This is an optimization exercise on Yosys and OpenROAD, whose aim is small area, not a production implementation. Only simulation tests tie the RTL to the original design; equivalence was not proved. Not every run is shown, and edits may drop behaviour that the tests do not exercise. No activity file was given, so power comes from the tool's default toggle rates.

**Run 1: wiring by layer**

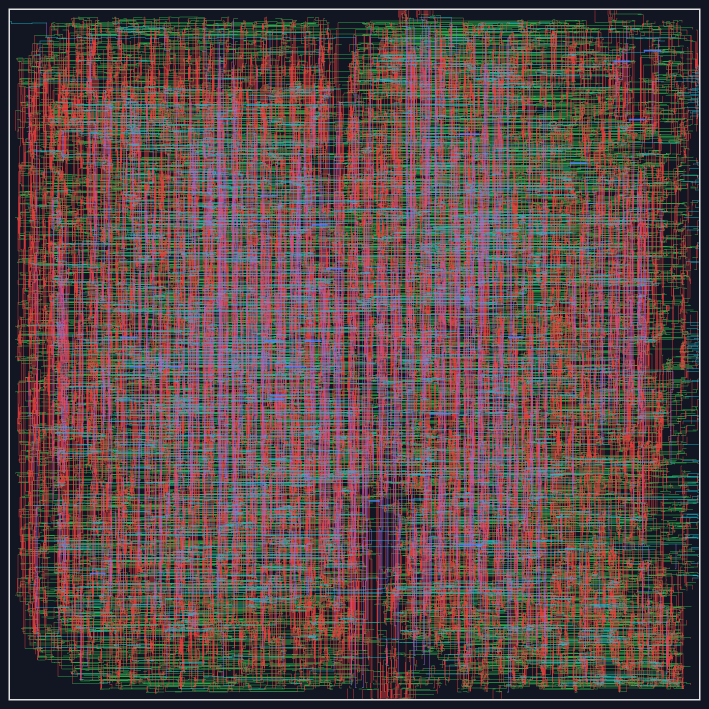
**Run 1: I/O nets highlighted**

Bar = 200 um.
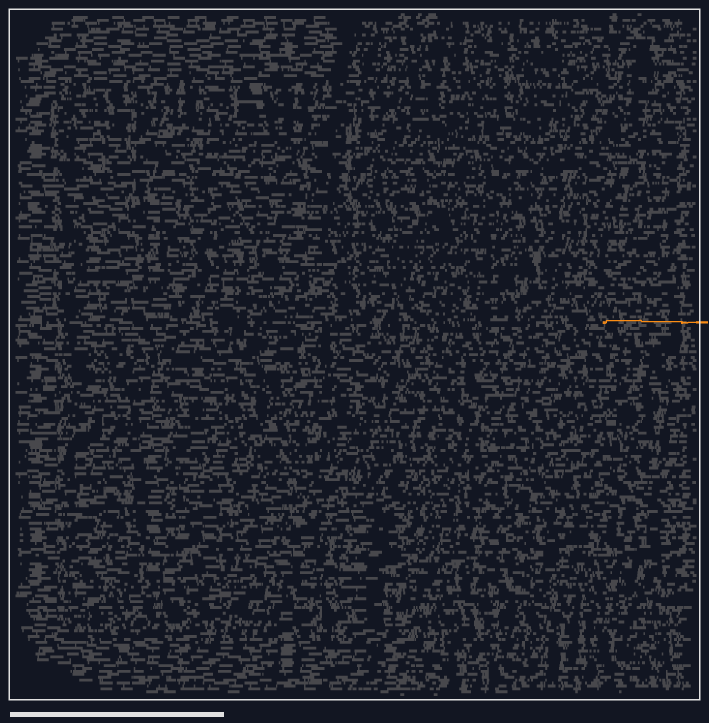
**Run 1: metal 3**

Bar = 200 um.
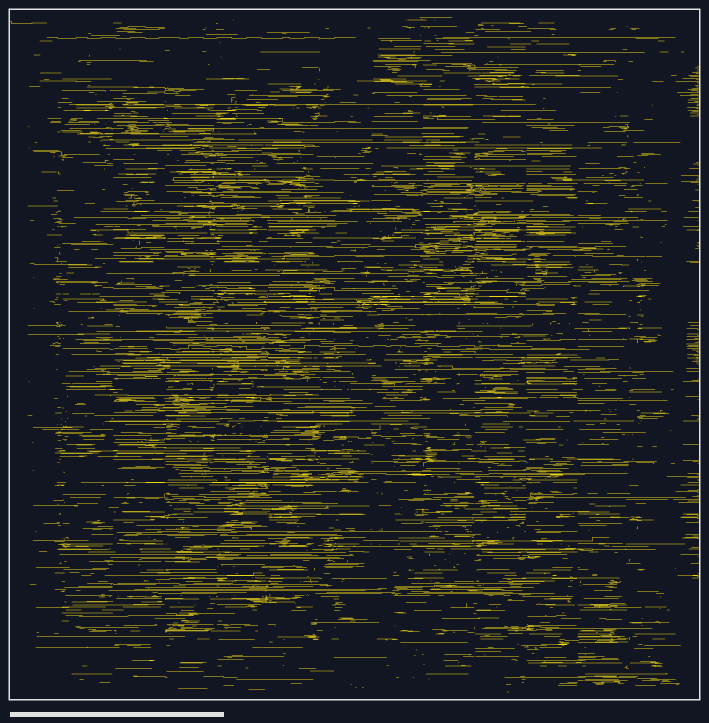
**Run 1: top view of the die**

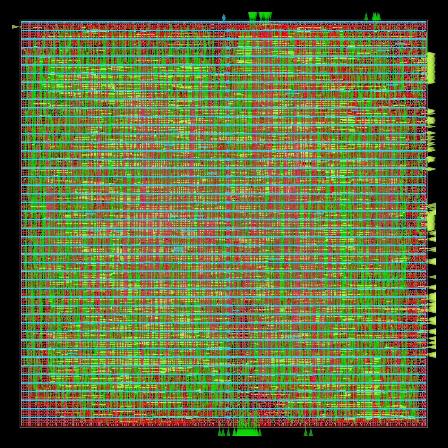
$ cat flow/run.sh
#!/bin/bash
# synth_recipe.tcl (not shown) runs the flow's synth.tcl, then flattens the netlist and writes it again
# the make line also repeats each setting of config.mk as NAME=value (left out here)
make -C /OpenROAD-flow-scripts/flow DESIGN_CONFIG=/design/flow/config.mk WORK_HOME=/design/flow/orfs CLKGATE_MAP_FILE= SYNTH_SCRIPT=/design/flow/synth_recipe.tcl finish
$ cat flow/config.mk
export PLATFORM = sky130hd
export DESIGN_NAME = rvsteel_core
export DESIGN_NICKNAME = rvsteel_core
export VERILOG_FILES = /design/flow/design.v
export SDC_FILE = /design/flow/constraint.sdc
export NUM_CORES = 4
export LEC_CHECK = 0
export CAP_MARGIN = 20
export CORE_MARGIN = 2
export CORE_UTILIZATION = 25
export PLACE_DENSITY = 0.3
export SLEW_MARGIN = 20
$ cat flow/design.v
`timescale 1ns / 1ps
module rvsteel_core #(
  parameter     [31:0]  BOOT_ADDRESS = 32'h00000000
  ) (
  input  wire           clock,
  input  wire           reset,
  input  wire           halt,
  output wire   [31:0]  rw_address,
  input  wire   [31:0]  read_data,
  output wire           read_request,
  input  wire           read_response,
  output wire   [31:0]  write_data,
  output wire   [3:0 ]  write_strobe,
  output wire           write_request,
  input  wire           write_response,
  input  wire           irq_external,
  output wire           irq_external_response,
  input  wire           irq_timer,
  output wire           irq_timer_response,
  input  wire           irq_software,
  output wire           irq_software_response,
  input  wire   [15:0]  irq_fast,
  output wire   [15:0]  irq_fast_response,
  input  wire   [63:0]  real_time_clock
  );
  localparam MARCHID              = 12'hF12;
  localparam MIMPID               = 12'hF13;
  localparam CYCLE                = 12'hC00;
  localparam TIME                 = 12'hC01;
  localparam INSTRET              = 12'hC02;
  localparam CYCLEH               = 12'hC80;
  localparam TIMEH                = 12'hC81;
  localparam INSTRETH             = 12'hC82;
  localparam MSTATUS              = 12'h300;
  localparam MSTATUSH             = 12'h310;
  localparam MISA                 = 12'h301;
  localparam MIE                  = 12'h304;
  localparam MTVEC                = 12'h305;
  localparam MSCRATCH             = 12'h340;
  localparam MEPC                 = 12'h341;
  localparam MCAUSE               = 12'h342;
  localparam MTVAL                = 12'h343;
  localparam MIP                  = 12'h344;
  localparam MCYCLE               = 12'hB00;
  localparam MINSTRET             = 12'hB02;
  localparam MCYCLEH              = 12'hB80;
  localparam MINSTRETH            = 12'hB82;
  localparam WB_ALU               = 3'b000;
  localparam WB_LOAD_UNIT         = 3'b001;
  localparam WB_UPPER_IMM         = 3'b010;
  localparam WB_TARGET_ADDER      = 3'b011;
  localparam WB_CSR               = 3'b100;
  localparam WB_PC_PLUS_4         = 3'b101;
  localparam I_TYPE_IMMEDIATE     = 3'b001;
  localparam S_TYPE_IMMEDIATE     = 3'b010;
  localparam B_TYPE_IMMEDIATE     = 3'b011;
  localparam U_TYPE_IMMEDIATE     = 3'b100;
  localparam J_TYPE_IMMEDIATE     = 3'b101;
  localparam CSR_TYPE_IMMEDIATE   = 3'b110;
  localparam PC_BOOT              = 2'b00;
  localparam PC_EPC               = 2'b01;
  localparam PC_TRAP              = 2'b10;
  localparam PC_NEXT              = 2'b11;
  localparam LOAD_SIZE_BYTE       = 2'b00;
  localparam LOAD_SIZE_HALF       = 2'b01;
  localparam LOAD_SIZE_WORD       = 2'b10;
  localparam CSR_RWX              = 2'b01;
  localparam CSR_RSX              = 2'b10;
  localparam CSR_RCX              = 2'b11;
  localparam STATE_RESET          = 4'b0001;
  localparam STATE_OPERATING      = 4'b0010;
  localparam STATE_TRAP_TAKEN     = 4'b0100;
  localparam STATE_TRAP_RETURN    = 4'b1000;
  localparam NOP_INSTRUCTION      = 32'h00000013;
  localparam OPCODE_OP            = 7'b0110011;
  localparam OPCODE_OP_IMM        = 7'b0010011;
  localparam OPCODE_LOAD          = 7'b0000011;
  localparam OPCODE_STORE         = 7'b0100011;
  localparam OPCODE_BRANCH        = 7'b1100011;
  localparam OPCODE_JAL           = 7'b1101111;
  localparam OPCODE_JALR          = 7'b1100111;
  localparam OPCODE_LUI           = 7'b0110111;
  localparam OPCODE_AUIPC         = 7'b0010111;
  localparam OPCODE_MISC_MEM      = 7'b0001111;
  localparam OPCODE_SYSTEM        = 7'b1110011;
  localparam FUNCT3_ADD           = 3'b000;
  localparam FUNCT3_SUB           = 3'b000;
  localparam FUNCT3_SLT           = 3'b010;
  localparam FUNCT3_SLTU          = 3'b011;
  localparam FUNCT3_AND           = 3'b111;
  localparam FUNCT3_OR            = 3'b110;
  localparam FUNCT3_XOR           = 3'b100;
  localparam FUNCT3_SLL           = 3'b001;
  localparam FUNCT3_SRL           = 3'b101;
  localparam FUNCT3_SRA           = 3'b101;
  localparam FUNCT3_ADDI          = 3'b000;
  localparam FUNCT3_SLTI          = 3'b010;
  localparam FUNCT3_SLTIU         = 3'b011;
  localparam FUNCT3_ANDI          = 3'b111;
  localparam FUNCT3_ORI           = 3'b110;
  localparam FUNCT3_XORI          = 3'b100;
  localparam FUNCT3_SLLI          = 3'b001;
  localparam FUNCT3_SRLI          = 3'b101;
  localparam FUNCT3_SRAI          = 3'b101;
  localparam FUNCT3_BEQ           = 3'b000;
  localparam FUNCT3_BNE           = 3'b001;
  localparam FUNCT3_BLT           = 3'b100;
  localparam FUNCT3_BGE           = 3'b101;
  localparam FUNCT3_BLTU          = 3'b110;
  localparam FUNCT3_BGEU          = 3'b111;
  localparam FUNCT3_SB            = 3'b000;
  localparam FUNCT3_SH            = 3'b001;
  localparam FUNCT3_SW            = 3'b010;
  localparam FUNCT3_ECALL         = 3'b000;
  localparam FUNCT3_EBREAK        = 3'b000;
  localparam FUNCT3_MRET          = 3'b000;
  localparam FUNCT7_SUB           = 7'b0100000;
  localparam FUNCT7_SRA           = 7'b0100000;
  localparam FUNCT7_ADD           = 7'b0000000;
  localparam FUNCT7_SLT           = 7'b0000000;
  localparam FUNCT7_SLTU          = 7'b0000000;
  localparam FUNCT7_AND           = 7'b0000000;
  localparam FUNCT7_OR            = 7'b0000000;
  localparam FUNCT7_XOR           = 7'b0000000;
  localparam FUNCT7_SLL           = 7'b0000000;
  localparam FUNCT7_SRL           = 7'b0000000;
  localparam FUNCT7_SRAI          = 7'b0100000;
  localparam FUNCT7_SLLI          = 7'b0000000;
  localparam FUNCT7_SRLI          = 7'b0000000;
  localparam FUNCT7_ECALL         = 7'b0000000;
  localparam FUNCT7_EBREAK        = 7'b0000000;
  localparam FUNCT7_MRET          = 7'b0011000;
  localparam RS1_ECALL            = 5'b00000;
  localparam RS1_EBREAK           = 5'b00000;
  localparam RS1_MRET             = 5'b00000;
  localparam RS2_ECALL            = 5'b00000;
  localparam RS2_EBREAK           = 5'b00001;
  localparam RS2_MRET             = 5'b00010;
  localparam RD_ECALL             = 5'b00000;
  localparam RD_EBREAK            = 5'b00000;
  localparam RD_MRET              = 5'b00000;
  wire  [31:0]  alu_2nd_operand;
  wire          alu_2nd_operand_source;
  wire  [31:0]  alu_adder_2nd_operand_mux;
  wire  [31:0]  alu_minus_2nd_operand;
  wire  [3:0 ]  alu_operation_code;
  reg   [31:0]  alu_output;
  wire  [31:0]  alu_shift_right_mux;
  wire          alu_slt_result;
  wire          alu_sltu_result;
  wire  [31:0]  alu_sra_result;
  wire  [31:0]  alu_srl_result;
  reg           branch_condition_satisfied;
  wire  [31:0]  branch_target_address;
  wire          clock_enable;
  wire  [31:0]  csr_data_mask;
  reg   [31:0]  csr_data_out;
  wire          csr_file_write_enable;
  wire          csr_file_write_request;
  reg   [31:0]  csr_mcause;
  reg   [4:0 ]  csr_mcause_code;
  reg           csr_mcause_interrupt_flag;
  reg   [63:0]  csr_mcycle;
  reg   [31:0]  csr_mepc;
  wire  [31:0]  csr_mie;
  reg   [15:0]  csr_mie_mfie;
  reg           csr_mie_meie;
  reg           csr_mie_msie;
  reg           csr_mie_mtie;
  wire  [31:0]  csr_mip;
  reg   [15:0]  csr_mip_mfip;
  reg           csr_mip_meip;
  reg           csr_mip_mtip;
  reg           csr_mip_msip;
  reg   [63:0]  csr_minstret;
  reg   [31:0]  csr_mscratch;
  wire  [31:0]  csr_mstatus;
  reg           csr_mstatus_mie;
  reg           csr_mstatus_mpie;
  reg   [31:0]  csr_mtvec;
  reg   [31:0]  csr_mtval;
  wire  [2:0 ]  csr_operation;
  reg   [63:0]  csr_utime;
  reg   [31:0]  csr_write_data;
  reg   [3:0 ]  current_state;
  wire          ebreak;
  wire          ecall;
  wire          flush;
  wire          illegal_instruction;
  reg   [31:0]  immediate;
  wire  [31:0]  immediate_b_type;
  wire  [31:0]  immediate_csr_type;
  wire  [31:0]  immediate_i_type;
  wire  [31:0]  immediate_j_type;
  wire  [31:0]  immediate_s_type;
  wire  [19:0]  immediate_sign_extension;
  reg   [2:0 ]  immediate_type;
  wire  [31:0]  immediate_u_type;
  reg   [31:0]  integer_file [31:1];
  wire          integer_file_write_enable;
  wire          integer_file_write_request;
  wire  [31:0]  instruction;
  wire  [31:0]  instruction_address;
  wire  [2:0 ]  instruction_funct3;
  wire  [6:0 ]  instruction_funct7;
  wire  [6:0 ]  instruction_opcode;
  wire  [11:0]  instruction_csr_address;
  wire  [4:0 ]  instruction_rd_address;
  wire  [4:0 ]  instruction_rs1_address;
  wire  [4:0 ]  instruction_rs2_address;
  wire  [31:0]  interrupt_address_offset;
  wire          load;
  reg   [7:0 ]  load_byte_data;
  wire  [23:0]  load_byte_upper_bits;
  wire          load_commit_cycle;
  reg   [31:0]  load_data;
  reg   [15:0]  load_half_data;
  wire  [15:0]  load_half_upper_bits;
  wire          load_pending;
  wire          load_request;
  wire  [1:0 ]  load_size;
  wire          load_unsigned;
  wire          misaligned_address_exception;
  wire          misaligned_instruction_address;
  wire          misaligned_load;
  wire          misaligned_store;
  wire          mret;
  wire  [31:0]  next_address;
  reg   [31:0]  next_program_counter;
  reg   [3:0 ]  next_state;
  reg   [31:0]  prev_instruction;
  reg   [31:0]  prev_instruction_address;
  reg           prev_load_request;
  reg           prev_read_request;
  reg   [31:0]  prev_rw_address;
  reg   [31:0]  prev_write_data;
  reg           prev_write_request;
  reg   [3:0 ]  prev_write_strobe;
  reg   [31:0]  program_counter;
  wire  [31:0]  program_counter_plus_4;
  reg   [1:0 ]  program_counter_source;
  wire          reset_internal;
  reg           reset_reg;
  wire  [31:0]  rs1_data;
  wire  [31:0]  rs2_data;
  wire  [31:0]  rw_address_internal;
  wire          store;
  reg   [31:0]  store_byte_data;
  wire          store_commit_cycle;
  reg   [31:0]  store_half_data;
  wire          store_pending;
  wire          store_request;
  wire          take_branch;
  wire          take_trap;
  wire  [31:0]  target_address_adder;
  wire          target_address_source;
  wire  [31:0]  trap_address;
  reg   [31:0]  write_data_internal;
  reg   [3:0 ]  write_strobe_for_byte;
  reg   [3:0 ]  write_strobe_for_half;
  reg   [3:0 ]  write_strobe_internal;
  reg   [2:0 ]  writeback_mux_selector;
  reg   [31:0]  writeback_multiplexer_output;
  wire          branch_type;
  wire          jal_type;
  wire          jalr_type;
  wire          auipc_type;
  wire          lui_type;
  wire          load_type;
  wire          store_type;
  wire          system_type;
  wire          op_type;
  wire          op_imm_type;
  wire          misc_mem_type;
  wire          addi;
  wire          slti;
  wire          sltiu;
  wire          andi;
  wire          ori;
  wire          xori;
  wire          slli;
  wire          srli;
  wire          srai;
  wire          add;
  wire          sub;
  wire          slt;
  wire          sltu;
  wire          is_and;
  wire          is_or;
  wire          is_xor;
  wire          sll;
  wire          srl;
  wire          sra;
  wire          csrxxx;
  wire          illegal_store;
  wire          illegal_load;
  wire          illegal_jalr;
  wire          illegal_branch;
  wire          illegal_op;
  wire          illegal_op_imm;
  wire          illegal_system;
  wire          unknown_type;
  wire          misaligned_word;
  wire          misaligned_half;
  wire          misaligned;
  wire          is_branch;
  wire          is_jump;
  wire          is_equal;
  wire          is_not_equal;
  wire          is_less_than_unsigned;
  wire          is_less_than;
  wire          is_greater_or_equal_than;
  wire          is_greater_or_equal_than_unsigned;
  wire          interrupt_pending;
  wire          exception_pending;
  always @(posedge clock)
    reset_reg <= reset;
  assign reset_internal = reset | reset_reg;
  assign clock_enable = !( halt                |
    (prev_read_request   & !read_response    ) |
    (prev_write_request  & !write_response   ) );
  always @(posedge clock) begin
    if (reset_internal) begin
      prev_instruction_address  <= BOOT_ADDRESS;
      prev_load_request         <= 1'b0;
      prev_rw_address           <= 32'h00000000;
      prev_read_request         <= 1'b0;
      prev_write_data           <= 32'h00000000;
      prev_write_request        <= 1'b0;
      prev_write_strobe         <= 4'b0000;
    end
    else if(clock_enable) begin
      prev_instruction_address  <= instruction_address;
      prev_load_request         <= load_request;
      prev_rw_address           <= rw_address;
      prev_read_request         <= read_request;
      prev_write_data           <= write_data;
      prev_write_request        <= write_request;
      prev_write_strobe         <= write_strobe;
    end
  end
  assign instruction_address =
    reset ?
    BOOT_ADDRESS :
    (clock_enable ?
      next_program_counter :
      prev_instruction_address);
    always @(posedge clock)
    if (reset_internal)
      prev_instruction <= NOP_INSTRUCTION;
    else
      prev_instruction <= instruction;
  always @* begin : next_program_counter_mux
    case (program_counter_source)
      PC_BOOT: next_program_counter = BOOT_ADDRESS;
      PC_EPC:  next_program_counter = csr_mepc;
      PC_TRAP: next_program_counter = trap_address;
      PC_NEXT: next_program_counter = next_address;
    endcase
  end
  assign program_counter_plus_4 =
    program_counter + 32'h00000004;
  assign target_address_adder =
    target_address_source == 1'b1 ?
    rs1_data + immediate :
    program_counter + immediate;
  assign branch_target_address =
    {target_address_adder[31:1], 1'b0};
  assign next_address =
   take_branch ?
   branch_target_address :
   program_counter_plus_4;
  always @(posedge clock) begin : program_counter_reg_implementation
    if (reset_internal)
      program_counter <= BOOT_ADDRESS;
    else if (clock_enable & !load_pending & !store_pending)
      program_counter <= next_program_counter;
  end
  assign instruction =
    flush ?
    NOP_INSTRUCTION :
    (!clock_enable | load_commit_cycle | store_commit_cycle) ?
      prev_instruction :
      read_data;
  assign instruction_opcode =
    instruction[6:0];
  assign instruction_funct3 =
    instruction[14:12];
  assign instruction_funct7 =
    instruction[31:25];
  assign instruction_rs1_address =
    instruction[19:15];
  assign instruction_rs2_address =
    instruction[24:20];
  assign instruction_rd_address =
    instruction[11:7];
  assign instruction_csr_address =
    instruction[31:20];
  assign read_request =
    reset_internal ?
    1'b0 :
    (clock_enable ?
      ~store_request :
      prev_read_request);
  assign rw_address =
    reset_internal ?
    32'h00000000 :
    (clock_enable ?
      rw_address_internal :
      prev_rw_address);
  assign write_request =
    reset_internal ?
    1'b0 :
    (clock_enable ?
      store_request :
      prev_write_request);
  assign write_data =
    reset_internal ?
    32'h00000000 :
    (clock_enable ?
      write_data_internal :
      prev_write_data);
  assign write_strobe =
    reset_internal ?
    4'b0 :
    (clock_enable ?
      write_strobe_internal :
      prev_write_strobe);
  assign load_commit_cycle =
    prev_load_request & read_response;
  assign store_commit_cycle =
    prev_write_request & write_response;
  assign load_pending =
    load  & !load_commit_cycle;
  assign store_pending =
    store & !store_commit_cycle;
  assign load_request =
    load  & ~misaligned_load  & ~take_trap & ~load_commit_cycle;
  assign store_request =
    store & ~misaligned_store & ~take_trap & ~store_commit_cycle;
  assign rw_address_internal =
    load_request | store_request ?
    {target_address_adder[31:2], 2'b00} :
    instruction_address;
  always @* begin
    case(instruction_funct3)
      FUNCT3_SB: begin
        write_strobe_internal = write_strobe_for_byte;
        write_data_internal   = store_byte_data;
      end
      FUNCT3_SH: begin
        write_strobe_internal = write_strobe_for_half;
        write_data_internal   = store_half_data;
      end
      FUNCT3_SW: begin
        write_strobe_internal = {4{write_request}};
        write_data_internal   = rs2_data;
      end
      default: begin
        write_strobe_internal = {4{write_request}};
        write_data_internal   = rs2_data;
      end
    endcase
  end
  always @* begin
    case(target_address_adder[1:0])
      2'b00: begin
        store_byte_data       = {24'b0, rs2_data[7:0]};
        write_strobe_for_byte = {3'b0, write_request};
      end
      2'b01: begin
        store_byte_data       = {16'b0, rs2_data[7:0], 8'b0};
        write_strobe_for_byte = {2'b0, write_request, 1'b0};
      end
      2'b10: begin
        store_byte_data       = {8'b0, rs2_data[7:0], 16'b0};
        write_strobe_for_byte = {1'b0, write_request, 2'b0};
      end
      2'b11: begin
        store_byte_data       = {rs2_data[7:0], 24'b0};
        write_strobe_for_byte = {write_request, 3'b0};
      end
    endcase
  end
  always @* begin
    case(target_address_adder[1])
      1'b0: begin
        store_half_data       = {16'b0, rs2_data[15:0]};
        write_strobe_for_half = {2'b0, {2{write_request}}};
      end
      1'b1: begin
        store_half_data       = {rs2_data[15:0], 16'b0};
        write_strobe_for_half = {{2{write_request}}, 2'b0};
      end
    endcase
  end
  assign branch_type =
    instruction_opcode == OPCODE_BRANCH;
  assign jal_type =
    instruction_opcode == OPCODE_JAL;
  assign jalr_type =
    instruction_opcode == OPCODE_JALR;
  assign auipc_type =
    instruction_opcode == OPCODE_AUIPC;
  assign lui_type =
    instruction_opcode == OPCODE_LUI;
  assign load_type =
    instruction_opcode == OPCODE_LOAD;
  assign store_type =
    instruction_opcode == OPCODE_STORE;
  assign system_type =
    instruction_opcode == OPCODE_SYSTEM;
  assign op_type =
    instruction_opcode == OPCODE_OP;
  assign op_imm_type =
    instruction_opcode == OPCODE_OP_IMM;
  assign misc_mem_type =
    instruction_opcode == OPCODE_MISC_MEM;
  assign addi =
    op_imm_type &
    instruction_funct3 == FUNCT3_ADDI;
  assign slti =
    op_imm_type &
    instruction_funct3 == FUNCT3_SLTI;
  assign sltiu =
    op_imm_type &
    instruction_funct3 == FUNCT3_SLTIU;
  assign andi =
    op_imm_type &
    instruction_funct3 == FUNCT3_ANDI;
  assign ori =
    op_imm_type &
    instruction_funct3 == FUNCT3_ORI;
  assign xori =
    op_imm_type &
    instruction_funct3 == FUNCT3_XORI;
  assign slli =
    op_imm_type &
    instruction_funct3 == FUNCT3_SLLI &
    instruction_funct7 == FUNCT7_SLLI;
  assign srli =
    op_imm_type &
    instruction_funct3 == FUNCT3_SRLI &
    instruction_funct7 == FUNCT7_SRLI;
  assign srai =
    op_imm_type &
    instruction_funct3 == FUNCT3_SRAI &
    instruction_funct7 == FUNCT7_SRAI;
  assign add =
    op_type &
    instruction_funct3 == FUNCT3_ADD &
    instruction_funct7 == FUNCT7_ADD;
  assign sub =
    op_type &
    instruction_funct3 == FUNCT3_SUB &
    instruction_funct7 == FUNCT7_SUB;
  assign slt =
    op_type &
    instruction_funct3 == FUNCT3_SLT &
    instruction_funct7 == FUNCT7_SLT;
  assign sltu =
    op_type &
    instruction_funct3 == FUNCT3_SLTU &
    instruction_funct7 == FUNCT7_SLTU;
  assign is_and =
    op_type &
    instruction_funct3 == FUNCT3_AND &
    instruction_funct7 == FUNCT7_AND;
  assign is_or =
    op_type &
    instruction_funct3 == FUNCT3_OR &
    instruction_funct7 == FUNCT7_OR;
  assign is_xor =
    op_type &
    instruction_funct3 == FUNCT3_XOR &
    instruction_funct7 == FUNCT7_XOR;
  assign sll =
    op_type &
    instruction_funct3 == FUNCT3_SLL &
    instruction_funct7 == FUNCT7_SLL;
  assign srl =
    op_type &
    instruction_funct3 == FUNCT3_SRL &
    instruction_funct7 == FUNCT7_SRL;
  assign sra =
    op_type &
    instruction_funct3 == FUNCT3_SRA &
    instruction_funct7 == FUNCT7_SRA;
  assign csrxxx =
    system_type &
    instruction_funct3 != 3'b000 &
    instruction_funct3 != 3'b100;
  assign ecall =
    system_type &
    instruction_funct3 == FUNCT3_ECALL &
    instruction_funct7 == FUNCT7_ECALL &
    instruction_rs1_address == RS1_ECALL &
    instruction_rs2_address == RS2_ECALL &
    instruction_rd_address  == RD_ECALL;
  assign ebreak =
    system_type &
    instruction_funct3 == FUNCT3_EBREAK &
    instruction_funct7 == FUNCT7_EBREAK &
    instruction_rs1_address == RS1_EBREAK &
    instruction_rs2_address == RS2_EBREAK &
    instruction_rd_address  == RD_EBREAK;
  assign mret =
    system_type &
    instruction_funct3 == FUNCT3_MRET &
    instruction_funct7 == FUNCT7_MRET &
    instruction_rs1_address == RS1_MRET &
    instruction_rs2_address == RS2_MRET &
    instruction_rd_address  == RD_MRET;
  assign illegal_store =
    store_type &
    (instruction_funct3[2] == 1'b1 ||
    instruction_funct3[1:0] == 2'b11);
  assign illegal_load =
    load_type &
    (instruction_funct3 == 3'b011 ||
     instruction_funct3 == 3'b110 ||
     instruction_funct3 == 3'b111);
  assign illegal_jalr =
    jalr_type &
    instruction_funct3 != 3'b000;
  assign illegal_branch =
    branch_type &
    (instruction_funct3 == 3'b010 ||
    instruction_funct3 == 3'b011);
  assign illegal_op =
    op_type &
    ~(add | sub | slt | sltu | is_and | is_or | is_xor | sll | srl | sra);
  assign illegal_op_imm =
    op_imm_type &
    ~(addi | slti | sltiu | andi | ori | xori | slli | srli | srai);
  assign illegal_system =
    system_type &
    ~(csrxxx | ecall | ebreak | mret);
  assign unknown_type =
    ~(branch_type | jal_type | jalr_type | auipc_type | lui_type | load_type | store_type
    | system_type | op_type | op_imm_type | misc_mem_type);
  assign illegal_instruction =
    unknown_type | illegal_store | illegal_load | illegal_jalr | illegal_branch | illegal_op
    | illegal_op_imm | illegal_system;
  assign misaligned_word =
    instruction_funct3[1:0] == 2'b10 &
    (target_address_adder[1] | target_address_adder[0]);
  assign misaligned_half =
    instruction_funct3[1:0] == 2'b01 &
    target_address_adder[0];
  assign misaligned =
    misaligned_word | misaligned_half;
  assign misaligned_store =
    store & misaligned;
  assign misaligned_load =
    load & misaligned;
  assign alu_operation_code[2:0] =
    instruction_funct3;
  assign alu_operation_code[3] =
    instruction_funct7[5] &
    ~(addi | slti | sltiu | andi | ori | xori);
  assign load =
    load_type &
    ~illegal_load;
  assign store =
    store_type &
    ~illegal_store;
  assign load_size =
    instruction_funct3[1:0];
  assign load_unsigned =
    instruction_funct3[2];
  assign alu_2nd_operand_source =
    instruction_opcode[5];
  assign target_address_source =
    load_type | store_type | jalr_type;
  assign integer_file_write_request =
    lui_type | auipc_type | jalr_type | jal_type | op_type | op_imm_type | load_type | csrxxx;
  assign csr_file_write_request =
    csrxxx;
  assign csr_operation = instruction_funct3;
  always @* begin : writeback_selector_decoding
    if (op_type == 1'b1 || op_imm_type == 1'b1)
      writeback_mux_selector = WB_ALU;
    else if (load_type == 1'b1)
      writeback_mux_selector = WB_LOAD_UNIT;
    else if (jal_type == 1'b1 || jalr_type == 1'b1)
      writeback_mux_selector = WB_PC_PLUS_4;
    else if (lui_type == 1'b1)
      writeback_mux_selector = WB_UPPER_IMM;
    else if (auipc_type == 1'b1)
      writeback_mux_selector = WB_TARGET_ADDER;
    else if (csrxxx == 1'b1)
      writeback_mux_selector = WB_CSR;
    else
      writeback_mux_selector = WB_ALU;
  end
  always @* begin : immediate_type_decoding
    if (op_imm_type == 1'b1 || load_type == 1'b1 || jalr_type == 1'b1)
      immediate_type = I_TYPE_IMMEDIATE;
    else if (store_type == 1'b1)
      immediate_type = S_TYPE_IMMEDIATE;
    else if (branch_type == 1'b1)
      immediate_type = B_TYPE_IMMEDIATE;
    else if (jal_type == 1'b1)
      immediate_type = J_TYPE_IMMEDIATE;
    else if (lui_type == 1'b1 || auipc_type == 1'b1)
      immediate_type = U_TYPE_IMMEDIATE;
    else if (csrxxx == 1'b1)
      immediate_type = CSR_TYPE_IMMEDIATE;
    else
      immediate_type = I_TYPE_IMMEDIATE;
  end
  assign immediate_sign_extension = {
    20 {instruction[31]}
  };
  assign immediate_i_type = {
    immediate_sign_extension,
    instruction[31:20]
  };
  assign immediate_s_type = {
    immediate_sign_extension,
    instruction[31:25],
    instruction[11:7 ]
  };
  assign immediate_b_type = {
    immediate_sign_extension,
    instruction[7],
    instruction[30:25],
    instruction[11:8],
    1'b0
  };
  assign immediate_u_type = {
    instruction[31:12],
    12'h000
  };
  assign immediate_j_type = {
    immediate_sign_extension[11:0],
    instruction[19:12],
    instruction[20],
    instruction[30:21],
    1'b0
  };
  assign immediate_csr_type = {
    27'b0,
    instruction[19:15]
  };
  always @(*) begin : immediate_mux
    case (immediate_type)
      I_TYPE_IMMEDIATE:
        immediate = immediate_i_type;
      S_TYPE_IMMEDIATE:
        immediate = immediate_s_type;
      B_TYPE_IMMEDIATE:
        immediate = immediate_b_type;
      U_TYPE_IMMEDIATE:
        immediate = immediate_u_type;
      J_TYPE_IMMEDIATE:
        immediate = immediate_j_type;
      CSR_TYPE_IMMEDIATE:
        immediate = immediate_csr_type;
      default:
        immediate = immediate_i_type;
    endcase
  end
  assign is_branch =
    branch_type & !illegal_branch;
  assign is_jump =
    jal_type | (jalr_type & !illegal_jalr);
  assign is_equal =
    rs1_data == rs2_data;
  assign is_not_equal =
    !is_equal;
  assign is_less_than_unsigned =
    rs1_data < rs2_data;
  assign is_less_than =
    rs1_data[31] ^ rs2_data[31] ?
    rs1_data[31] :
    is_less_than_unsigned;
  assign is_greater_or_equal_than =
    !is_less_than;
  assign is_greater_or_equal_than_unsigned =
    !is_less_than_unsigned;
  always @* begin : branch_condition_satisfied_mux
    case (instruction_funct3)
      FUNCT3_BEQ:
        branch_condition_satisfied =
          is_equal;
      FUNCT3_BNE:
        branch_condition_satisfied =
          is_not_equal;
      FUNCT3_BLT:
        branch_condition_satisfied =
          is_less_than;
      FUNCT3_BGE:
        branch_condition_satisfied =
          is_greater_or_equal_than;
      FUNCT3_BLTU:
        branch_condition_satisfied =
          is_less_than_unsigned;
      FUNCT3_BGEU:
        branch_condition_satisfied =
          is_greater_or_equal_than_unsigned;
      default:
        branch_condition_satisfied =
          1'b0;
      endcase
  end
  assign take_branch =
    (is_jump == 1'b1) ?
    1'b1 :
      (is_branch == 1'b1) ?
      branch_condition_satisfied :
      1'b0;
  assign integer_file_write_enable =
    integer_file_write_request & !flush & !load_pending;
  integer i;
  always @(posedge clock) begin
    if (reset_internal)
      for (i = 1; i < 32; i = i + 1) integer_file[i] <= 32'h00000000;
    else if (clock_enable & integer_file_write_enable)
      integer_file[instruction_rd_address] <= writeback_multiplexer_output;
  end
  assign rs1_data =
    instruction_rs1_address == 5'b00000 ?
    32'h00000000 :
    integer_file[instruction_rs1_address];
  assign rs2_data =
    instruction_rs2_address == 5'b00000 ?
    32'h00000000 :
    integer_file[instruction_rs2_address];
  assign flush =
    current_state != STATE_OPERATING;
  assign interrupt_pending =
    (csr_mie_meie & csr_mip_meip) |
    (csr_mie_mtie & csr_mip_mtip) |
    (csr_mie_msie & csr_mip_msip) |
    (|(csr_mie_mfie & csr_mip_mfip));
  assign exception_pending =
    illegal_instruction |
    misaligned_load |
    misaligned_store |
    misaligned_instruction_address;
  assign take_trap =
    (csr_mstatus_mie & interrupt_pending) |
    exception_pending |
    ecall |
    ebreak;
  always @* begin : m_mode_fsm_next_state_logic
    case (current_state)
      STATE_RESET:
        next_state = STATE_OPERATING;
      STATE_OPERATING:
        if(take_trap)
          next_state = STATE_TRAP_TAKEN;
        else if(mret)
          next_state = STATE_TRAP_RETURN;
        else
          next_state = STATE_OPERATING;
      STATE_TRAP_TAKEN:
        next_state = STATE_OPERATING;
      STATE_TRAP_RETURN:
        next_state = STATE_OPERATING;
      default:
        next_state = STATE_OPERATING;
    endcase
  end
  always @(posedge clock) begin : m_mode_fsm_current_state_register
    if(reset_internal)
      current_state <= STATE_RESET;
    else if (clock_enable | interrupt_pending)
      current_state <= next_state;
  end
  always @* begin : program_counter_source_mux
    case (current_state)
      STATE_RESET:
        program_counter_source = PC_BOOT;
      STATE_OPERATING:
        program_counter_source = PC_NEXT;
      STATE_TRAP_TAKEN:
        program_counter_source = PC_TRAP;
      STATE_TRAP_RETURN:
        program_counter_source = PC_EPC;
      default:
        program_counter_source = PC_NEXT;
    endcase
  end
  assign irq_external_response =
    (current_state    == STATE_TRAP_TAKEN) &&
    (csr_mcause_code  == 5'b1011);
  assign irq_timer_response =
    (current_state    == STATE_TRAP_TAKEN) &&
    (csr_mcause_code  == 5'b0111);
  assign irq_software_response =
    (current_state    == STATE_TRAP_TAKEN) &&
    (csr_mcause_code  == 5'b0011);
  generate
    genvar ifast;
    for (ifast = 0; ifast < 16; ifast = ifast + 1) begin
        assign irq_fast_response[ifast] =
        (current_state    == STATE_TRAP_TAKEN) &&
        (csr_mcause_code  == ifast+16);
    end
  endgenerate
  assign csr_data_mask =
    csr_operation[2] == 1'b1 ?
    {27'b0, immediate[4:0]} :
    rs1_data;
  always @* begin : csr_write_data_mux
    case (csr_operation[1:0])
      CSR_RWX:
        csr_write_data = csr_data_mask;
      CSR_RSX:
        csr_write_data = csr_data_out |  csr_data_mask;
      CSR_RCX:
        csr_write_data = csr_data_out & ~csr_data_mask;
      default:
        csr_write_data = csr_data_out;
    endcase
  end
  always @* begin : csr_data_out_mux
    case (instruction_csr_address)
      MARCHID:       csr_data_out = 32'h00000018;  
      MIMPID:        csr_data_out = 32'h00000006;  
      CYCLE:         csr_data_out = csr_mcycle    [31:0 ];
      CYCLEH:        csr_data_out = csr_mcycle    [63:32];
      TIME:          csr_data_out = csr_utime     [31:0 ];
      TIMEH:         csr_data_out = csr_utime     [63:32];
      INSTRET:       csr_data_out = csr_minstret  [31:0 ];
      INSTRETH:      csr_data_out = csr_minstret  [63:32];
      MSTATUS:       csr_data_out = csr_mstatus;
      MSTATUSH:      csr_data_out = 32'h00000000;
      MISA:          csr_data_out = 32'h40000100;  
      MIE:           csr_data_out = csr_mie;
      MTVEC:         csr_data_out = csr_mtvec;
      MSCRATCH:      csr_data_out = csr_mscratch;
      MEPC:          csr_data_out = csr_mepc;
      MCAUSE:        csr_data_out = csr_mcause;
      MTVAL:         csr_data_out = csr_mtval;
      MIP:           csr_data_out = csr_mip;
      MCYCLE:        csr_data_out = csr_mcycle    [31:0 ];
      MCYCLEH:       csr_data_out = csr_mcycle    [63:32];
      MINSTRET:      csr_data_out = csr_minstret  [31:0 ];
      MINSTRETH:     csr_data_out = csr_minstret  [63:32];
      default:       csr_data_out = 32'h00000000;
    endcase
  end
  assign csr_file_write_enable =
    csr_file_write_request & !flush;
  assign misaligned_instruction_address =
    take_branch & next_address[1];
  assign csr_mstatus = {
    19'b0000000000000000000,
    2'b11,               
    3'b000,
    csr_mstatus_mpie,    
    3'b000,
    csr_mstatus_mie,     
    3'b000
  };
  always @(posedge clock) begin : mstatus_csr_fields_update
    if(reset_internal) begin
      csr_mstatus_mie   <= 1'b0;
      csr_mstatus_mpie  <= 1'b1;
    end
    else if (clock_enable) begin
      if(current_state == STATE_TRAP_RETURN) begin
        csr_mstatus_mie   <= csr_mstatus_mpie;
        csr_mstatus_mpie  <= 1'b1;
      end
      else if(current_state == STATE_TRAP_TAKEN) begin
        csr_mstatus_mpie  <= csr_mstatus_mie;
        csr_mstatus_mie   <= 1'b0;
      end
      else if(current_state == STATE_OPERATING && instruction_csr_address == MSTATUS && csr_file_write_enable) begin
        csr_mstatus_mie   <= csr_write_data[3];
        csr_mstatus_mpie  <= csr_write_data[7];
      end
    end
  end
  assign csr_mie = {
    csr_mie_mfie,    
    4'b0,
    csr_mie_meie,    
    3'b0,
    csr_mie_mtie,    
    3'b0,
    csr_mie_msie,    
    3'b0
  };
  always @(posedge clock) begin : mie_csr_fields_implementation
    if(reset_internal) begin
      csr_mie_mfie <= 16'b0;
      csr_mie_meie <= 1'b0;
      csr_mie_mtie <= 1'b0;
      csr_mie_msie <= 1'b0;
    end
    else if(clock_enable & instruction_csr_address == MIE && csr_file_write_enable) begin
      csr_mie_mfie <= csr_write_data[31:16];
      csr_mie_meie <= csr_write_data[11];
      csr_mie_mtie <= csr_write_data[7];
      csr_mie_msie <= csr_write_data[3];
    end
  end
  assign csr_mip = {
    csr_mip_mfip,
    4'b0,
    csr_mip_meip,
    3'b0,
    csr_mip_mtip,
    3'b0,
    csr_mip_msip,
    3'b0
  };
  always @(posedge clock) begin : mip_csr_fields_implementation
    if(reset_internal) begin
      csr_mip_mfip <= 16'b0;
      csr_mip_meip <= 1'b0;
      csr_mip_mtip <= 1'b0;
      csr_mip_msip <= 1'b0;
    end
    else begin
      csr_mip_mfip <= irq_fast;
      csr_mip_meip <= irq_external;
      csr_mip_mtip <= irq_timer;
      csr_mip_msip <= irq_software;
    end
  end
  always @(posedge clock) begin : mepc_implementation
    if(reset_internal)
      csr_mepc <= 32'h00000000;
    else if (clock_enable) begin
      if(take_trap)
        csr_mepc <= program_counter;
      else if(current_state == STATE_OPERATING && instruction_csr_address == MEPC && csr_file_write_enable)
        csr_mepc <= {csr_write_data[31:2], 2'b00};
    end
  end
  always @(posedge clock) begin
    if(reset_internal)
      csr_mscratch <= 32'h00000000;
    else if(clock_enable & instruction_csr_address == MSCRATCH && csr_file_write_enable)
      csr_mscratch <= csr_write_data;
  end
  always @(posedge clock) begin : mcycle_implementation
    if (reset_internal)
      csr_mcycle <= 64'b0;
    else begin
      if (clock_enable & instruction_csr_address == MCYCLE && csr_file_write_enable)
        csr_mcycle <= {csr_mcycle[63:32], csr_write_data} + 1;
      else if (clock_enable & instruction_csr_address == MCYCLEH && csr_file_write_enable)
        csr_mcycle <= {csr_write_data, csr_mcycle[31:0]} + 1;
      else
        csr_mcycle <= csr_mcycle + 1;
    end
  end
  always @(posedge clock) begin : minstret_implementation
    if (reset_internal)
      csr_minstret  <= 64'b0;
    else if (clock_enable) begin
      if (instruction_csr_address == MINSTRET && csr_file_write_enable) begin
        if (current_state == STATE_OPERATING)
          csr_minstret <= {csr_minstret[63:32], csr_write_data} + 1;
        else
          csr_minstret <= {csr_minstret[63:32], csr_write_data};
      end
      else if (instruction_csr_address == MINSTRETH && csr_file_write_enable) begin
        if (current_state == STATE_OPERATING)
          csr_minstret <= {csr_write_data, csr_minstret[31:0]} + 1;
        else
          csr_minstret <= {csr_write_data, csr_minstret[31:0]};
      end
      else begin
        if (current_state == STATE_OPERATING)
          csr_minstret <= csr_minstret + 1;
        else
          csr_minstret <= csr_minstret;
      end
    end
  end
  always @(posedge clock) begin : utime_csr_implementation
    csr_utime <= real_time_clock;
  end
  always @(posedge clock) begin : mcause_implementation
    if(reset_internal)
      csr_mcause <= 32'h00000000;
    else if (clock_enable) begin
      if(current_state == STATE_TRAP_TAKEN)
        csr_mcause <= {csr_mcause_interrupt_flag, 26'b0, csr_mcause_code};
      else if(current_state == STATE_OPERATING && instruction_csr_address == MCAUSE && csr_file_write_enable)
        csr_mcause <= csr_write_data;
    end
  end
  always @(posedge clock) begin : trap_cause_implementation
    if(reset_internal) begin
      csr_mcause_code           <= 5'b0;
      csr_mcause_interrupt_flag <= 1'b0;
    end
    if(clock_enable & current_state == STATE_OPERATING) begin
      if(illegal_instruction) begin
        csr_mcause_code           <= 5'b0010;
        csr_mcause_interrupt_flag <= 1'b0;
      end
      else if(misaligned_instruction_address) begin
        csr_mcause_code           <= 5'b0000;
        csr_mcause_interrupt_flag <= 1'b0;
      end
      else if(ecall) begin
        csr_mcause_code           <= 5'b1011;
        csr_mcause_interrupt_flag <= 1'b0;
      end
      else if(ebreak) begin
        csr_mcause_code           <= 5'b0011;
        csr_mcause_interrupt_flag <= 1'b0;
      end
      else if(misaligned_store) begin
        csr_mcause_code           <= 5'b0110;
        csr_mcause_interrupt_flag <= 1'b0;
      end
      else if(misaligned_load) begin
        csr_mcause_code           <= 5'b0100;
        csr_mcause_interrupt_flag <= 1'b0;
      end
      else if(csr_mstatus_mie & csr_mie_mfie[0] & csr_mip_mfip[0]) begin
        csr_mcause_code           <= 5'd16;
        csr_mcause_interrupt_flag <= 1'b1;
      end
      else if(csr_mstatus_mie & csr_mie_mfie[1] & csr_mip_mfip[1]) begin
        csr_mcause_code           <= 5'd17;
        csr_mcause_interrupt_flag <= 1'b1;
      end
      else if(csr_mstatus_mie & csr_mie_mfie[2] & csr_mip_mfip[2]) begin
        csr_mcause_code           <= 5'd18;
        csr_mcause_interrupt_flag <= 1'b1;
      end
      else if(csr_mstatus_mie & csr_mie_mfie[3] & csr_mip_mfip[3]) begin
        csr_mcause_code           <= 5'd19;
        csr_mcause_interrupt_flag <= 1'b1;
      end
      else if(csr_mstatus_mie & csr_mie_mfie[4] & csr_mip_mfip[4]) begin
        csr_mcause_code           <= 5'd20;
        csr_mcause_interrupt_flag <= 1'b1;
      end
      else if(csr_mstatus_mie & csr_mie_mfie[5] & csr_mip_mfip[5]) begin
        csr_mcause_code           <= 5'd21;
        csr_mcause_interrupt_flag <= 1'b1;
      end
      else if(csr_mstatus_mie & csr_mie_mfie[6] & csr_mip_mfip[6]) begin
        csr_mcause_code           <= 5'd22;
        csr_mcause_interrupt_flag <= 1'b1;
      end
      else if(csr_mstatus_mie & csr_mie_mfie[7] & csr_mip_mfip[7]) begin
        csr_mcause_code           <= 5'd23;
        csr_mcause_interrupt_flag <= 1'b1;
      end
      else if(csr_mstatus_mie & csr_mie_mfie[8] & csr_mip_mfip[8]) begin
        csr_mcause_code           <= 5'd24;
        csr_mcause_interrupt_flag <= 1'b1;
      end
      else if(csr_mstatus_mie & csr_mie_mfie[9] & csr_mip_mfip[9]) begin
        csr_mcause_code           <= 5'd25;
        csr_mcause_interrupt_flag <= 1'b1;
      end
      else if(csr_mstatus_mie & csr_mie_mfie[10] & csr_mip_mfip[10]) begin
        csr_mcause_code           <= 5'd26;
        csr_mcause_interrupt_flag <= 1'b1;
      end
      else if(csr_mstatus_mie & csr_mie_mfie[11] & csr_mip_mfip[11]) begin
        csr_mcause_code           <= 5'd27;
        csr_mcause_interrupt_flag <= 1'b1;
      end
      else if(csr_mstatus_mie & csr_mie_mfie[12] & csr_mip_mfip[12]) begin
        csr_mcause_code           <= 5'd28;
        csr_mcause_interrupt_flag <= 1'b1;
      end
      else if(csr_mstatus_mie & csr_mie_mfie[13] & csr_mip_mfip[13]) begin
        csr_mcause_code           <= 5'd29;
        csr_mcause_interrupt_flag <= 1'b1;
      end
      else if(csr_mstatus_mie & csr_mie_mfie[14] & csr_mip_mfip[14]) begin
        csr_mcause_code           <= 5'd30;
        csr_mcause_interrupt_flag <= 1'b1;
      end
      else if(csr_mstatus_mie & csr_mie_mfie[15] & csr_mip_mfip[15]) begin
        csr_mcause_code           <= 5'd31;
        csr_mcause_interrupt_flag <= 1'b1;
      end
      else if(csr_mstatus_mie & csr_mie_meie & csr_mip_meip) begin
        csr_mcause_code           <= 5'b1011;
        csr_mcause_interrupt_flag <= 1'b1;
      end
      else if(csr_mstatus_mie & csr_mie_msie & csr_mip_msip) begin
        csr_mcause_code           <= 5'b0011;
        csr_mcause_interrupt_flag <= 1'b1;
      end
      else if(csr_mstatus_mie & csr_mie_mtie & csr_mip_mtip) begin
        csr_mcause_code           <= 5'b0111;
        csr_mcause_interrupt_flag <= 1'b1;
      end
    end
  end
  assign misaligned_address_exception =
    misaligned_load | misaligned_store | misaligned_instruction_address;
  always @(posedge clock) begin : mtval_implementation
    if(reset_internal)
      csr_mtval <= 32'h00000000;
    else if (clock_enable) begin
      if(take_trap) begin
        if(misaligned_address_exception)
          csr_mtval <= target_address_adder;
        else if (ebreak)
          csr_mtval <= program_counter;
        else
          csr_mtval <= 32'h00000000;
      end
      else if(current_state == STATE_OPERATING && instruction_csr_address == MTVAL && csr_file_write_enable)
        csr_mtval <= csr_write_data;
    end
  end
  assign interrupt_address_offset =
    {{25{1'b0}}, csr_mcause_code, 2'b00};
  assign trap_address =
    csr_mtvec[1:0] == 2'b01 && csr_mcause_interrupt_flag ?
    {csr_mtvec[31:2], 2'b00} + interrupt_address_offset :
    {csr_mtvec[31:2], 2'b00};
  always @(posedge clock) begin : mtvec_implementation
    if(reset_internal)
      csr_mtvec <= 32'h00000000;
    else if(clock_enable & instruction_csr_address == MTVEC && csr_file_write_enable)
      csr_mtvec <= {csr_write_data[31:2], 1'b0, csr_write_data[0]};
  end
  always @* begin
    case (writeback_mux_selector)
      WB_ALU:          writeback_multiplexer_output = alu_output;
      WB_LOAD_UNIT:    writeback_multiplexer_output = load_data;
      WB_UPPER_IMM:    writeback_multiplexer_output = immediate;
      WB_TARGET_ADDER: writeback_multiplexer_output = target_address_adder;
      WB_CSR:          writeback_multiplexer_output = csr_data_out;
      WB_PC_PLUS_4:    writeback_multiplexer_output = program_counter_plus_4;
      default:         writeback_multiplexer_output = alu_output;
    endcase
  end
  always @* begin : load_size_mux
    case (load_size)
      LOAD_SIZE_BYTE:
        load_data = {load_byte_upper_bits, load_byte_data};
      LOAD_SIZE_HALF:
        load_data = {load_half_upper_bits, load_half_data};
      LOAD_SIZE_WORD:
        load_data = read_data;
      default:
        load_data = read_data;
    endcase
  end
  always @* begin : load_byte_data_mux
    case (target_address_adder[1:0])
      2'b00:
        load_byte_data = read_data[7:0];
      2'b01:
        load_byte_data = read_data[15:8];
      2'b10:
        load_byte_data = read_data[23:16];
      2'b11:
        load_byte_data = read_data[31:24];
    endcase
  end
  always @* begin : load_half_data_mux
    case (target_address_adder[1])
      1'b0:
        load_half_data = read_data[15:0];
      1'b1:
        load_half_data = read_data[31:16];
    endcase
  end
  assign load_byte_upper_bits =
    load_unsigned == 1'b1 ?
    24'b0 :
    {24{load_byte_data[7]}};
  assign load_half_upper_bits =
    load_unsigned == 1'b1 ?
    16'b0 :
    {16{load_half_data[15]}};
  assign alu_2nd_operand =
    alu_2nd_operand_source ?
    rs2_data :
    immediate;
  assign alu_minus_2nd_operand =
    - alu_2nd_operand;
  assign alu_adder_2nd_operand_mux =
    alu_operation_code[3] == 1'b1 ?
    alu_minus_2nd_operand :
    alu_2nd_operand;
  assign alu_sra_result =
    $signed(rs1_data) >>> alu_2nd_operand[4:0];
  assign alu_srl_result =
    rs1_data >> alu_2nd_operand[4:0];
  assign alu_shift_right_mux =
    alu_operation_code[3] == 1'b1 ?
    alu_sra_result :
    alu_srl_result;
  assign alu_sltu_result =
    rs1_data < alu_2nd_operand;
  assign alu_slt_result =
    rs1_data[31] ^ alu_2nd_operand[31] ?
    rs1_data[31] :
    alu_sltu_result;
  always @* begin : operation_result_mux
    case (alu_operation_code[2:0])
      FUNCT3_ADD:
        alu_output =
          rs1_data + alu_adder_2nd_operand_mux;
      FUNCT3_SRL:
        alu_output =
          alu_shift_right_mux;
      FUNCT3_OR:
        alu_output =
          rs1_data | alu_2nd_operand;
      FUNCT3_AND:
        alu_output =
          rs1_data & alu_2nd_operand;
      FUNCT3_XOR:
        alu_output =
          rs1_data ^ alu_2nd_operand;
      FUNCT3_SLT:
        alu_output =
          {31'b0, alu_slt_result};
      FUNCT3_SLTU:
        alu_output =
          {31'b0, alu_sltu_result};
      FUNCT3_SLL:
        alu_output =
          rs1_data << alu_2nd_operand[4:0];
    endcase
  end
endmodule
$ cat flow/constraint.sdc
create_clock -name core_clock -period 20.0 [get_ports {clock}]
set_input_delay 4.0000 -clock core_clock [delete_from_list [all_inputs] [get_ports {clock}]]
set_output_delay 4.0000 -clock core_clock [all_outputs]
set_load 0.01 [all_outputs]
==> impl_metrics.py, run 1 <==
metrics = {
    "power": {
        "comb_power_share_pct": 6.5,
        "p_leak_nw": 42.1,
        "ir_drop_mv": 0.0694,
        "p_clk_share_pct": 48.3,
        "p_total_mw": 8.00,
        "p_per_area_mw_per_mm2": 65.7,
        "seq-power_mw": 3.62,
        "powerComb_mw": 0.519,
        "p_switching_mw": 2.17,
        "p_seq_share_pct": 45.2,
        "swShare_pct": 27.1,
        "p_int_mw": 5.83,
        "pg_clk_mw": 3.87,
        "power.group.top": "the clock network",
    },
    "worst_setup_path": {
        "worst_path_most_repeated_cell": "buf_4",
        "start_kind": "input port",
        "worst-path-max-fanout": 84,
        "slowest_delay_ps": 1030,
        "cp.arrival_ps": 15510,
        "endpoint_kind": "output port",
        "crit_slowest_cell": "clkdlybuf4s50_1",
        "path_class": "in -> out",
        "required_ps": 16000,
    },
    "cells_and_area": {
        "layout_commonest_cell": "nor2_1",
        "nClkBuffers": 256,
        "syn_to_final_growth_pct": 18.5,
        "nFillCells": 43700,
        "multi_input_gates": 9129,
        "seq-cell-share_pct": 34.1,
        "n_antenna_cell": 67,
        "drive_gt1_share_pct": 12.8,
        "regArea_mm2": 0.0415,
        "multi_input_area_share_pct": 47.4,
        "dominant_cells": "multi-input combinational cells",
        "largest_reg_flops": 1023,
        "final-clk-cell-share_pct": 5.42,
        "buffers": 990,
        "nets": 12400,
        "n_all_inverters": 184,
        "layout_common_cells": "nor2_1 (1,700), nand2_1 (1,141), edfxtp_1 (1,023)",
        "finalNonFillerCells": 17700,
        "nonClkBufAreaFrac_pct": 6.84,
        "nFlopsAndLatches": 1560,
        "multi_input_area_mm2": 0.0576,
        "top_register": "integer_file",
        "design_area_mm2": 0.122,
    },
    "grt": {
        "antenna_found_initial": 121,
        "grt_pass1_vias": 105000,
        "gr-total-overflow": 0,
        "grt_max_degree": 89,
        "grt_pass1_wl_um": 1110000,
    },
    "placed_design": {
        "postPlaceCellArea_mm2": 0.115,
        "hpwl_um": 636000,
        "place_ws_ps": 1150,
        "place_inst": 17300,
        "gp_congestion": 1.01,
    },
    "detailed_routing": {
        "vias_per_cell": 6.41,
        "drt-wirelength-per-cell_um": 49.0,
        "drt_iter0_markers": 17600,
        "ant_nets": 0,
        "firstDrtPassIters": 9,
        "route.detailed.drc": 0,
    },
    "cts": {
        "cts_buffer_depth": 4,
        "clock-sinks": 1560,
        "clk_latency_ps": 1000,
        "cts.root.buffer_cell": "clkbuf_16",
        "cts-resized-gates": 0,
        "path_clk_slew_ps": 60,
        "h-tree-depth": 4,
        "cts_tree": "built",
        "postCtsSetupBuffers": 0,
        "holdBufCountCts": 0,
        "cts_buffers": 207,
    },
    "floorplan": {
        "die_x_um": 645,
        "nWellTaps": 5451,
        "rows": 235,
        "core_mm2": 0.409,
        "initial_core_util_pct": 25.1,
    },
    "sta": {
        "rsz0062_at_grt": "no",
        "hold_viol": 0,
        "slew_viol_final": 0,
        "hold_slack_ps": 457,
        "setup_viol": 0,
        "final.period_utilization_pct": 97.5,
        "max_freq_mhz": 51.3,
        "worst_slack_ps": 494,
        "max-slew-margin-rel_pct": 7.46,
        "fin_skew_ps": 141,
        "setup_tns_ps": 0,
        "worstMarginPinSlew_ps": 1380,
        "finalCriticalPeriod_ps": 19510,
    },
    "synthesis": {
        "synth_common_cells": "nor2_1 (1,730), nand2_1 (1,220), edfxtp_1 (1,023)",
        "yosys-top-cells-area": "edfxtp_1 (30%), dfxtp_1 (10%), nor2_1 (6.3%)",
        "netlist_area_mm2": 0.103,
        "synth_top_area_cell": "edfxtp_1",
        "ys_ff_latch": 1560,
        "async_reset_ff_share_pct": 0,
        "synthCells": 12000,
        "synth_most_common_cell": "nor2_1",
        "synth_ff_type": "edfxtp_1",
        "synth.distinct_cells": 128,
        "ys_seq_area_share_pct": 40.4,
        "synth_edf_count": 1023,
        "syn_avg_cell_area_um2": 8.57,
        "yosys.area.top_type_share_pct": 29.9,
        "synth_warnings": 1,
    },
    "job": {
        "cap_violations": 0,
    },
    "min_path": {
        "hold_path.class": "reg -> reg",
    },
    "outcome": {
        "status": "timing/DRC/antenna clean",
    },
}
-- 'wiring by layer' (at the start) --
| layer | colour | wire length |
|---|---|---|
| M5 | blue | 306 um |
| M2 | red | 375 mm |
| M1 | green | 346 mm |
| M3 | cyan | 77.6 mm |
| M4 | purple | 70.8 mm |
Tot GR Track Use: 40.2%
WL final: 870,000 um

-- 'I/O nets highlighted' (at the start) --
| port | colour | direction | edge | end cells | buffers | wire |
|---|---|---|---|---|---|---|
| write_response | orange | input | right | 2 | 1 | 95.8 um |
# IOs: 209
PortBufs: 208

-- 'metal 3' (at the start) --
nets with wire on the layer: 2,109
wire length on this layer: 77.6 mm
main direction: horizontal
longest straight run: 338 um
met3 track demand over resource: 8.89%
routed vias: 114,000

-- 'top view of the die' (at the start) --
die area: 0.416 mm2
Final Util: 29.7%
Die Ht: 645 um

run 1: final timing paths:
path	startpoint	end	slack, ps	cells past startpoint
hold reg to reg	csr_mscratch[4]$_SDFFE_PN0P_	csr_mscratch[4]$_SDFFE_PN0P_	460	2
hold / removal	csr_mscratch[4]$_SDFFE_PN0P_	csr_mscratch[4]$_SDFFE_PN0P_	460	2
setup reg to reg	current_state[1]$_SDFFE_PN0P_	integer_file[17][27]$_SDFFCE_PN0P_	7260	33
setup / recovery	read_response	rw_address[6]	490	29
run 1: critical path, delay by kind of cell:
| kind | cells | cell delay [ps] |
|---|---|---|
| fa+ha+maj | 1 | 440 |
| buf+inv | 7 | 3200 |
| compound gates | 8 | 2550 |
| simple gates | 11 | 4530 |
| mux | 2 | 600 |
run 1: layer usage:
layer,global-route usage (%),up-vias,wire length [um]
met3,8.89,1818,77600
met5,0,-,306
met1,50.7,58700,346000
met4,27.4,44,70800
met2,61.1,7795,375000
li1,-,45400,-
run 1: cells by family after synthesis:
logic type,share of synthesized area [%]
DFF,40.4
muxes,4.33
buffers and inverters,5.33
AOI/OAI and AO/OA,23.6
and+or+nand+nor,21.6
xor gates and xnor gates,2.18
adders and majority gates,2.50
**Run 1: routing view**

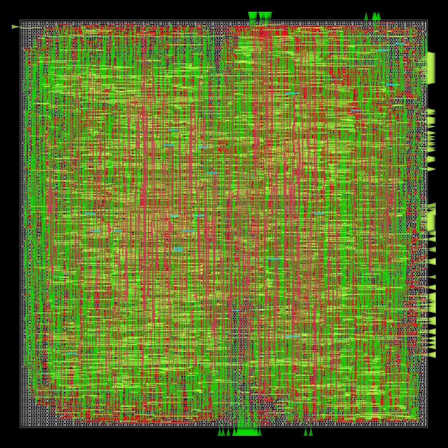

==> run 2: a larger rewrite; changed files in full <==
==> flow/design.v <==
`timescale 1ns / 1ps
module rvsteel_core #(
  parameter     [31:0]  BOOT_ADDRESS = 32'h00000000
  ) (
  input  wire           clock,
  input  wire           reset,
  input  wire           halt,
  output wire   [31:0]  rw_address,
  input  wire   [31:0]  read_data,
  output wire           read_request,
  input  wire           read_response,
  output wire   [31:0]  write_data,
  output wire   [3:0 ]  write_strobe,
  output wire           write_request,
  input  wire           write_response,
  input  wire           irq_external,
  output wire           irq_external_response,
  input  wire           irq_timer,
  output wire           irq_timer_response,
  input  wire           irq_software,
  output wire           irq_software_response,
  input  wire   [15:0]  irq_fast,
  output wire   [15:0]  irq_fast_response,
  input  wire   [63:0]  real_time_clock
  );
  localparam NOP_INSTRUCTION      = 32'h00000013;
  localparam OPCODE_OP            = 7'b0110011;
  localparam OPCODE_OP_IMM        = 7'b0010011;
  localparam OPCODE_LOAD          = 7'b0000011;
  localparam OPCODE_STORE         = 7'b0100011;
  localparam OPCODE_BRANCH        = 7'b1100011;
  localparam OPCODE_JAL           = 7'b1101111;
  localparam OPCODE_JALR          = 7'b1100111;
  localparam OPCODE_LUI           = 7'b0110111;
  localparam OPCODE_AUIPC         = 7'b0010111;
  localparam OPCODE_MISC_MEM      = 7'b0001111;
  localparam OPCODE_SYSTEM        = 7'b1110011;
  reg           reset_reg;
  wire          reset_internal;
  wire          clock_enable;
  reg           prev_load_request;
  reg           prev_read_request;
  reg           prev_write_request;
  reg   [31:0]  prev_rw_address;
  reg   [31:0]  prev_write_data;
  reg   [3:0 ]  prev_write_strobe;
  reg   [31:0]  prev_instruction;
  reg           state_reset;
  reg           state_trap_taken;
  reg           state_trap_return;
  wire          state_operating;
  wire          flush;
  reg   [31:1]  program_counter;
  always @(posedge clock)
    reset_reg <= reset;
  assign reset_internal = reset | reset_reg;
  assign clock_enable = !( halt                |
    (prev_read_request   & !read_response    ) |
    (prev_write_request  & !write_response   ) );
  wire          load_commit_cycle  = prev_load_request  & read_response;
  wire          store_commit_cycle = prev_write_request & write_response;
  wire  [31:0]  instruction =
    flush ?
    NOP_INSTRUCTION :
    (!clock_enable | load_commit_cycle | store_commit_cycle) ?
      prev_instruction :
      read_data;
  always @(posedge clock)
    prev_instruction <= reset_internal ? NOP_INSTRUCTION : instruction;
  wire  [6:0 ]  opcode     = instruction[6:0];
  wire  [2:0 ]  funct3     = instruction[14:12];
  wire  [6:0 ]  funct7     = instruction[31:25];
  wire  [4:0 ]  rd_address = instruction[11:7];
  wire  [4:0 ]  rs1_address = instruction[19:15];
  wire  [4:0 ]  rs2_address = instruction[24:20];
  wire  [11:0]  csr_address = instruction[31:20];
  wire branch_type   = opcode == OPCODE_BRANCH;
  wire jal_type      = opcode == OPCODE_JAL;
  wire jalr_type     = opcode == OPCODE_JALR;
  wire auipc_type    = opcode == OPCODE_AUIPC;
  wire lui_type      = opcode == OPCODE_LUI;
  wire load_type     = opcode == OPCODE_LOAD;
  wire store_type    = opcode == OPCODE_STORE;
  wire system_type   = opcode == OPCODE_SYSTEM;
  wire op_type       = opcode == OPCODE_OP;
  wire op_imm_type   = opcode == OPCODE_OP_IMM;
  wire misc_mem_type = opcode == OPCODE_MISC_MEM;
  wire funct7_zero   = funct7 == 7'b0000000;
  wire funct7_alt    = funct7 == 7'b0100000;
  wire legal_op =
    funct7_zero | (funct7_alt & (funct3 == 3'b000 | funct3 == 3'b101));
  wire legal_op_imm =
    (funct3[1:0] != 2'b01) |
    funct7_zero |
    (funct7_alt & funct3[2]);
  wire rs1_rd_zero = rs1_address == 5'b00000 & rd_address == 5'b00000;
  wire csrxxx = system_type & funct3[1:0] != 2'b00;
  wire system_zero = system_type & funct3 == 3'b000 & rs1_rd_zero;
  wire ecall  = system_zero & funct7_zero & rs2_address == 5'b00000;
  wire ebreak = system_zero & funct7_zero & rs2_address == 5'b00001;
  wire mret   = system_zero & funct7 == 7'b0011000 & rs2_address == 5'b00010;
  wire illegal_store  = store_type  & (funct3[2] | funct3[1:0] == 2'b11);
  wire illegal_load   = load_type   & (funct3 == 3'b011 | funct3[2:1] == 2'b11);
  wire illegal_jalr   = jalr_type   & funct3 != 3'b000;
  wire illegal_branch = branch_type & funct3[2:1] == 2'b01;
  wire illegal_op     = op_type     & ~legal_op;
  wire illegal_op_imm = op_imm_type & ~legal_op_imm;
  wire illegal_system = system_type & ~(csrxxx | ecall | ebreak | mret);
  wire unknown_type =
    ~(branch_type | jal_type | jalr_type | auipc_type | lui_type | load_type | store_type
    | system_type | op_type | op_imm_type | misc_mem_type);
  wire illegal_instruction =
    unknown_type | illegal_store | illegal_load | illegal_jalr | illegal_branch | illegal_op
    | illegal_op_imm | illegal_system;
  wire load  = load_type  & ~illegal_load;
  wire store = store_type & ~illegal_store;
  wire integer_file_write_request =
    lui_type | auipc_type | jalr_type | jal_type | op_type | op_imm_type | load_type | csrxxx;
  reg   [31:0]  integer_file [31:1];
  reg   [31:0]  rs1_data;
  reg   [31:0]  rs2_data;
  reg   [31:0]  writeback_data;
  wire          load_pending;
  wire integer_file_write_enable =
    clock_enable & integer_file_write_request & !flush & !load_pending;
  wire [31:0] integer_file_write_data =
    writeback_data & {32{~reset_internal}};
  genvar ireg;
  generate
    for (ireg = 1; ireg < 32; ireg = ireg + 1) begin : integer_file_regs
      wire enable = reset_internal | (integer_file_write_enable & (rd_address == ireg));
      always @(posedge clock)
        if (enable)
          integer_file[ireg] <= integer_file_write_data;
    end
  endgenerate
  wire  [32:0]  rs1_select;
  wire  [32:0]  rs2_select;
  assign rs1_select[0]  = 1'b0;
  assign rs2_select[0]  = 1'b0;
  assign rs1_select[32] = 1'b0;
  assign rs2_select[32] = 1'b0;
  genvar isel, ibitr, igrp;
  generate
    for (isel = 1; isel < 32; isel = isel + 1) begin : read_select
      assign rs1_select[isel] = rs1_address == isel;
      assign rs2_select[isel] = rs2_address == isel;
    end
    for (ibitr = 0; ibitr < 32; ibitr = ibitr + 1) begin : read_bits
      wire [10:0] rs1_group_n;
      wire [10:0] rs2_group_n;
      for (igrp = 0; igrp < 11; igrp = igrp + 1) begin : groups
        wire data0 = integer_file[3*igrp+1][ibitr];
        wire data1 = integer_file[3*igrp+2][ibitr];
        wire data2 = (3*igrp+3 < 32) ? integer_file[(3*igrp+3) % 32 + (3*igrp+3) / 32][ibitr] : 1'b0;
        rvsteel_core_aoi222 rs1_group (
          .a0(data0), .s0(rs1_select[3*igrp+1]),
          .a1(data1), .s1(rs1_select[3*igrp+2]),
          .a2(data2), .s2(rs1_select[3*igrp+3]),
          .y(rs1_group_n[igrp]));
        rvsteel_core_aoi222 rs2_group (
          .a0(data0), .s0(rs2_select[3*igrp+1]),
          .a1(data1), .s1(rs2_select[3*igrp+2]),
          .a2(data2), .s2(rs2_select[3*igrp+3]),
          .y(rs2_group_n[igrp]));
      end
      always @* begin
        rs1_data[ibitr] = ~&rs1_group_n;
        rs2_data[ibitr] = ~&rs2_group_n;
      end
    end
  endgenerate
  wire  [31:0]  immediate_i_type = {{20{instruction[31]}}, instruction[31:20]};
  wire  [31:0]  immediate_s_type = {{20{instruction[31]}}, instruction[31:25], instruction[11:7]};
  wire  [31:0]  immediate_b_type = {{20{instruction[31]}}, instruction[7], instruction[30:25],
                                    instruction[11:8], 1'b0};
  wire  [31:0]  immediate_u_type = {instruction[31:12], 12'h000};
  wire  [31:0]  immediate_j_type = {{12{instruction[31]}}, instruction[19:12], instruction[20],
                                    instruction[30:21], 1'b0};
  reg   [31:0]  target_immediate;
  always @* begin
    if (store_type)
      target_immediate = immediate_s_type;
    else if (branch_type)
      target_immediate = immediate_b_type;
    else if (jal_type)
      target_immediate = immediate_j_type;
    else if (lui_type | auipc_type)
      target_immediate = immediate_u_type;
    else
      target_immediate = immediate_i_type;
  end
  wire target_from_rs1 = load_type | store_type | jalr_type;
  wire  [31:0]  target_base =
    target_from_rs1 ? rs1_data :
    lui_type        ? 32'h00000000 :
                      {program_counter, 1'b0};
  wire  [31:0]  target_address_adder = target_base + target_immediate;
  wire  [31:1]  program_counter_plus_4;
  wire  [31:2]  pc_carry;
  assign pc_carry[2] = 1'b1;
  assign program_counter_plus_4[1] = program_counter[1];
  genvar ipc;
  generate
    for (ipc = 2; ipc < 32; ipc = ipc + 1) begin : pc_increment
      assign program_counter_plus_4[ipc] = program_counter[ipc] ^ pc_carry[ipc];
      if (ipc < 31) begin : carry
        assign pc_carry[ipc + 1] = pc_carry[ipc] & program_counter[ipc];
      end
    end
  endgenerate
  wire  [31:0]  alu_2nd_operand = opcode[5] ? rs2_data : immediate_i_type;
  wire alu_subtract = opcode[6] | (funct3 != 3'b000) | (opcode[5] & instruction[30]);
  wire  [32:0]  alu_sum =
    {1'b0, rs1_data} + {1'b0, alu_2nd_operand ^ {32{alu_subtract}}} + {32'b0, alu_subtract};
  wire alu_sltu_result = ~alu_sum[32];
  wire alu_slt_result  =
    rs1_data[31] ^ alu_2nd_operand[31] ? rs1_data[31] : alu_sltu_result;
  wire alu_equal       = alu_sum[31:0] == 32'h00000000;
  wire          shift_left  = ~funct3[2];
  wire          shift_arith = instruction[30] & rs1_data[31];
  wire  [31:0]  shift_input;
  wire  [31:0]  shift_output;
  wire  [31:0]  shift_output_reversed;
  genvar ibit;
  generate
    for (ibit = 0; ibit < 32; ibit = ibit + 1) begin : shift_reverse
      assign shift_input[ibit] = shift_left ? rs1_data[31 - ibit] : rs1_data[ibit];
      assign shift_output_reversed[ibit] = shift_output[31 - ibit];
    end
  endgenerate
  wire  [32:0]  shift_extended = {shift_arith & ~shift_left, shift_input};
  assign shift_output = $signed(shift_extended) >>> alu_2nd_operand[4:0];
  reg   [31:0]  alu_output;
  always @* begin
    case (funct3)
      3'b000: alu_output = alu_sum[31:0];
      3'b001: alu_output = shift_output_reversed;
      3'b010: alu_output = {31'b0, alu_slt_result};
      3'b011: alu_output = {31'b0, alu_sltu_result};
      3'b100: alu_output = rs1_data ^ alu_2nd_operand;
      3'b101: alu_output = shift_output;
      3'b110: alu_output = rs1_data | alu_2nd_operand;
      3'b111: alu_output = rs1_data & alu_2nd_operand;
    endcase
  end
  reg branch_condition_satisfied;
  always @* begin
    case (funct3)
      3'b000:  branch_condition_satisfied = alu_equal;
      3'b001:  branch_condition_satisfied = ~alu_equal;
      3'b100:  branch_condition_satisfied = alu_slt_result;
      3'b101:  branch_condition_satisfied = ~alu_slt_result;
      3'b110:  branch_condition_satisfied = alu_sltu_result;
      3'b111:  branch_condition_satisfied = ~alu_sltu_result;
      default: branch_condition_satisfied = 1'b0;
    endcase
  end
  wire take_branch =
    jal_type | (jalr_type & ~illegal_jalr) | (branch_type & branch_condition_satisfied);
  wire  [31:1]  next_address =
    take_branch ? target_address_adder[31:1] : program_counter_plus_4;
  reg           csr_mstatus_mie;
  reg           csr_mstatus_mpie;
  reg   [15:0]  csr_mie_mfie;
  reg           csr_mie_meie;
  reg           csr_mie_mtie;
  reg           csr_mie_msie;
  reg   [15:0]  csr_mip_mfip;
  reg           csr_mip_meip;
  reg           csr_mip_mtip;
  reg           csr_mip_msip;
  reg   [4:0 ]  csr_mcause_code;
  reg           csr_mcause_interrupt_flag;
  wire misaligned =
    (funct3[1:0] == 2'b10 & (target_address_adder[1] | target_address_adder[0])) |
    (funct3[1:0] == 2'b01 & target_address_adder[0]);
  wire misaligned_store = store & misaligned;
  wire misaligned_load  = load  & misaligned;
  wire misaligned_instruction_address = take_branch & target_address_adder[1];
  wire [15:0] fast_pending = csr_mie_mfie & csr_mip_mfip;
  wire interrupt_pending =
    (csr_mie_meie & csr_mip_meip) |
    (csr_mie_mtie & csr_mip_mtip) |
    (csr_mie_msie & csr_mip_msip) |
    (|fast_pending);
  wire exception_pending =
    illegal_instruction | misaligned_load | misaligned_store | misaligned_instruction_address;
  wire take_trap = (csr_mstatus_mie & interrupt_pending) | exception_pending | ecall | ebreak;
  assign flush = state_reset | state_trap_taken | state_trap_return;
  assign state_operating = ~flush;
  always @(posedge clock) begin
    if (reset_internal) begin
      state_reset       <= 1'b1;
      state_trap_taken  <= 1'b0;
      state_trap_return <= 1'b0;
    end
    else if (clock_enable | interrupt_pending) begin
      state_reset       <= 1'b0;
      state_trap_taken  <= state_operating & take_trap;
      state_trap_return <= state_operating & ~take_trap & mret;
    end
  end
  wire trap_response = state_trap_taken;
  assign irq_external_response = trap_response & csr_mcause_code == 5'd11;
  assign irq_timer_response    = trap_response & csr_mcause_code == 5'd7;
  assign irq_software_response = trap_response & csr_mcause_code == 5'd3;
  genvar ifast;
  generate
    for (ifast = 0; ifast < 16; ifast = ifast + 1) begin : fast_response
      assign irq_fast_response[ifast] = trap_response & csr_mcause_code == ifast + 16;
    end
  endgenerate
  assign load_pending      = load  & !load_commit_cycle;
  wire   store_pending     = store & !store_commit_cycle;
  wire load_request  = load  & ~misaligned & ~take_trap & ~load_commit_cycle;
  wire store_request = store & ~misaligned & ~take_trap & ~store_commit_cycle;
  wire  [31:0]  csr_mepc_value;
  wire  [31:0]  csr_mtvec_value;
  wire          trap_vectored = csr_mtvec_value[0] & csr_mcause_interrupt_flag;
  wire  [5:0 ]  trap_low_sum  = {1'b0, csr_mtvec_value[6:2]} + {1'b0, csr_mcause_code & {5{trap_vectored}}};
  wire  [31:7]  trap_high;
  wire  [32:7]  trap_carry;
  assign trap_carry[7] = trap_low_sum[5];
  genvar itrap;
  generate
    for (itrap = 7; itrap < 32; itrap = itrap + 1) begin : trap_increment
      assign trap_high[itrap]      = csr_mtvec_value[itrap] ^ trap_carry[itrap];
      assign trap_carry[itrap + 1] = csr_mtvec_value[itrap] & trap_carry[itrap];
    end
  endgenerate
  wire  [31:1]  trap_address = {trap_high, trap_low_sum[4:0], 1'b0};
  wire  [31:1]  next_program_counter =
    state_reset       ? BOOT_ADDRESS[31:1] :
    state_trap_taken  ? trap_address :
    state_trap_return ? csr_mepc_value[31:1] :
                        next_address;
  always @(posedge clock) begin
    if (reset_internal)
      program_counter <= BOOT_ADDRESS[31:1];
    else if (clock_enable & !load_pending & !store_pending)
      program_counter <= next_program_counter;
  end
  wire  [31:0]  rw_address_internal =
    load_request | store_request ?
    {target_address_adder[31:2], 2'b00} :
    {next_program_counter, 1'b0};
  reg   [31:0]  write_data_internal;
  reg   [3:0 ]  write_strobe_internal;
  always @* begin
    case (funct3[1:0])
      2'b00: begin
        write_data_internal   = {4{rs2_data[7:0]}};
        write_strobe_internal = 4'b0001 << target_address_adder[1:0];
      end
      2'b01: begin
        write_data_internal   = {2{rs2_data[15:0]}};
        write_strobe_internal = target_address_adder[1] ? 4'b1100 : 4'b0011;
      end
      default: begin
        write_data_internal   = rs2_data;
        write_strobe_internal = 4'b1111;
      end
    endcase
    if (!write_strobe_internal[0]) write_data_internal[7:0]   = 8'h00;
    if (!write_strobe_internal[1]) write_data_internal[15:8]  = 8'h00;
    if (!write_strobe_internal[2]) write_data_internal[23:16] = 8'h00;
    if (!write_strobe_internal[3]) write_data_internal[31:24] = 8'h00;
  end
  assign read_request =
    reset_internal ? 1'b0 : (clock_enable ? ~store_request : prev_read_request);
  assign write_request =
    reset_internal ? 1'b0 : (clock_enable ? store_request : prev_write_request);
  assign rw_address   = clock_enable ? rw_address_internal   : prev_rw_address;
  assign write_data   = clock_enable ? write_data_internal   : prev_write_data;
  assign write_strobe = clock_enable ? write_strobe_internal : prev_write_strobe;
  always @(posedge clock) begin
    if (reset_internal) begin
      prev_load_request  <= 1'b0;
      prev_read_request  <= 1'b0;
      prev_write_request <= 1'b0;
    end
    else if (clock_enable) begin
      prev_load_request  <= load_request;
      prev_read_request  <= read_request;
      prev_write_request <= write_request;
    end
  end
  always @(posedge clock) begin
    if (clock_enable) begin
      prev_rw_address    <= rw_address;
      prev_write_data    <= write_data;
      prev_write_strobe  <= write_strobe;
    end
  end
  wire  [7:0 ]  load_byte_data =
    target_address_adder[1] ?
      (target_address_adder[0] ? read_data[31:24] : read_data[23:16]) :
      (target_address_adder[0] ? read_data[15:8]  : read_data[7:0]);
  wire  [15:0]  load_half_data =
    target_address_adder[1] ? read_data[31:16] : read_data[15:0];
  reg   [31:0]  load_data;
  always @* begin
    case (funct3[1:0])
      2'b00:   load_data = {{24{~funct3[2] & load_byte_data[7]}}, load_byte_data};
      2'b01:   load_data = {{16{~funct3[2] & load_half_data[15]}}, load_half_data};
      default: load_data = read_data;
    endcase
  end
  reg   [63:0]  csr_mcycle;
  reg   [63:0]  csr_minstret;
  reg   [63:0]  csr_utime;
  reg   [31:0]  csr_mscratch;
  reg   [31:1]  csr_mepc;
  reg   [31:0]  csr_mcause;
  reg   [31:0]  csr_mtval;
  reg   [31:2]  csr_mtvec_base;
  reg           csr_mtvec_mode;
  reg   [31:0]  csr_data_out;
  assign csr_mepc_value  = {csr_mepc, 1'b0};
  assign csr_mtvec_value = {csr_mtvec_base, 1'b0, csr_mtvec_mode};
  wire  [31:0]  csr_mstatus = {19'b0, 2'b11, 3'b000, csr_mstatus_mpie, 3'b000, csr_mstatus_mie, 3'b000};
  wire  [31:0]  csr_mie = {csr_mie_mfie, 4'b0, csr_mie_meie, 3'b0, csr_mie_mtie, 3'b0, csr_mie_msie, 3'b0};
  wire  [31:0]  csr_mip = {csr_mip_mfip, 4'b0, csr_mip_meip, 3'b0, csr_mip_mtip, 3'b0, csr_mip_msip, 3'b0};
  wire  sel_cycle    = csr_address == 12'hC00 | csr_address == 12'hB00;
  wire  sel_cycleh   = csr_address == 12'hC80 | csr_address == 12'hB80;
  wire  sel_time     = csr_address == 12'hC01;
  wire  sel_timeh    = csr_address == 12'hC81;
  wire  sel_instret  = csr_address == 12'hC02 | csr_address == 12'hB02;
  wire  sel_instreth = csr_address == 12'hC82 | csr_address == 12'hB82;
  wire  sel_mtvec    = csr_address == 12'h305;
  wire  sel_mscratch = csr_address == 12'h340;
  wire  sel_mepc     = csr_address == 12'h341;
  wire  sel_mcause   = csr_address == 12'h342;
  wire  sel_mtval    = csr_address == 12'h343;
  wire  [31:0]  csr_small_out =
    ({32{csr_address == 12'hF12}} & 32'h00000018) |
    ({32{csr_address == 12'hF13}} & 32'h00000006) |
    ({32{csr_address == 12'h301}} & 32'h40000100) |
    ({32{csr_address == 12'h300}} & csr_mstatus)  |
    ({32{csr_address == 12'h304}} & csr_mie)      |
    ({32{csr_address == 12'h344}} & csr_mip);
  genvar icsr;
  generate
    for (icsr = 0; icsr < 32; icsr = icsr + 1) begin : csr_read_bits
      wire [3:0] group_n;
      rvsteel_core_aoi222 group0 (
        .a0(csr_mcycle[icsr]),        .s0(sel_cycle),
        .a1(csr_mcycle[32+icsr]),     .s1(sel_cycleh),
        .a2(csr_utime[icsr]),         .s2(sel_time),
        .y(group_n[0]));
      rvsteel_core_aoi222 group1 (
        .a0(csr_utime[32+icsr]),      .s0(sel_timeh),
        .a1(csr_minstret[icsr]),      .s1(sel_instret),
        .a2(csr_minstret[32+icsr]),   .s2(sel_instreth),
        .y(group_n[1]));
      rvsteel_core_aoi222 group2 (
        .a0(csr_mtvec_value[icsr]),   .s0(sel_mtvec),
        .a1(csr_mscratch[icsr]),      .s1(sel_mscratch),
        .a2(csr_mepc_value[icsr]),    .s2(sel_mepc),
        .y(group_n[2]));
      rvsteel_core_aoi222 group3 (
        .a0(csr_mcause[icsr]),        .s0(sel_mcause),
        .a1(csr_mtval[icsr]),         .s1(sel_mtval),
        .a2(csr_small_out[icsr]),     .s2(1'b1),
        .y(group_n[3]));
      always @*
        csr_data_out[icsr] = ~&group_n;
    end
  endgenerate
  wire  [31:0]  csr_data_mask = funct3[2] ? {27'b0, rs1_address} : rs1_data;
  reg   [31:0]  csr_write_data;
  always @* begin
    case (funct3[1:0])
      2'b01:   csr_write_data = csr_data_mask;
      2'b10:   csr_write_data = csr_data_out |  csr_data_mask;
      default: csr_write_data = csr_data_out & ~csr_data_mask;
    endcase
  end
  wire csr_write = clock_enable & csrxxx & state_operating;
  wire write_mstatus  = csr_write & csr_address == 12'h300;
  wire write_mie      = csr_write & csr_address == 12'h304;
  wire write_mtvec    = csr_write & csr_address == 12'h305;
  wire write_mscratch = csr_write & csr_address == 12'h340;
  wire write_mepc     = csr_write & csr_address == 12'h341;
  wire write_mcause   = csr_write & csr_address == 12'h342;
  wire write_mtval    = csr_write & csr_address == 12'h343;
  wire write_mcycle   = csr_write & csr_address == 12'hB00;
  wire write_mcycleh  = csr_write & csr_address == 12'hB80;
  wire write_minstret = csr_write & csr_address == 12'hB02;
  wire write_minstreth= csr_write & csr_address == 12'hB82;
  wire  [31:0]  csr_write_data_or_zero = csr_write_data & {32{~reset_internal}};
  always @(posedge clock) begin
    if (reset_internal) begin
      csr_mstatus_mie   <= 1'b0;
      csr_mstatus_mpie  <= 1'b1;
    end
    else if (clock_enable) begin
      if (state_trap_return) begin
        csr_mstatus_mie   <= csr_mstatus_mpie;
        csr_mstatus_mpie  <= 1'b1;
      end
      else if (state_trap_taken) begin
        csr_mstatus_mpie  <= csr_mstatus_mie;
        csr_mstatus_mie   <= 1'b0;
      end
      else if (write_mstatus) begin
        csr_mstatus_mie   <= csr_write_data[3];
        csr_mstatus_mpie  <= csr_write_data[7];
      end
    end
  end
  always @(posedge clock) begin
    if (reset_internal | write_mie) begin
      csr_mie_mfie <= csr_write_data_or_zero[31:16];
      csr_mie_meie <= csr_write_data_or_zero[11];
      csr_mie_mtie <= csr_write_data_or_zero[7];
      csr_mie_msie <= csr_write_data_or_zero[3];
    end
  end
  always @(posedge clock) begin
    csr_mip_mfip <= irq_fast     & {16{~reset_internal}};
    csr_mip_meip <= irq_external & ~reset_internal;
    csr_mip_mtip <= irq_timer    & ~reset_internal;
    csr_mip_msip <= irq_software & ~reset_internal;
  end
  wire trap_now = clock_enable & take_trap;
  always @(posedge clock) begin
    if (reset_internal | trap_now | write_mepc)
      csr_mepc <= reset_internal ? 31'b0 :
                  take_trap ? program_counter : {csr_write_data[31:2], 1'b0};
  end
  always @(posedge clock) begin
    if (reset_internal | write_mscratch)
      csr_mscratch <= csr_write_data_or_zero;
  end
  always @(posedge clock) begin
    if (reset_internal | write_mtvec) begin
      csr_mtvec_base <= csr_write_data_or_zero[31:2];
      csr_mtvec_mode <= csr_write_data_or_zero[0];
    end
  end
  wire mcause_trap = clock_enable & state_trap_taken;
  always @(posedge clock) begin
    if (reset_internal | mcause_trap | write_mcause)
      csr_mcause <= reset_internal ? 32'b0 :
                    state_trap_taken ? {csr_mcause_interrupt_flag, 26'b0, csr_mcause_code} :
                    csr_write_data;
  end
  wire misaligned_address_exception =
    misaligned_load | misaligned_store | misaligned_instruction_address;
  always @(posedge clock) begin
    if (reset_internal | trap_now | write_mtval)
      csr_mtval <= reset_internal ? 32'b0 :
                   take_trap ? (misaligned_address_exception ? target_address_adder :
                                ebreak ? {program_counter, 1'b0} : 32'b0) :
                   csr_write_data;
  end
  wire  [31:0]  counter_write_data = csr_write_data | {32{reset_internal}};
  wire  [63:0]  mcycle_base = {
    (write_mcycleh | reset_internal) ? counter_write_data : csr_mcycle[63:32],
    (write_mcycle  | reset_internal) ? counter_write_data : csr_mcycle[31:0]};
  wire  [64:0]  mcycle_carry;
  wire  [64:0]  minstret_carry;
  assign mcycle_carry[0] = 1'b1;
  genvar icnt;
  generate
    for (icnt = 0; icnt < 64; icnt = icnt + 1) begin : counter_carry
      assign mcycle_carry[icnt + 1]   = mcycle_carry[icnt]   & mcycle_base[icnt];
      assign minstret_carry[icnt + 1] = minstret_carry[icnt] & minstret_base[icnt];
    end
  endgenerate
  always @(posedge clock)
    csr_mcycle <= mcycle_base ^ mcycle_carry[63:0];
  wire  [63:0]  minstret_base = {
    (write_minstreth | reset_internal) ? counter_write_data : csr_minstret[63:32],
    (write_minstret  | reset_internal) ? counter_write_data : csr_minstret[31:0]};
  always @(posedge clock)
    if (clock_enable | reset_internal)
      csr_minstret <= minstret_base ^ minstret_carry[63:0];
  assign minstret_carry[0] = state_operating | reset_internal;
  always @(posedge clock)
    csr_utime <= real_time_clock;
  reg   [4:0 ]  trap_code;
  reg           trap_interrupt;
  reg           trap_cause_valid;
  integer       ifp;
  always @* begin
    trap_cause_valid = 1'b1;
    trap_interrupt   = 1'b0;
    trap_code        = 5'd0;
    if (illegal_instruction)
      trap_code = 5'd2;
    else if (misaligned_instruction_address)
      trap_code = 5'd0;
    else if (ecall)
      trap_code = 5'd11;
    else if (ebreak)
      trap_code = 5'd3;
    else if (misaligned_store)
      trap_code = 5'd6;
    else if (misaligned_load)
      trap_code = 5'd4;
    else begin
      trap_interrupt = 1'b1;
      if (csr_mstatus_mie & |fast_pending) begin
        trap_code = 5'd31;
        for (ifp = 15; ifp >= 0; ifp = ifp - 1)
          if (fast_pending[ifp]) trap_code = 5'd16 + ifp;
      end
      else if (csr_mstatus_mie & csr_mie_meie & csr_mip_meip)
        trap_code = 5'd11;
      else if (csr_mstatus_mie & csr_mie_msie & csr_mip_msip)
        trap_code = 5'd3;
      else if (csr_mstatus_mie & csr_mie_mtie & csr_mip_mtip)
        trap_code = 5'd7;
      else
        trap_cause_valid = 1'b0;
    end
  end
  always @(posedge clock) begin
    if (clock_enable & state_operating & trap_cause_valid) begin
      csr_mcause_code           <= trap_code;
      csr_mcause_interrupt_flag <= trap_interrupt;
    end
    else if (reset_internal) begin
      csr_mcause_code           <= 5'b0;
      csr_mcause_interrupt_flag <= 1'b0;
    end
  end
  always @* begin
    if (op_type | op_imm_type)
      writeback_data = alu_output;
    else if (load_type)
      writeback_data = load_data;
    else if (jal_type | jalr_type)
      writeback_data = {program_counter_plus_4, 1'b0};
    else if (lui_type | auipc_type)
      writeback_data = target_address_adder;
    else
      writeback_data = csr_data_out;
  end
endmodule
module rvsteel_core_aoi222 (
  input  wire a0,
  input  wire s0,
  input  wire a1,
  input  wire s1,
  input  wire a2,
  input  wire s2,
  output wire y
  );
  assign y = ~((a0 & s0) | (a1 & s1) | (a2 & s2));
endmodule
==> flow/config.mk <==
export PLATFORM = sky130hd
export DESIGN_NAME = rvsteel_core
export DESIGN_NICKNAME = rvsteel_core
export VERILOG_FILES = /design/flow/design.v
export SDC_FILE = /design/flow/constraint.sdc
export NUM_CORES = 4
export LEC_CHECK = 0
export CAP_MARGIN = 20
export CORE_MARGIN = 2
export CORE_UTILIZATION = 25
export PLACE_DENSITY = 0.3
export SLEW_MARGIN = 20
export SYNTH_HIERARCHICAL = 1
export SYNTH_MINIMUM_KEEP_SIZE = 0
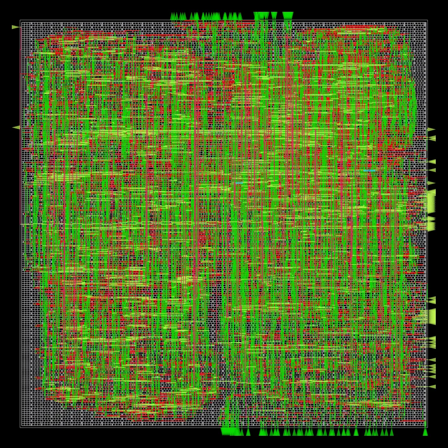
**Above:** run 2 (routing view).
wire length on met2: 220,000 um
highest metal used: met5
routed wl met3: 28,000 um

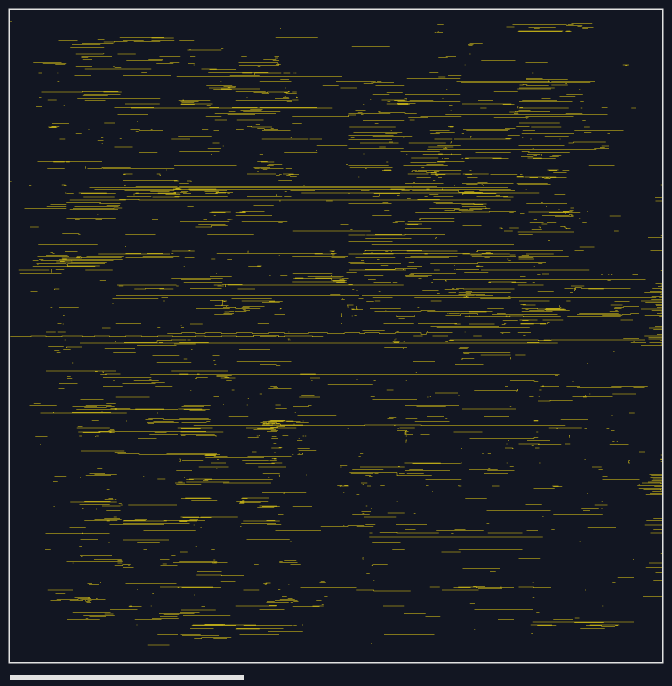
**Above:** run 2 (metal 3).
Bar = 200 um.
wire length on this layer: 28.0 mm
nets with wire on the layer: 929
share of all routed wire: 6.1%
main direction: horizontal
longest straight run: 409 um
met3 track demand over resource: 3.84%
routed vias: 67,900

==> run 2 against run 1 <==
Compared with the run above:
- combinational power grew to 2.9 times the previous value
- worst setup slack gained 41 ps
- synthesized cell count shrank 46%
- synthesized area shrank 25%
- design area shrank 20%
==> impl_metrics.py, run 2 <==
metrics = {
    "grt": {
        "use_met1_pct": 35.9,
        "grt_pass1_vias": 66800,
        "grt_max_degree": 68,
        "top_usage_layer": "met2",
        "grt_pass1_wl_um": 609000,
        "grtUsageMet2_pct": 48.2,
        "antenna_found_initial": 27,
        "gr-total-overflow": 0,
    },
    "cells_and_area": {
        "largest_reg_flops": 992,
        "drive_gt1_share_pct": 16.0,
        "nets": 7925,
        "top_register": "integer_file",
        "fin_util_pct": 31.8,
        "layout_common_cells": "edfxtp_1 (1,307), a222oi_1 (834), buf_4 (680)",
        "syn_to_final_growth_pct": 26.6,
        "design_area_mm2": 0.0972,
        "finalNonFillerCells": 11800,
        "layout_commonest_cell": "edfxtp_1",
    },
    "detailed_routing": {
        "wl_met1_um": 186000,
        "vias_per_cell": 5.77,
        "drt_iter0_markers": 10900,
        "firstDrtPassIters": 12,
        "route.detailed.drc": 0,
        "ant_nets": 0,
    },
    "sta": {
        "max_freq_mhz": 51.4,
        "hold_viol": 0,
        "rsz0062_at_grt": "no",
        "setup_viol": 0,
        "final.period_utilization_pct": 97.3,
        "setup_tns_ps": 0,
        "worstMarginPinSlew_ps": 1180,
        "hold_slack_ps": 519,
        "fin_skew_ps": 95.0,
        "max-slew-margin-rel_pct": 20.6,
        "finalCriticalPeriod_ps": 19460,
        "slew_viol_final": 0,
        "worst_slack_ps": 535,
    },
    "placed_design": {
        "place_inst": 11400,
        "gp_congestion": 0.939,
        "postPlaceCellArea_mm2": 0.0910,
        "io_buffers": 208,
        "place_ws_ps": -783,
        "hpwl_um": 334000,
    },
    "worst_setup_path": {
        "startpoint": "read_response",
        "worst-path-max-fanout": 22,
        "required_ps": 16000,
        "path_class": "in -> out",
        "r2r_start": "state_trap_return$_SDFFE_PN0P_",
        "reg2reg_slack_ps": 3450,
        "cp_top_family": "simple AND/OR/NAND/NOR gates",
        "endpoint_kind": "output port",
        "start_kind": "input port",
        "reg2reg_depth": 81,
        "crit_slowest_cell": "a21oi_1",
        "worst_path_most_repeated_cell": "buf_4",
        "slowest_delay_ps": 710,
        "crit_cells": 37,
        "cp_num_buf_inv": 12,
        "cp.arrival_ps": 15460,
    },
    "synthesis": {
        "synthSimpleGateAreaFrac_pct": 10.5,
        "yosys.area.top_type_share_pct": 51.1,
        "ys_ff_latch": 1526,
        "synth_top_area_cell": "edfxtp_1",
        "synth_edf_count": 1307,
        "synth_common_cells": "edfxtp_1 (1,307), a222oi_1 (834), nand2_1 (521)",
        "synth_compound_area_share_pct": 22.6,
        "synth_top_family_by_area": "compound AO/OA/AOI/OAI gates",
        "netlist_area_mm2": 0.0768,
        "async_reset_ff_share_pct": 0,
        "synth_ff_type": "edfxtp_1",
        "synth-xor-area-share_pct": 1.00,
        "ys_seq_area_share_pct": 56.8,
        "synth_most_common_cell": "edfxtp_1",
        "muxShareOfSynthArea_pct": 1.70,
        "yosys-top-cells-area": "edfxtp_1 (51%), a222oi_1 (11%), dfxtp_1 (5.7%)",
        "synth_warnings": 72,
        "syn_avg_cell_area_um2": 12.0,
        "synth.distinct_cells": 93,
        "synthCells": 6409,
        "synth-adder-area-share_pct": 5.16,
    },
    "cts": {
        "cts_buffers": 192,
        "clock-sinks": 1526,
        "cts_tree": "built",
        "cts_buffer_depth": 4,
        "clk_latency_ps": 910,
        "holdBufCountCts": 0,
        "cts-resized-gates": 0,
        "cts.root.buffer_cell": "clkbuf_16",
        "h-tree-depth": 4,
        "postCtsSetupBuffers": 0,
        "path_clk_slew_ps": 60,
    },
    "floorplan": {
        "die_x_um": 558,
        "die_h_um": 558,
        "die_area_mm2": 0.312,
        "initial_core_util_pct": 25.1,
        "rows": 203,
        "core_mm2": 0.306,
        "io_pins": 209,
    },
    "power": {
        "p_per_area_mw_per_mm2": 93.9,
        "p_leak_nw": 36.5,
        "p_total_mw": 9.12,
        "ir_drop_mv": 0.0741,
    },
    "job": {
        "cap_violations": 0,
    },
    "min_path": {
        "hold_depth": 2,
        "hold_path.class": "reg -> reg",
        "hold_start": "prev_instruction[1]$_SDFF_PN1_",
    },
    "outcome": {
        "status": "timing/DRC/antenna clean",
    },
}
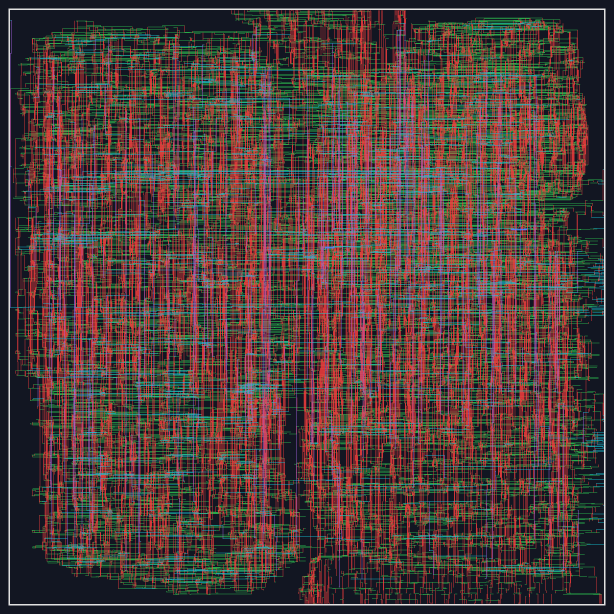
**Above:** run 2 (wiring by layer).
Tot GR Track Use: 28.5%
WL final: 458,000 um
wire length per cell: 39.0 um

## run 2: cell count changes after synthesis, sizes merged, moves of 284 or more
cell / previous run / this run
a211oi: 425 / 54
a21oi: 669 / 371
a222oi: 49 / 834
and3: 423 / 29
buf: 382 / 60
clkbuf: 721 / 273
dfxtp: 537 / 219
edfxtp: 1023 / 1307
nand2: 1223 / 521
nor2: 1734 / 426
o21ai: 658 / 261
## run 2: worst paths after layout
path | endpoint
max | rw_address[25]
max reg2reg | csr_minstret[63]$_DFFE_PP_
min reg2reg | prev_instruction[1]$_SDFF_PN1_
min | prev_instruction[1]$_SDFF_PN1_
## run 2: power breakdown
part | internal (mW) | total, mW | switching, mW
combinational | 0.428 | 1.50 | 1.07
sequential | 3.95 | 4.18 | 0.226
clock | 1.98 | 3.45 | 1.47
total | 6.36 | 9.12 | 2.76
## run 2: Yosys stat by module, one instance, submodules excluded
module               flip-flops and latches  cells inside  area, um2
rvsteel_core_aoi222                       0             1       10.0
rvsteel_core                           1526          5577      68400
## run 2: cell type report
class,instances,area [um2]
multi-input cells,4728,34000
inverters,118,445
clock inverters,90,802
well taps,4100,5130
fillers,31100,209000
clock buffers,253,5240
repair buffers,924,7910
flip-flops and latches,1526,43600
diodes,22,55.1
==> run 3: changes to the inputs <==
==> flow/config.mk (replaced) <==
export PLATFORM = sky130hd
export DESIGN_NAME = rvsteel_core
export DESIGN_NICKNAME = rvsteel_core
export VERILOG_FILES = /design/flow/design.v
export SDC_FILE = /design/flow/constraint.sdc
export NUM_CORES = 4
export LEC_CHECK = 0
export CAP_MARGIN = 10
export CORE_MARGIN = 2
export CORE_UTILIZATION = 35
export CTS_BUF_LIST = sky130_fd_sc_hd__clkbuf_8
export PLACE_DENSITY = 0.4
export SETUP_SLACK_MARGIN = 0.1
export SLEW_MARGIN = 10
export SYNTH_HIERARCHICAL = 1
export SYNTH_MINIMUM_KEEP_SIZE = 0
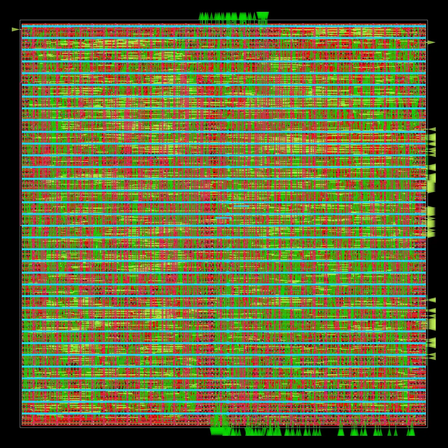
**Above:** run 3 (top view of the die).
WL final: 411,000 um
Non-Filler Cell Area, Final: 0.0946 mm2
Cell Count, Final, Fillers Out: 10,700

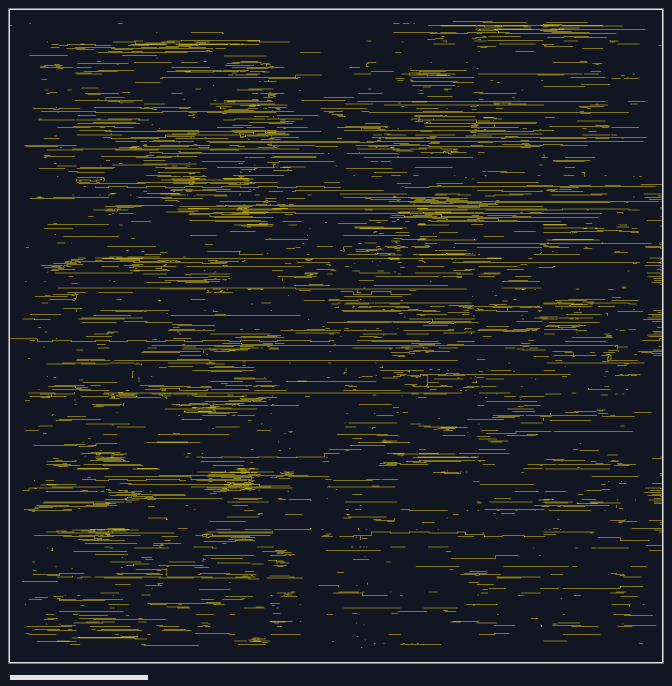
**Above:** run 3 (metal 3).
Bar = 100 um.
routed vias: 69,700
met3 track demand over resource: 6.92%

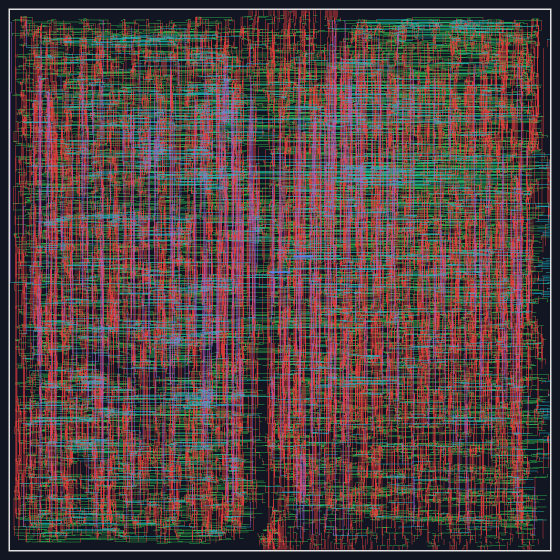
**Above:** run 3 (wiring by layer).
| layer | colour | wire length |
|---|---|---|
| M1 | green | 157 mm |
| M3 | cyan | 35.9 mm |
| M2 | red | 187 mm |
| M4 | purple | 31.7 mm |
| M5 | blue | 32.2 um |
Tot GR Track Use: 35.6%
wire length per cell: 38.5 um

==> run 3 against run 2 <==
Compared with the run above:
- still clean on timing, DRC and antenna
- count of clock-buffer cells in the layout rose by 61
- non-clock buffer count shrank 5
- die area shrank 28%
- synthesized cell count stayed put
- power is 6.7% lower
- routed wire length shrank 10%
- design area shrank 2.6%
- utilization grew 12 points
- sequential power hardly changed
- hold slack improved by 8.9 ps
- cell count shrank 9.4%
==> impl_metrics.py, run 3 <==
metrics = {
    "cells_and_area": {
        "fin_util_pct": 43.5,
        "top_register": "integer_file",
        "drive_gt1_share_pct": 17.0,
        "syn_to_final_growth_pct": 23.2,
        "nets": 8022,
        "largest_reg_flops": 992,
        "layout_common_cells": "edfxtp_1 (1,307), a222oi_1 (834), buf_4 (679)",
        "layout_commonest_cell": "edfxtp_1",
    },
    "worst_setup_path": {
        "worst-path-max-fanout": 20,
        "slowest_delay_ps": 980,
        "required_ps": 16000,
        "cp_num_buf_inv": 11,
        "reg2reg_depth": 78,
        "worst_path_most_repeated_cell": "buf_4",
        "r2r-end": "csr_minstret[63]$_DFFE_PP_",
        "cp.arrival_ps": 15580,
        "reg2reg_slack_ps": 3400,
        "startpoint": "read_response",
        "crit_cells": 36,
        "endpoint": "rw_address[1]",
        "start_kind": "input port",
        "path_class": "in -> out",
        "r2r_start": "state_reset$_SDFFE_PN1P_",
        "crit_slowest_cell": "nor3_2",
        "cp_top_family": "compound AO/OA/AOI/OAI gates",
        "endpoint_kind": "output port",
    },
    "placed_design": {
        "io_buffers": 208,
        "gp_congestion": 1.00,
        "hpwl_um": 296000,
        "postPlaceCellArea_mm2": 0.0893,
        "place_ws_ps": -379,
        "place_inst": 10100,
    },
    "synthesis": {
        "synthCells": 6409,
        "synthSimpleGateAreaFrac_pct": 10.5,
        "yosys.area.top_type_share_pct": 51.1,
        "synth-xor-area-share_pct": 1.00,
        "synth_compound_area_share_pct": 22.6,
        "synth_common_cells": "edfxtp_1 (1,307), a222oi_1 (834), nand2_1 (521)",
        "synth_ff_type": "edfxtp_1",
        "synth_edf_count": 1307,
        "synth_warnings": 72,
        "synth-adder-area-share_pct": 5.16,
        "muxShareOfSynthArea_pct": 1.70,
        "netlist_area_mm2": 0.0768,
        "synth_top_family_by_area": "compound AO/OA/AOI/OAI gates",
        "synth_top_area_cell": "edfxtp_1",
        "synth_most_common_cell": "edfxtp_1",
        "yosys-top-cells-area": "edfxtp_1 (51%), a222oi_1 (11%), dfxtp_1 (5.7%)",
        "ys_seq_area_share_pct": 56.8,
        "ys_ff_latch": 1526,
        "async_reset_ff_share_pct": 0,
        "syn_avg_cell_area_um2": 12.0,
        "synth.distinct_cells": 93,
    },
    "power": {
        "p_per_area_mw_per_mm2": 89.9,
        "p_leak_nw": 36.5,
        "ir_drop_mv": 0.0653,
        "p_total_mw": 8.51,
    },
    "sta": {
        "worstMarginPinSlew_ps": 1340,
        "hold_viol": 0,
        "max-slew-margin-rel_pct": 10.5,
        "worst_slack_ps": 417,
        "setup_viol": 0,
        "hold_slack_ps": 528,
        "slew_viol_final": 0,
        "setup_tns_ps": 0,
        "fin_skew_ps": 137,
        "final.period_utilization_pct": 97.9,
        "rsz0062_at_grt": "no",
        "finalCriticalPeriod_ps": 19580,
        "max_freq_mhz": 51.1,
    },
    "cts": {
        "holdBufCountCts": 0,
        "postCtsSetupBuffers": 0,
        "cts-resized-gates": 0,
        "cts_buffer_depth": 4,
        "clk_latency_ps": 1100,
        "path_clk_slew_ps": 60,
        "cts.root.buffer_cell": "clkbuf_8",
        "cts_tree": "built",
        "cts_buffers": 294,
        "h-tree-depth": 5,
        "clock-sinks": 1526,
    },
    "floorplan": {
        "rows": 171,
        "die_area_mm2": 0.223,
        "die_x_um": 472,
        "initial_core_util_pct": 35.3,
        "core_mm2": 0.218,
        "die_h_um": 472,
        "io_pins": 209,
    },
    "grt": {
        "antenna_found_initial": 15,
        "grt_pass1_vias": 67000,
        "grt_max_degree": 146,
        "gr-total-overflow": 0,
        "grt_pass1_wl_um": 556000,
    },
    "min_path": {
        "hold_start": "prev_instruction[1]$_SDFF_PN1_",
        "hold_path.class": "reg -> reg",
        "min_delay_worst_endpoint": "prev_instruction[1]$_SDFF_PN1_",
        "hold_depth": 2,
    },
    "job": {
        "cap_violations": 0,
    },
    "detailed_routing": {
        "drt_iter0_markers": 13400,
        "ant_nets": 0,
        "vias_per_cell": 6.54,
        "firstDrtPassIters": 13,
        "route.detailed.drc": 0,
    },
    "outcome": {
        "status": "timing/DRC/antenna clean",
    },
}
## run 3: changes by cell type in the layout (fill, tap and decap cells not counted), moves of 8 or more
| cell | previous run | this run |
|---|---|---|
| clkinv_1 | 34 | 48 |
| inv_1 | 112 | 195 |
| clkbuf_8 | 8 | 314 |
| bufinv_16 | 11 | 3 |
| clkbuf_16 | 198 | 0 |
| clkinv_2 | 24 | 42 |
| clkbuf_1 | 47 | 0 |
## run 3: routing by layer
layer / global-route usage [%] / vias to the layer above / routed length (um)
met1: 44.3 / 35200 / 157000
li1: - / 29400 / -
met4: 23.5 / 4 / 31700
met2: 56.4 / 4306 / 187000
met3: 6.92 / 888 / 35900
met5: 0 / - / 32
## run 3: tightest hold or removal path: stages, from the launching register on
cell and delay (ps):
dfxtp_1 330, nand2_1 60, nand4_1 80
## run 3: power by group
group	total (mW)	leakage, nW	switching [mW]	internal [mW]
Sequential	4.18	16.0	0.230	3.95
Clock	2.88	3.00	1.40	1.48
Combinational	1.44	17.5	1.01	0.430
## run 3: cell type report
cell class	instances	area, um2
well taps	2854	3570
repair buffers	919	7800
fillers	20500	123000
diodes	20	50.0
inverters	118	445
clock buffers	314	4320
multi-input cells	4728	33900
flip-flops and latches	1526	43600
clock inverters	182	858
==> run 4: changes to the inputs <==
==> flow/flow/run.sh (new file) <==
#!/bin/bash
# Standard layout, with two changes: clock tree synthesis without dummy loads,
# and small buffers (buf_1) on the input and output ports.
set -e
export CTS_ARGS="-sink_clustering_enable -repair_clock_nets -dont_use_dummy_load"
export BUFFER_PORTS_ARGS="-buffer_cell sky130_fd_sc_hd__buf_1"
bash standard.sh > standard.log 2>&1
==> flow/standard.sh (new file) <==
#!/bin/bash
# synth_recipe.tcl (not shown) runs the flow's synth.tcl, then flattens the netlist and writes it again
# the make line also repeats each setting of config.mk as NAME=value (left out here)
make -C /OpenROAD-flow-scripts/flow DESIGN_CONFIG=/design/flow/config.mk WORK_HOME=/design/flow/orfs CLKGATE_MAP_FILE= SYNTH_SCRIPT=/design/flow/synth_recipe.tcl "${@:-finish}"
removed: flow/run.sh
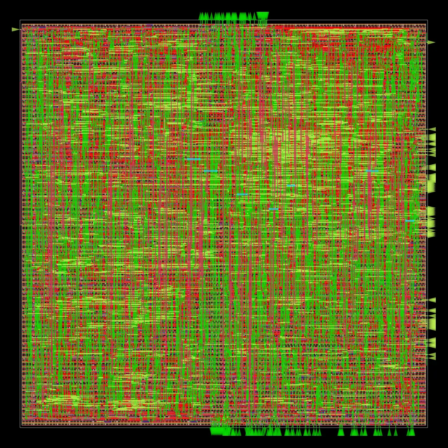
**Above:** run 4 (routing view).
wire length per cell: 40.2 um
routed vias: 67,900
WL final: 408,000 um
wire length on met2: 190,000 um

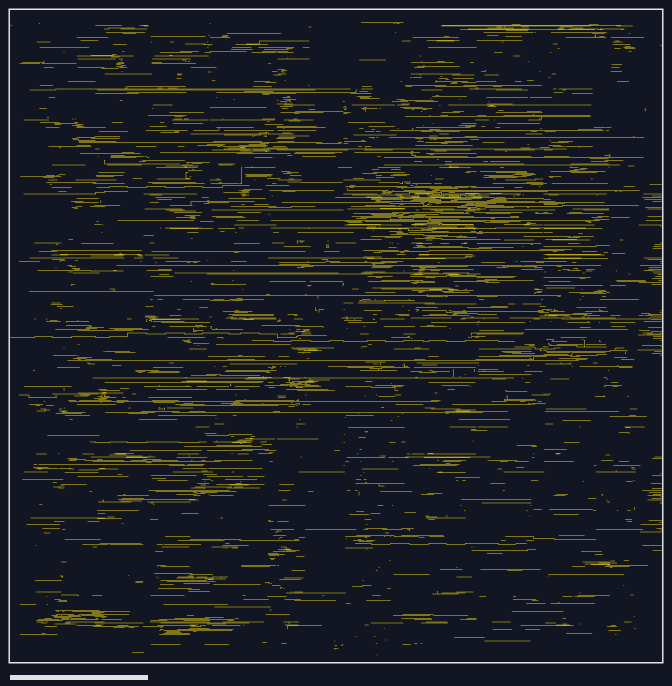
**Above:** run 4 (metal 3).
Bar = 100 um.
nets with wire on the layer: 1,234
wire length on this layer: 34.7 mm
longest straight run: 351 um
met3 track demand over resource: 6.58%

==> run 4 against run 3 <==
Compared with the run above:
- still clean
- via count fell by 2.6%
- maximum frequency is 0.15% lower
- synthesized cell count unchanged
- cell count fell by 4.7%
- critical path depth did not move
- first-iteration DRC count shrank 6.1%
- sequential share of layout area rose by 1.9 points
- count of clock-buffer cells in the layout shrank 137
- global-route usage is 0.25 points lower
- hold slack better by 18 ps
- register-to-register slack hardly changed
- die area unchanged
- critical path type unchanged
- critical endpoint is now rw_address[5]
- highest routed layer unchanged
==> impl_metrics.py, run 4 <==
metrics = {
    "power": {
        "p_seq_share_pct": 50.2,
        "comb_power_share_pct": 16.4,
        "powerComb_mw": 1.36,
        "swShare_pct": 29.7,
        "p_switching_mw": 2.47,
        "p_total_mw": 8.32,
        "pg_clk_mw": 2.77,
        "p_per_area_mw_per_mm2": 91.5,
        "p_int_mw": 5.85,
        "p_leak_nw": 34.2,
        "p_clk_share_pct": 33.4,
    },
    "cells_and_area": {
        "dominant_cells": "flip-flops and latches",
        "syn_to_final_growth_pct": 18.4,
        "top_register": "integer_file",
        "regArea_mm2": 0.0436,
        "nClkBuffers": 177,
        "buffers": 729,
        "design_area_mm2": 0.0909,
        "multi_input_gates": 4728,
        "seq-cell-share_pct": 48.0,
        "n_antenna_cell": 24,
    },
    "sta": {
        "fin_skew_ps": 148,
        "setup_viol": 0,
        "rsz0062_at_grt": "no",
        "finalCriticalPeriod_ps": 19610,
        "worstMarginPinSlew_ps": 1350,
        "setup_tns_ps": 0,
        "slew_viol_final": 0,
    },
    "synthesis": {
        "syn_avg_cell_area_um2": 12.0,
        "yosys.area.top_type_share_pct": 51.1,
        "muxShareOfSynthArea_pct": 1.70,
        "synth_warnings": 72,
        "ys_seq_area_share_pct": 56.8,
        "synth_most_common_cell": "edfxtp_1",
        "synth_edf_count": 1307,
        "synth-xor-area-share_pct": 1.00,
        "netlist_area_mm2": 0.0768,
        "synth_common_cells": "edfxtp_1 (1,307), a222oi_1 (834), nand2_1 (521)",
    },
    "detailed_routing": {
        "ant_nets": 0,
        "route.detailed.drc": 0,
        "firstDrtPassIters": 13,
        "drt_iter0_markers": 12600,
        "vias_per_cell": 6.68,
    },
    "floorplan": {
        "core_mm2": 0.218,
        "die_x_um": 472,
        "die_h_um": 472,
        "nWellTaps": 2854,
    },
    "cts": {
        "cts_tree": "built",
        "clk_latency_ps": 860,
        "cts_buffer_depth": 3,
        "h-tree-depth": 4,
        "clock-sinks": 1526,
        "cts.root.buffer_cell": "clkbuf_16",
    },
    "grt": {
        "antenna_found_initial": 29,
        "grt_max_degree": 76,
    },
    "placed_design": {
        "postPlaceCellArea_mm2": 0.0864,
        "hpwl_um": 295000,
        "place_inst": 9955,
    },
    "worst_setup_path": {
        "crit_slowest_cell": "o21ai_0",
        "endpoint_kind": "output port",
        "worst-path-max-fanout": 30,
        "cp_top_family": "simple AND/OR/NAND/NOR gates",
    },
    "job": {
        "cap_violations": 0,
    },
    "outcome": {
        "status": "timing/DRC/antenna clean",
    },
}
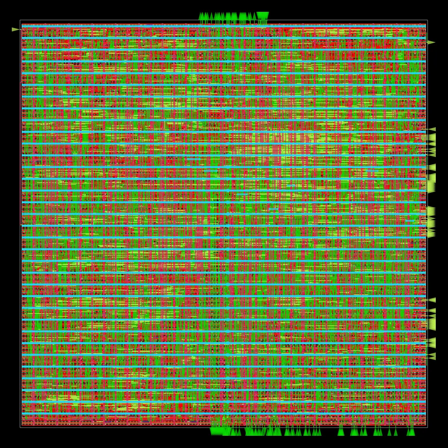
**Above:** run 4 (top view of the die).
row cnt: 171
Final Util: 41.8%

## run 4: cell counts after synthesis
No cell type changed its count.
## run 4: path summary, 6_finish.rpt
| path | depth (start not counted) | start | slack, ps | end |
|---|---|---|---|---|
| setup / recovery | 36 | read_response | 390 | rw_address[5] |
| hold / removal | 2 | prev_instruction[0]$_SDFF_PN1_ | 550 | prev_instruction[0]$_SDFF_PN1_ |
| setup reg to reg | 78 | state_reset$_SDFFE_PN1P_ | 3410 | csr_minstret[63]$_DFFE_PP_ |
| hold reg to reg | 2 | prev_instruction[0]$_SDFF_PN1_ | 550 | prev_instruction[0]$_SDFF_PN1_ |
## run 4: routing by layer
layer	share of wire [%]	vias up	global-route usage (%)	routed length [um]
met5	0.018	-	0	75
met4	7.2	14	21.7	29400
met3	8.5	846	6.58	34700
met2	46	4021	57.3	190000
met1	38	34400	43.7	154000
li1	-	28600	-	-
## run 4: modules after synthesis, one instance, submodules excluded
module,cell area (um2),times used
rvsteel_core_aoi222,10.0,832
rvsteel_core,68400,1
## run 4: what timing repair did
action	CTS	global route
endpoints found under the setup margin	0	3
hold buffers	0	0
gates resized for setup	0	2
==> run 5: changes to the inputs <==
==> flow/flow/run.sh (replaced) <==
#!/bin/bash
# Standard layout, with two changes: clock tree synthesis with clkbuf_8 buffers
# and without dummy loads, and small buffers (buf_1) on the input and output ports.
set -e
export CTS_ARGS="-sink_clustering_enable -repair_clock_nets -dont_use_dummy_load -buf_list sky130_fd_sc_hd__clkbuf_8"
export BUFFER_PORTS_ARGS="-buffer_cell sky130_fd_sc_hd__buf_1"
bash standard.sh > standard.log 2>&1
==> flow/config.mk (replaced) <==
export PLATFORM = sky130hd
export DESIGN_NAME = rvsteel_core
export DESIGN_NICKNAME = rvsteel_core
export VERILOG_FILES = /design/flow/design.v
export SDC_FILE = /design/flow/constraint.sdc
export NUM_CORES = 4
export LEC_CHECK = 0
export CAP_MARGIN = 5
export CORE_MARGIN = 2
export CORE_UTILIZATION = 35
export PLACE_DENSITY = 0.4
export SETUP_SLACK_MARGIN = 0.1
export SLEW_MARGIN = 5
export SYNTH_HIERARCHICAL = 1
export SYNTH_MINIMUM_KEEP_SIZE = 0
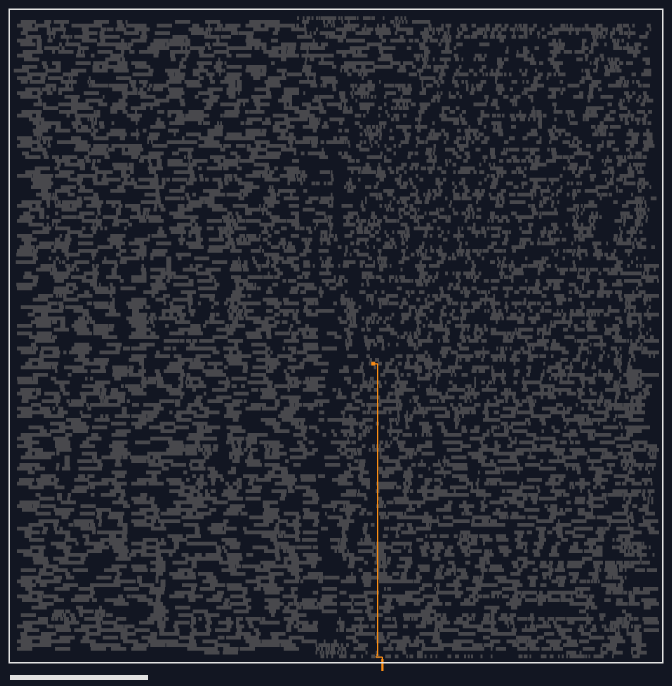
**Above:** run 5 (I/O nets highlighted).
Bar = 100 um.

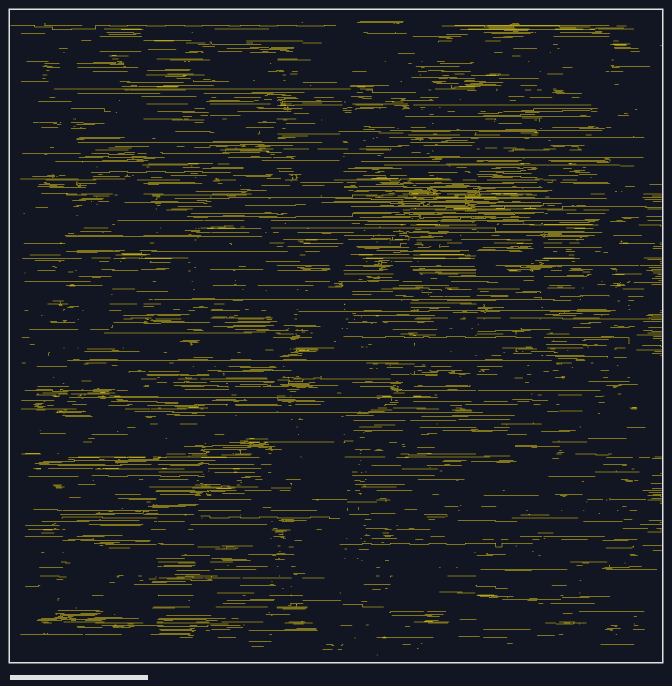
**Above:** run 5 (metal 3).
Bar = 100 um.
share of all routed wire: 8.7%
nets with wire on the layer: 1,272
longest straight run: 351 um
met3 track demand over resource: 6.26%
WL final: 411,000 um
routed vias: 68,600

==> run 5 against run 4 <==
Compared with the run above:
- global-route usage rose by 0.19 points
- critical endpoint unchanged
- worst setup slack improved by 52 ps
- non-clock buffer count did not move
- via count up 1.0%
- power shrank 2.6%
- synthesized area is the same
- cell count rose by 1.2%
==> impl_metrics.py, run 5 <==
metrics = {
    "outcome": {
        "status": "timing/DRC/antenna clean",
    },
    "cts": {
        "h-tree-depth": 5,
        "clk_latency_ps": 1080,
        "cts_tree": "built",
        "cts-resized-gates": 0,
        "cts.root.buffer_cell": "clkbuf_8",
        "postCtsSetupBuffers": 0,
        "path_clk_slew_ps": 60,
        "cts_buffer_depth": 4,
        "cts_buffers": 296,
    },
    "grt": {
        "grtUsageMet2_pct": 57.5,
        "antenna_found_initial": 27,
        "grt_pass1_vias": 65800,
        "use_met1_pct": 44.0,
        "top_usage_layer": "met2",
        "grt_max_degree": 76,
    },
    "synthesis": {
        "netlist_area_mm2": 0.0768,
        "synthCells": 6409,
        "synth_ff_type": "edfxtp_1",
        "async_reset_ff_share_pct": 0,
        "synthSimpleGateAreaFrac_pct": 10.5,
        "synth_edf_count": 1307,
        "ys_seq_area_share_pct": 56.8,
        "synth_top_family_by_area": "compound AO/OA/AOI/OAI gates",
        "synth_most_common_cell": "edfxtp_1",
        "synth_top_area_cell": "edfxtp_1",
        "synth.distinct_cells": 93,
        "synth_compound_area_share_pct": 22.6,
        "muxShareOfSynthArea_pct": 1.70,
        "yosys-top-cells-area": "edfxtp_1 (51%), a222oi_1 (11%), dfxtp_1 (5.7%)",
        "synth-adder-area-share_pct": 5.16,
        "synth_common_cells": "edfxtp_1 (1,307), a222oi_1 (834), nand2_1 (521)",
        "synth_warnings": 72,
        "synth-xor-area-share_pct": 1.00,
        "syn_avg_cell_area_um2": 12.0,
    },
    "sta": {
        "finalCriticalPeriod_ps": 19560,
        "max-slew-margin-rel_pct": 12.1,
        "max_freq_mhz": 51.1,
        "setup_viol": 0,
        "hold_slack_ps": 540,
        "fin_skew_ps": 147,
        "slew_viol_final": 0,
        "worstMarginPinSlew_ps": 1300,
        "final.period_utilization_pct": 97.8,
    },
    "cells_and_area": {
        "nets": 7834,
        "multi_input_area_mm2": 0.0338,
        "design_area_mm2": 0.0905,
        "nFillCells": 20800,
        "syn_to_final_growth_pct": 17.9,
        "fin_util_pct": 41.6,
        "layout_common_cells": "edfxtp_1 (1,307), a222oi_1 (834), nand2_1 (517)",
        "finalNonFillerCells": 10300,
        "largest_reg_flops": 992,
        "layout_commonest_cell": "edfxtp_1",
        "top_register": "integer_file",
        "regArea_mm2": 0.0436,
    },
    "min_path": {
        "hold_path.class": "reg -> reg",
        "hold_start": "prev_instruction[0]$_SDFF_PN1_",
        "min_delay_worst_endpoint": "prev_instruction[0]$_SDFF_PN1_",
        "hold_depth": 2,
    },
    "worst_setup_path": {
        "crit_slowest_cell": "o21ai_0",
        "reg2reg_slack_ps": 3150,
        "path_class": "in -> out",
        "worst_path_most_repeated_cell": "buf_4",
        "r2r_start": "state_reset$_SDFFE_PN1P_",
        "cp_top_family": "simple AND/OR/NAND/NOR gates",
        "cp.arrival_ps": 15560,
        "startpoint": "read_response",
        "reg2reg_depth": 80,
        "endpoint_kind": "output port",
        "endpoint": "rw_address[5]",
        "worst-path-max-fanout": 30,
        "start_kind": "input port",
    },
    "detailed_routing": {
        "firstDrtPassIters": 14,
        "top_layer": "met5",
        "drt_iter0_markers": 12900,
        "vias_per_cell": 6.68,
        "ant_nets": 0,
        "wl_met2_um": 191000,
        "route.detailed.drc": 0,
    },
    "floorplan": {
        "rows": 171,
        "die_x_um": 472,
        "die_h_um": 472,
        "core_mm2": 0.218,
        "die_area_mm2": 0.223,
    },
    "power": {
        "p_total_mw": 8.10,
        "ir_drop_mv": 0.0678,
    },
    "placed_design": {
        "hpwl_um": 295000,
        "postPlaceCellArea_mm2": 0.0864,
        "gp_congestion": 0.996,
        "place_inst": 9955,
        "io_buffers": 208,
    },
    "job": {
        "cap_violations": 0,
    },
}
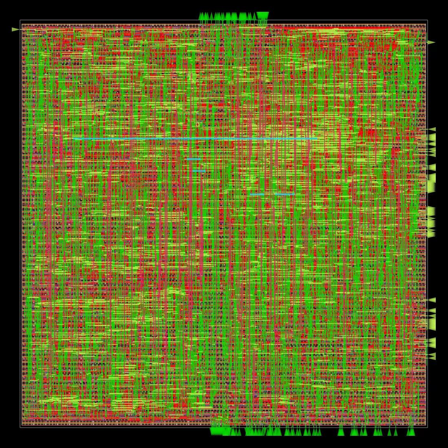
**Above:** run 5 (routing view).
routed wl met3: 35,600 um
wire length per cell: 40.0 um

-- run 5: cell counts after synthesis --
Identical to the previous run, type by type.
-- run 5: cell type report --
class	instances	share of cell area, %
Inverter	118	0.492
Timing Repair Buffer	729	5.41
Sequential cell	1526	48.2
Tap cell	2854	3.94
Antenna cell	25	0.0691
Clock buffer	296	4.50
Multi-Input combinational cell	4728	37.4
-- run 5: where the power goes --
group / total [mW] / internal (mW) / switching [mW]
clock network: 2.56 / 1.30 / 1.26
logic: 1.36 / 0.361 / 1.00
registers: 4.18 / 3.95 / 0.228
total: 8.10 / 5.62 / 2.49
-- run 5: kinds of logic after synthesis --
logic type,after synthesis
AOI/OAI and AO/OA,2207
and+or+nand+nor,1694
DFF,1526
buffers and inverters,451
adders and majority gates,315
muxes,126
xor gates and xnor gates,88
other,2
-- run 5: per-module statistics from Yosys, one instance, submodules excluded --
module	area (um2)	copies in the design	flops+latches	cells inside
rvsteel_core	68400	1	1526	5577
rvsteel_core_aoi222	10.0	832	0	1
-- run 5: per-stage QoR --
step           TNS (ps)  setup WS (ps)
2_1_floorplan         0            816
3_3_place_gp          0           34.4
3_5_place_dp       -185           -117
4_1_cts               0            824
5_1_grt               0            180
6_report              0            441
==> run 6: changes to the inputs <==
--- a/flow/design.v
+++ b/flow/design.v
@@ -149,10 +149,10 @@
     for (ibitr = 0; ibitr < 32; ibitr = ibitr + 1) begin : read_bits
       wire [10:0] rs1_group_n;
       wire [10:0] rs2_group_n;
-      for (igrp = 0; igrp < 11; igrp = igrp + 1) begin : groups
+      for (igrp = 0; igrp < 10; igrp = igrp + 1) begin : groups
         wire data0 = integer_file[3*igrp+1][ibitr];
         wire data1 = integer_file[3*igrp+2][ibitr];
-        wire data2 = (3*igrp+3 < 32) ? integer_file[(3*igrp+3) % 32 + (3*igrp+3) / 32][ibitr] : 1'b0;
+        wire data2 = integer_file[3*igrp+3][ibitr];
         rvsteel_core_aoi222 rs1_group (
           .a0(data0), .s0(rs1_select[3*igrp+1]),
           .a1(data1), .s1(rs1_select[3*igrp+2]),
@@ -164,6 +164,8 @@
           .a2(data2), .s2(rs2_select[3*igrp+3]),
           .y(rs2_group_n[igrp]));
       end
+      assign rs1_group_n[10] = ~(integer_file[31][ibitr] & rs1_select[31]);
+      assign rs2_group_n[10] = ~(integer_file[31][ibitr] & rs2_select[31]);
       always @* begin
         rs1_data[ibitr] = ~&rs1_group_n;
         rs2_data[ibitr] = ~&rs2_group_n;
@@ -459,10 +461,10 @@
         .a1(csr_mscratch[icsr]),      .s1(sel_mscratch),
         .a2(csr_mepc_value[icsr]),    .s2(sel_mepc),
         .y(group_n[2]));
-      rvsteel_core_aoi222 group3 (
+      rvsteel_core_aoi221 group3 (
         .a0(csr_mcause[icsr]),        .s0(sel_mcause),
         .a1(csr_mtval[icsr]),         .s1(sel_mtval),
-        .a2(csr_small_out[icsr]),     .s2(1'b1),
+        .c(csr_small_out[icsr]),
         .y(group_n[3]));
       always @*
         csr_data_out[icsr] = ~&group_n;
@@ -652,3 +654,13 @@
   );
   assign y = ~((a0 & s0) | (a1 & s1) | (a2 & s2));
 endmodule
+module rvsteel_core_aoi221 (
+  input  wire a0,
+  input  wire s0,
+  input  wire a1,
+  input  wire s1,
+  input  wire c,
+  output wire y
+  );
+  assign y = ~((a0 & s0) | (a1 & s1) | c);
+endmodule
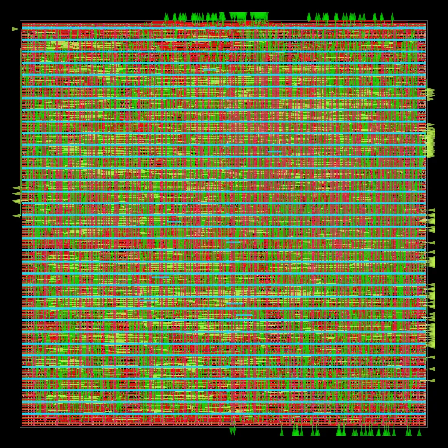
**Above:** run 6 (top view of the die).
Cell Count, Final, Fillers Out: 10,100
Die W: 474 um
row cnt: 172
Die Ht: 474 um
WL final: 437,000 um

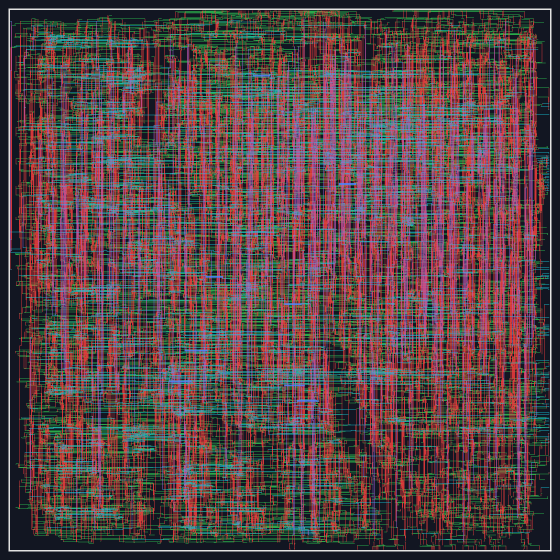
**Above:** run 6 (wiring by layer).
Tot GR Track Use: 37.7%
wire length per cell: 43.1 um
routed vias: 69,400

==> run 6 against run 5 <==
Compared with the run above:
- sequential power fell by 3%
- sequential cell count did not move
- power decreased by 6.5%
- utilization decreased by 0.59 points
- non-clock buffer count shrank 12
- highest routed layer unchanged
==> impl_metrics.py, run 6 <==
metrics = {
    "outcome": {
        "status": "timing/DRC/antenna clean",
    },
    "worst_setup_path": {
        "worst-path-max-fanout": 31,
        "r2r_start": "state_trap_taken$_SDFFE_PN0P_",
        "required_ps": 16000,
        "endpoint": "rw_address[2]",
        "reg2reg_slack_ps": 3430,
        "startpoint": "halt",
        "crit_cells": 33,
        "start_kind": "input port",
        "cp_num_buf_inv": 10,
        "crit_slowest_cell": "o41ai_1",
        "r2r-end": "csr_minstret[63]$_DFFE_PP_",
        "cp.arrival_ps": 15610,
        "endpoint_kind": "output port",
        "worst_path_most_repeated_cell": "buf_4",
        "path_class": "in -> out",
        "cp_top_family": "compound AO/OA/AOI/OAI gates",
        "reg2reg_depth": 82,
    },
    "detailed_routing": {
        "top_layer": "met5",
        "vias_per_cell": 6.85,
        "ant_nets": 0,
        "wl_met1_um": 157000,
        "wl_met2_um": 197000,
        "firstDrtPassIters": 14,
        "route.detailed.drc": 0,
        "route.met3.wl_um": 40600,
        "drt_iter0_markers": 13000,
    },
    "placed_design": {
        "place_inst": 9816,
        "gp_congestion": 1.02,
        "postPlaceCellArea_mm2": 0.0860,
        "hpwl_um": 316000,
        "place_ws_ps": -77.5,
        "io_buffers": 208,
    },
    "synthesis": {
        "synth_warnings": 8,
        "synth_edf_count": 1307,
        "synth_top_area_cell": "edfxtp_1",
        "syn_avg_cell_area_um2": 12.0,
        "synth_common_cells": "edfxtp_1 (1,307), a222oi_1 (738), nand2_1 (642)",
        "ys_ff_latch": 1526,
        "synth_most_common_cell": "edfxtp_1",
        "netlist_area_mm2": 0.0773,
        "yosys-top-cells-area": "edfxtp_1 (51%), a222oi_1 (9.6%), dfxtp_1 (5.7%)",
        "synth_ff_type": "edfxtp_1",
        "async_reset_ff_share_pct": 0,
        "yosys.area.top_type_share_pct": 50.8,
        "synthCells": 6443,
    },
    "sta": {
        "final.period_utilization_pct": 98.1,
        "worst_slack_ps": 389,
        "rsz0062_at_grt": "no",
        "max_freq_mhz": 51.0,
        "hold_slack_ps": 494,
        "fin_skew_ps": 107,
        "setup_tns_ps": 0,
        "finalCriticalPeriod_ps": 19610,
        "slew_viol_final": 0,
        "setup_viol": 0,
        "worstMarginPinSlew_ps": 1310,
        "max-slew-margin-rel_pct": 11.5,
    },
    "power": {
        "ir_drop_mv": 0.0629,
        "p_total_mw": 7.58,
        "pg_clk_mw": 2.56,
        "power.group.top": "sequential cells",
        "swShare_pct": 28.8,
        "p_clk_share_pct": 33.7,
        "p_int_mw": 5.39,
        "p_leak_nw": 33.8,
        "comb_power_share_pct": 12.8,
        "p_seq_share_pct": 53.5,
        "seq-power_mw": 4.05,
        "p_per_area_mw_per_mm2": 84.1,
        "powerComb_mw": 0.968,
        "p_switching_mw": 2.18,
    },
    "cells_and_area": {
        "top_register": "integer_file",
        "design_area_mm2": 0.0901,
        "syn_to_final_growth_pct": 16.5,
        "layout_commonest_cell": "edfxtp_1",
        "layout_common_cells": "edfxtp_1 (1,307), a222oi_1 (738), nand2_1 (637)",
        "fin_util_pct": 41.0,
        "nets": 7589,
        "largest_reg_flops": 992,
        "drive_gt1_share_pct": 15.4,
    },
    "floorplan": {
        "io_pins": 209,
        "die_area_mm2": 0.225,
        "initial_core_util_pct": 35.2,
    },
    "grt": {
        "grt_pass1_vias": 66500,
        "grt_max_degree": 91,
        "antenna_found_initial": 36,
        "grtUsageMet2_pct": 59.0,
        "grt_pass1_wl_um": 579000,
        "use_met1_pct": 44.4,
        "top_usage_layer": "met2",
        "gr-total-overflow": 0,
    },
    "cts": {
        "holdBufCountCts": 0,
        "postCtsSetupBuffers": 0,
        "cts-resized-gates": 0,
        "cts.root.buffer_cell": "clkbuf_8",
        "path_clk_slew_ps": 50,
        "clock-sinks": 1526,
        "clk_latency_ps": 1070,
        "h-tree-depth": 5,
        "cts_buffers": 294,
    },
    "min_path": {
        "hold_depth": 2,
        "min_delay_worst_endpoint": "prev_instruction[1]$_SDFF_PN1_",
        "hold_start": "prev_instruction[1]$_SDFF_PN1_",
    },
    "job": {
        "cap_violations": 0,
    },
}
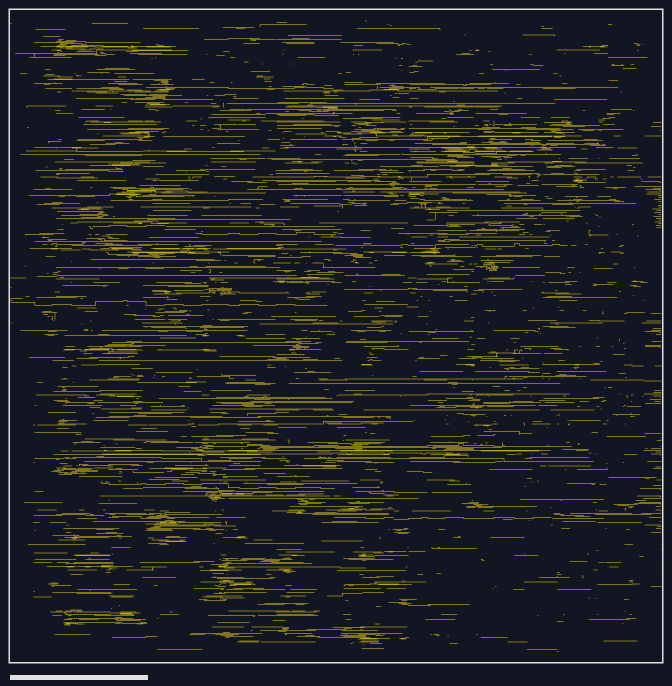
**Above:** run 6 (metal 3).
Bar = 100 um.
nets with wire on the layer: 1,401
share of all routed wire: 9.3%
main direction: horizontal
wire length on this layer: 40.6 mm
met3 track demand over resource: 8.27%

[run 6: cell count changes in the layout (fill, tap and decap cells not counted), moves of 35 or more]
cell,delta
a2111o_1,+60
nand2_1,+120
a222oi_1,-96
conb_1,-288
a21oi_1,-86
o22ai_1,-43
o21ai_0,+119
nand3_1,-112
xor2_1,-35
[run 6: Yosys stat by module, one instance, submodules excluded]
| module | area (um2) | flops+latches | copies in the design |
|---|---|---|---|
| rvsteel_core | 69500 | 1526 | 1 |
| rvsteel_core_aoi221 | 15.0 | 0 | 32 |
| rvsteel_core_aoi222 | 10.0 | 0 | 736 |
[run 6: logic make-up (layout without fill, tap and decap cells)]
group                      after synthesis  after routing  synth area share [%]
other                                    1             40               0.00485
adders and majority gates              315            315                  5.13
muxes                                  139            139                  2.26
buffers and inverters                  436           1136                  2.17
and+or+nand+nor                       1710           1710                  10.1
DFF                                   1526           1526                  56.4
AOI/OAI and AO/OA                     2234           2234                  23.0
xor gates and xnor gates                82             82                 0.929
[run 6: cell type report]
type,instances,area [um2]
clock buffer,294,4050
multi-input combinational,4490,33400
antenna,30,75.1
tap,2958,3700
inverter,125,472
sequential,1526,43600
timing repair buffer,717,4760
fill,20800,130000

## afterwards: timing with drivers on the ports
In the flow no input, the clock included, has a driving cell. The finished layouts below were timed again as built, in two steps.
Step 1, drivers: a clkbuf_16 drives clock and a buf_2 each remaining input, both assumed.
Step 2 times the ports against the registers' clock, not the clock port: input delays grow and output delays shrink by t, the midpoint of the rising clock arrivals with the driver on.
Three values: ideal, step 1, step 2; two values: the first two.
run	t (ns)	setup slack, ns	hold WS [ns]	worst setup path at the end	worst data-port slew with drivers (ns)
run 1	1.059	0.494 / 0.414 / 0.414	0.457 / 0.457 / 0.457	input to output	0.11
run 2	0.960	0.535 / 0.515 / -0.126	0.519 / 0.519 / 0.519	input to register	0.06
run 3	1.123	0.417 / 0.393 / -0.314	0.528 / 0.528 / 0.528	input to register	0.06
run 4	0.884	0.388 / 0.189 / -0.143	0.546 / 0.546 / 0.546	input to register	0.21
run 5	1.109	0.441 / 0.255 / -0.428	0.540 / 0.540 / 0.540	input to register	0.21
run 6	1.117	0.389 / 0.283 / -0.198	0.494 / 0.494 / 0.494	input to register	0.14
With both steps, setup timing fails in 5 of these runs, where it was met with ideal ports. The setup slack of run 5, which loses most, moves by -0.186 ns with the drivers and by -0.869 ns with both steps.
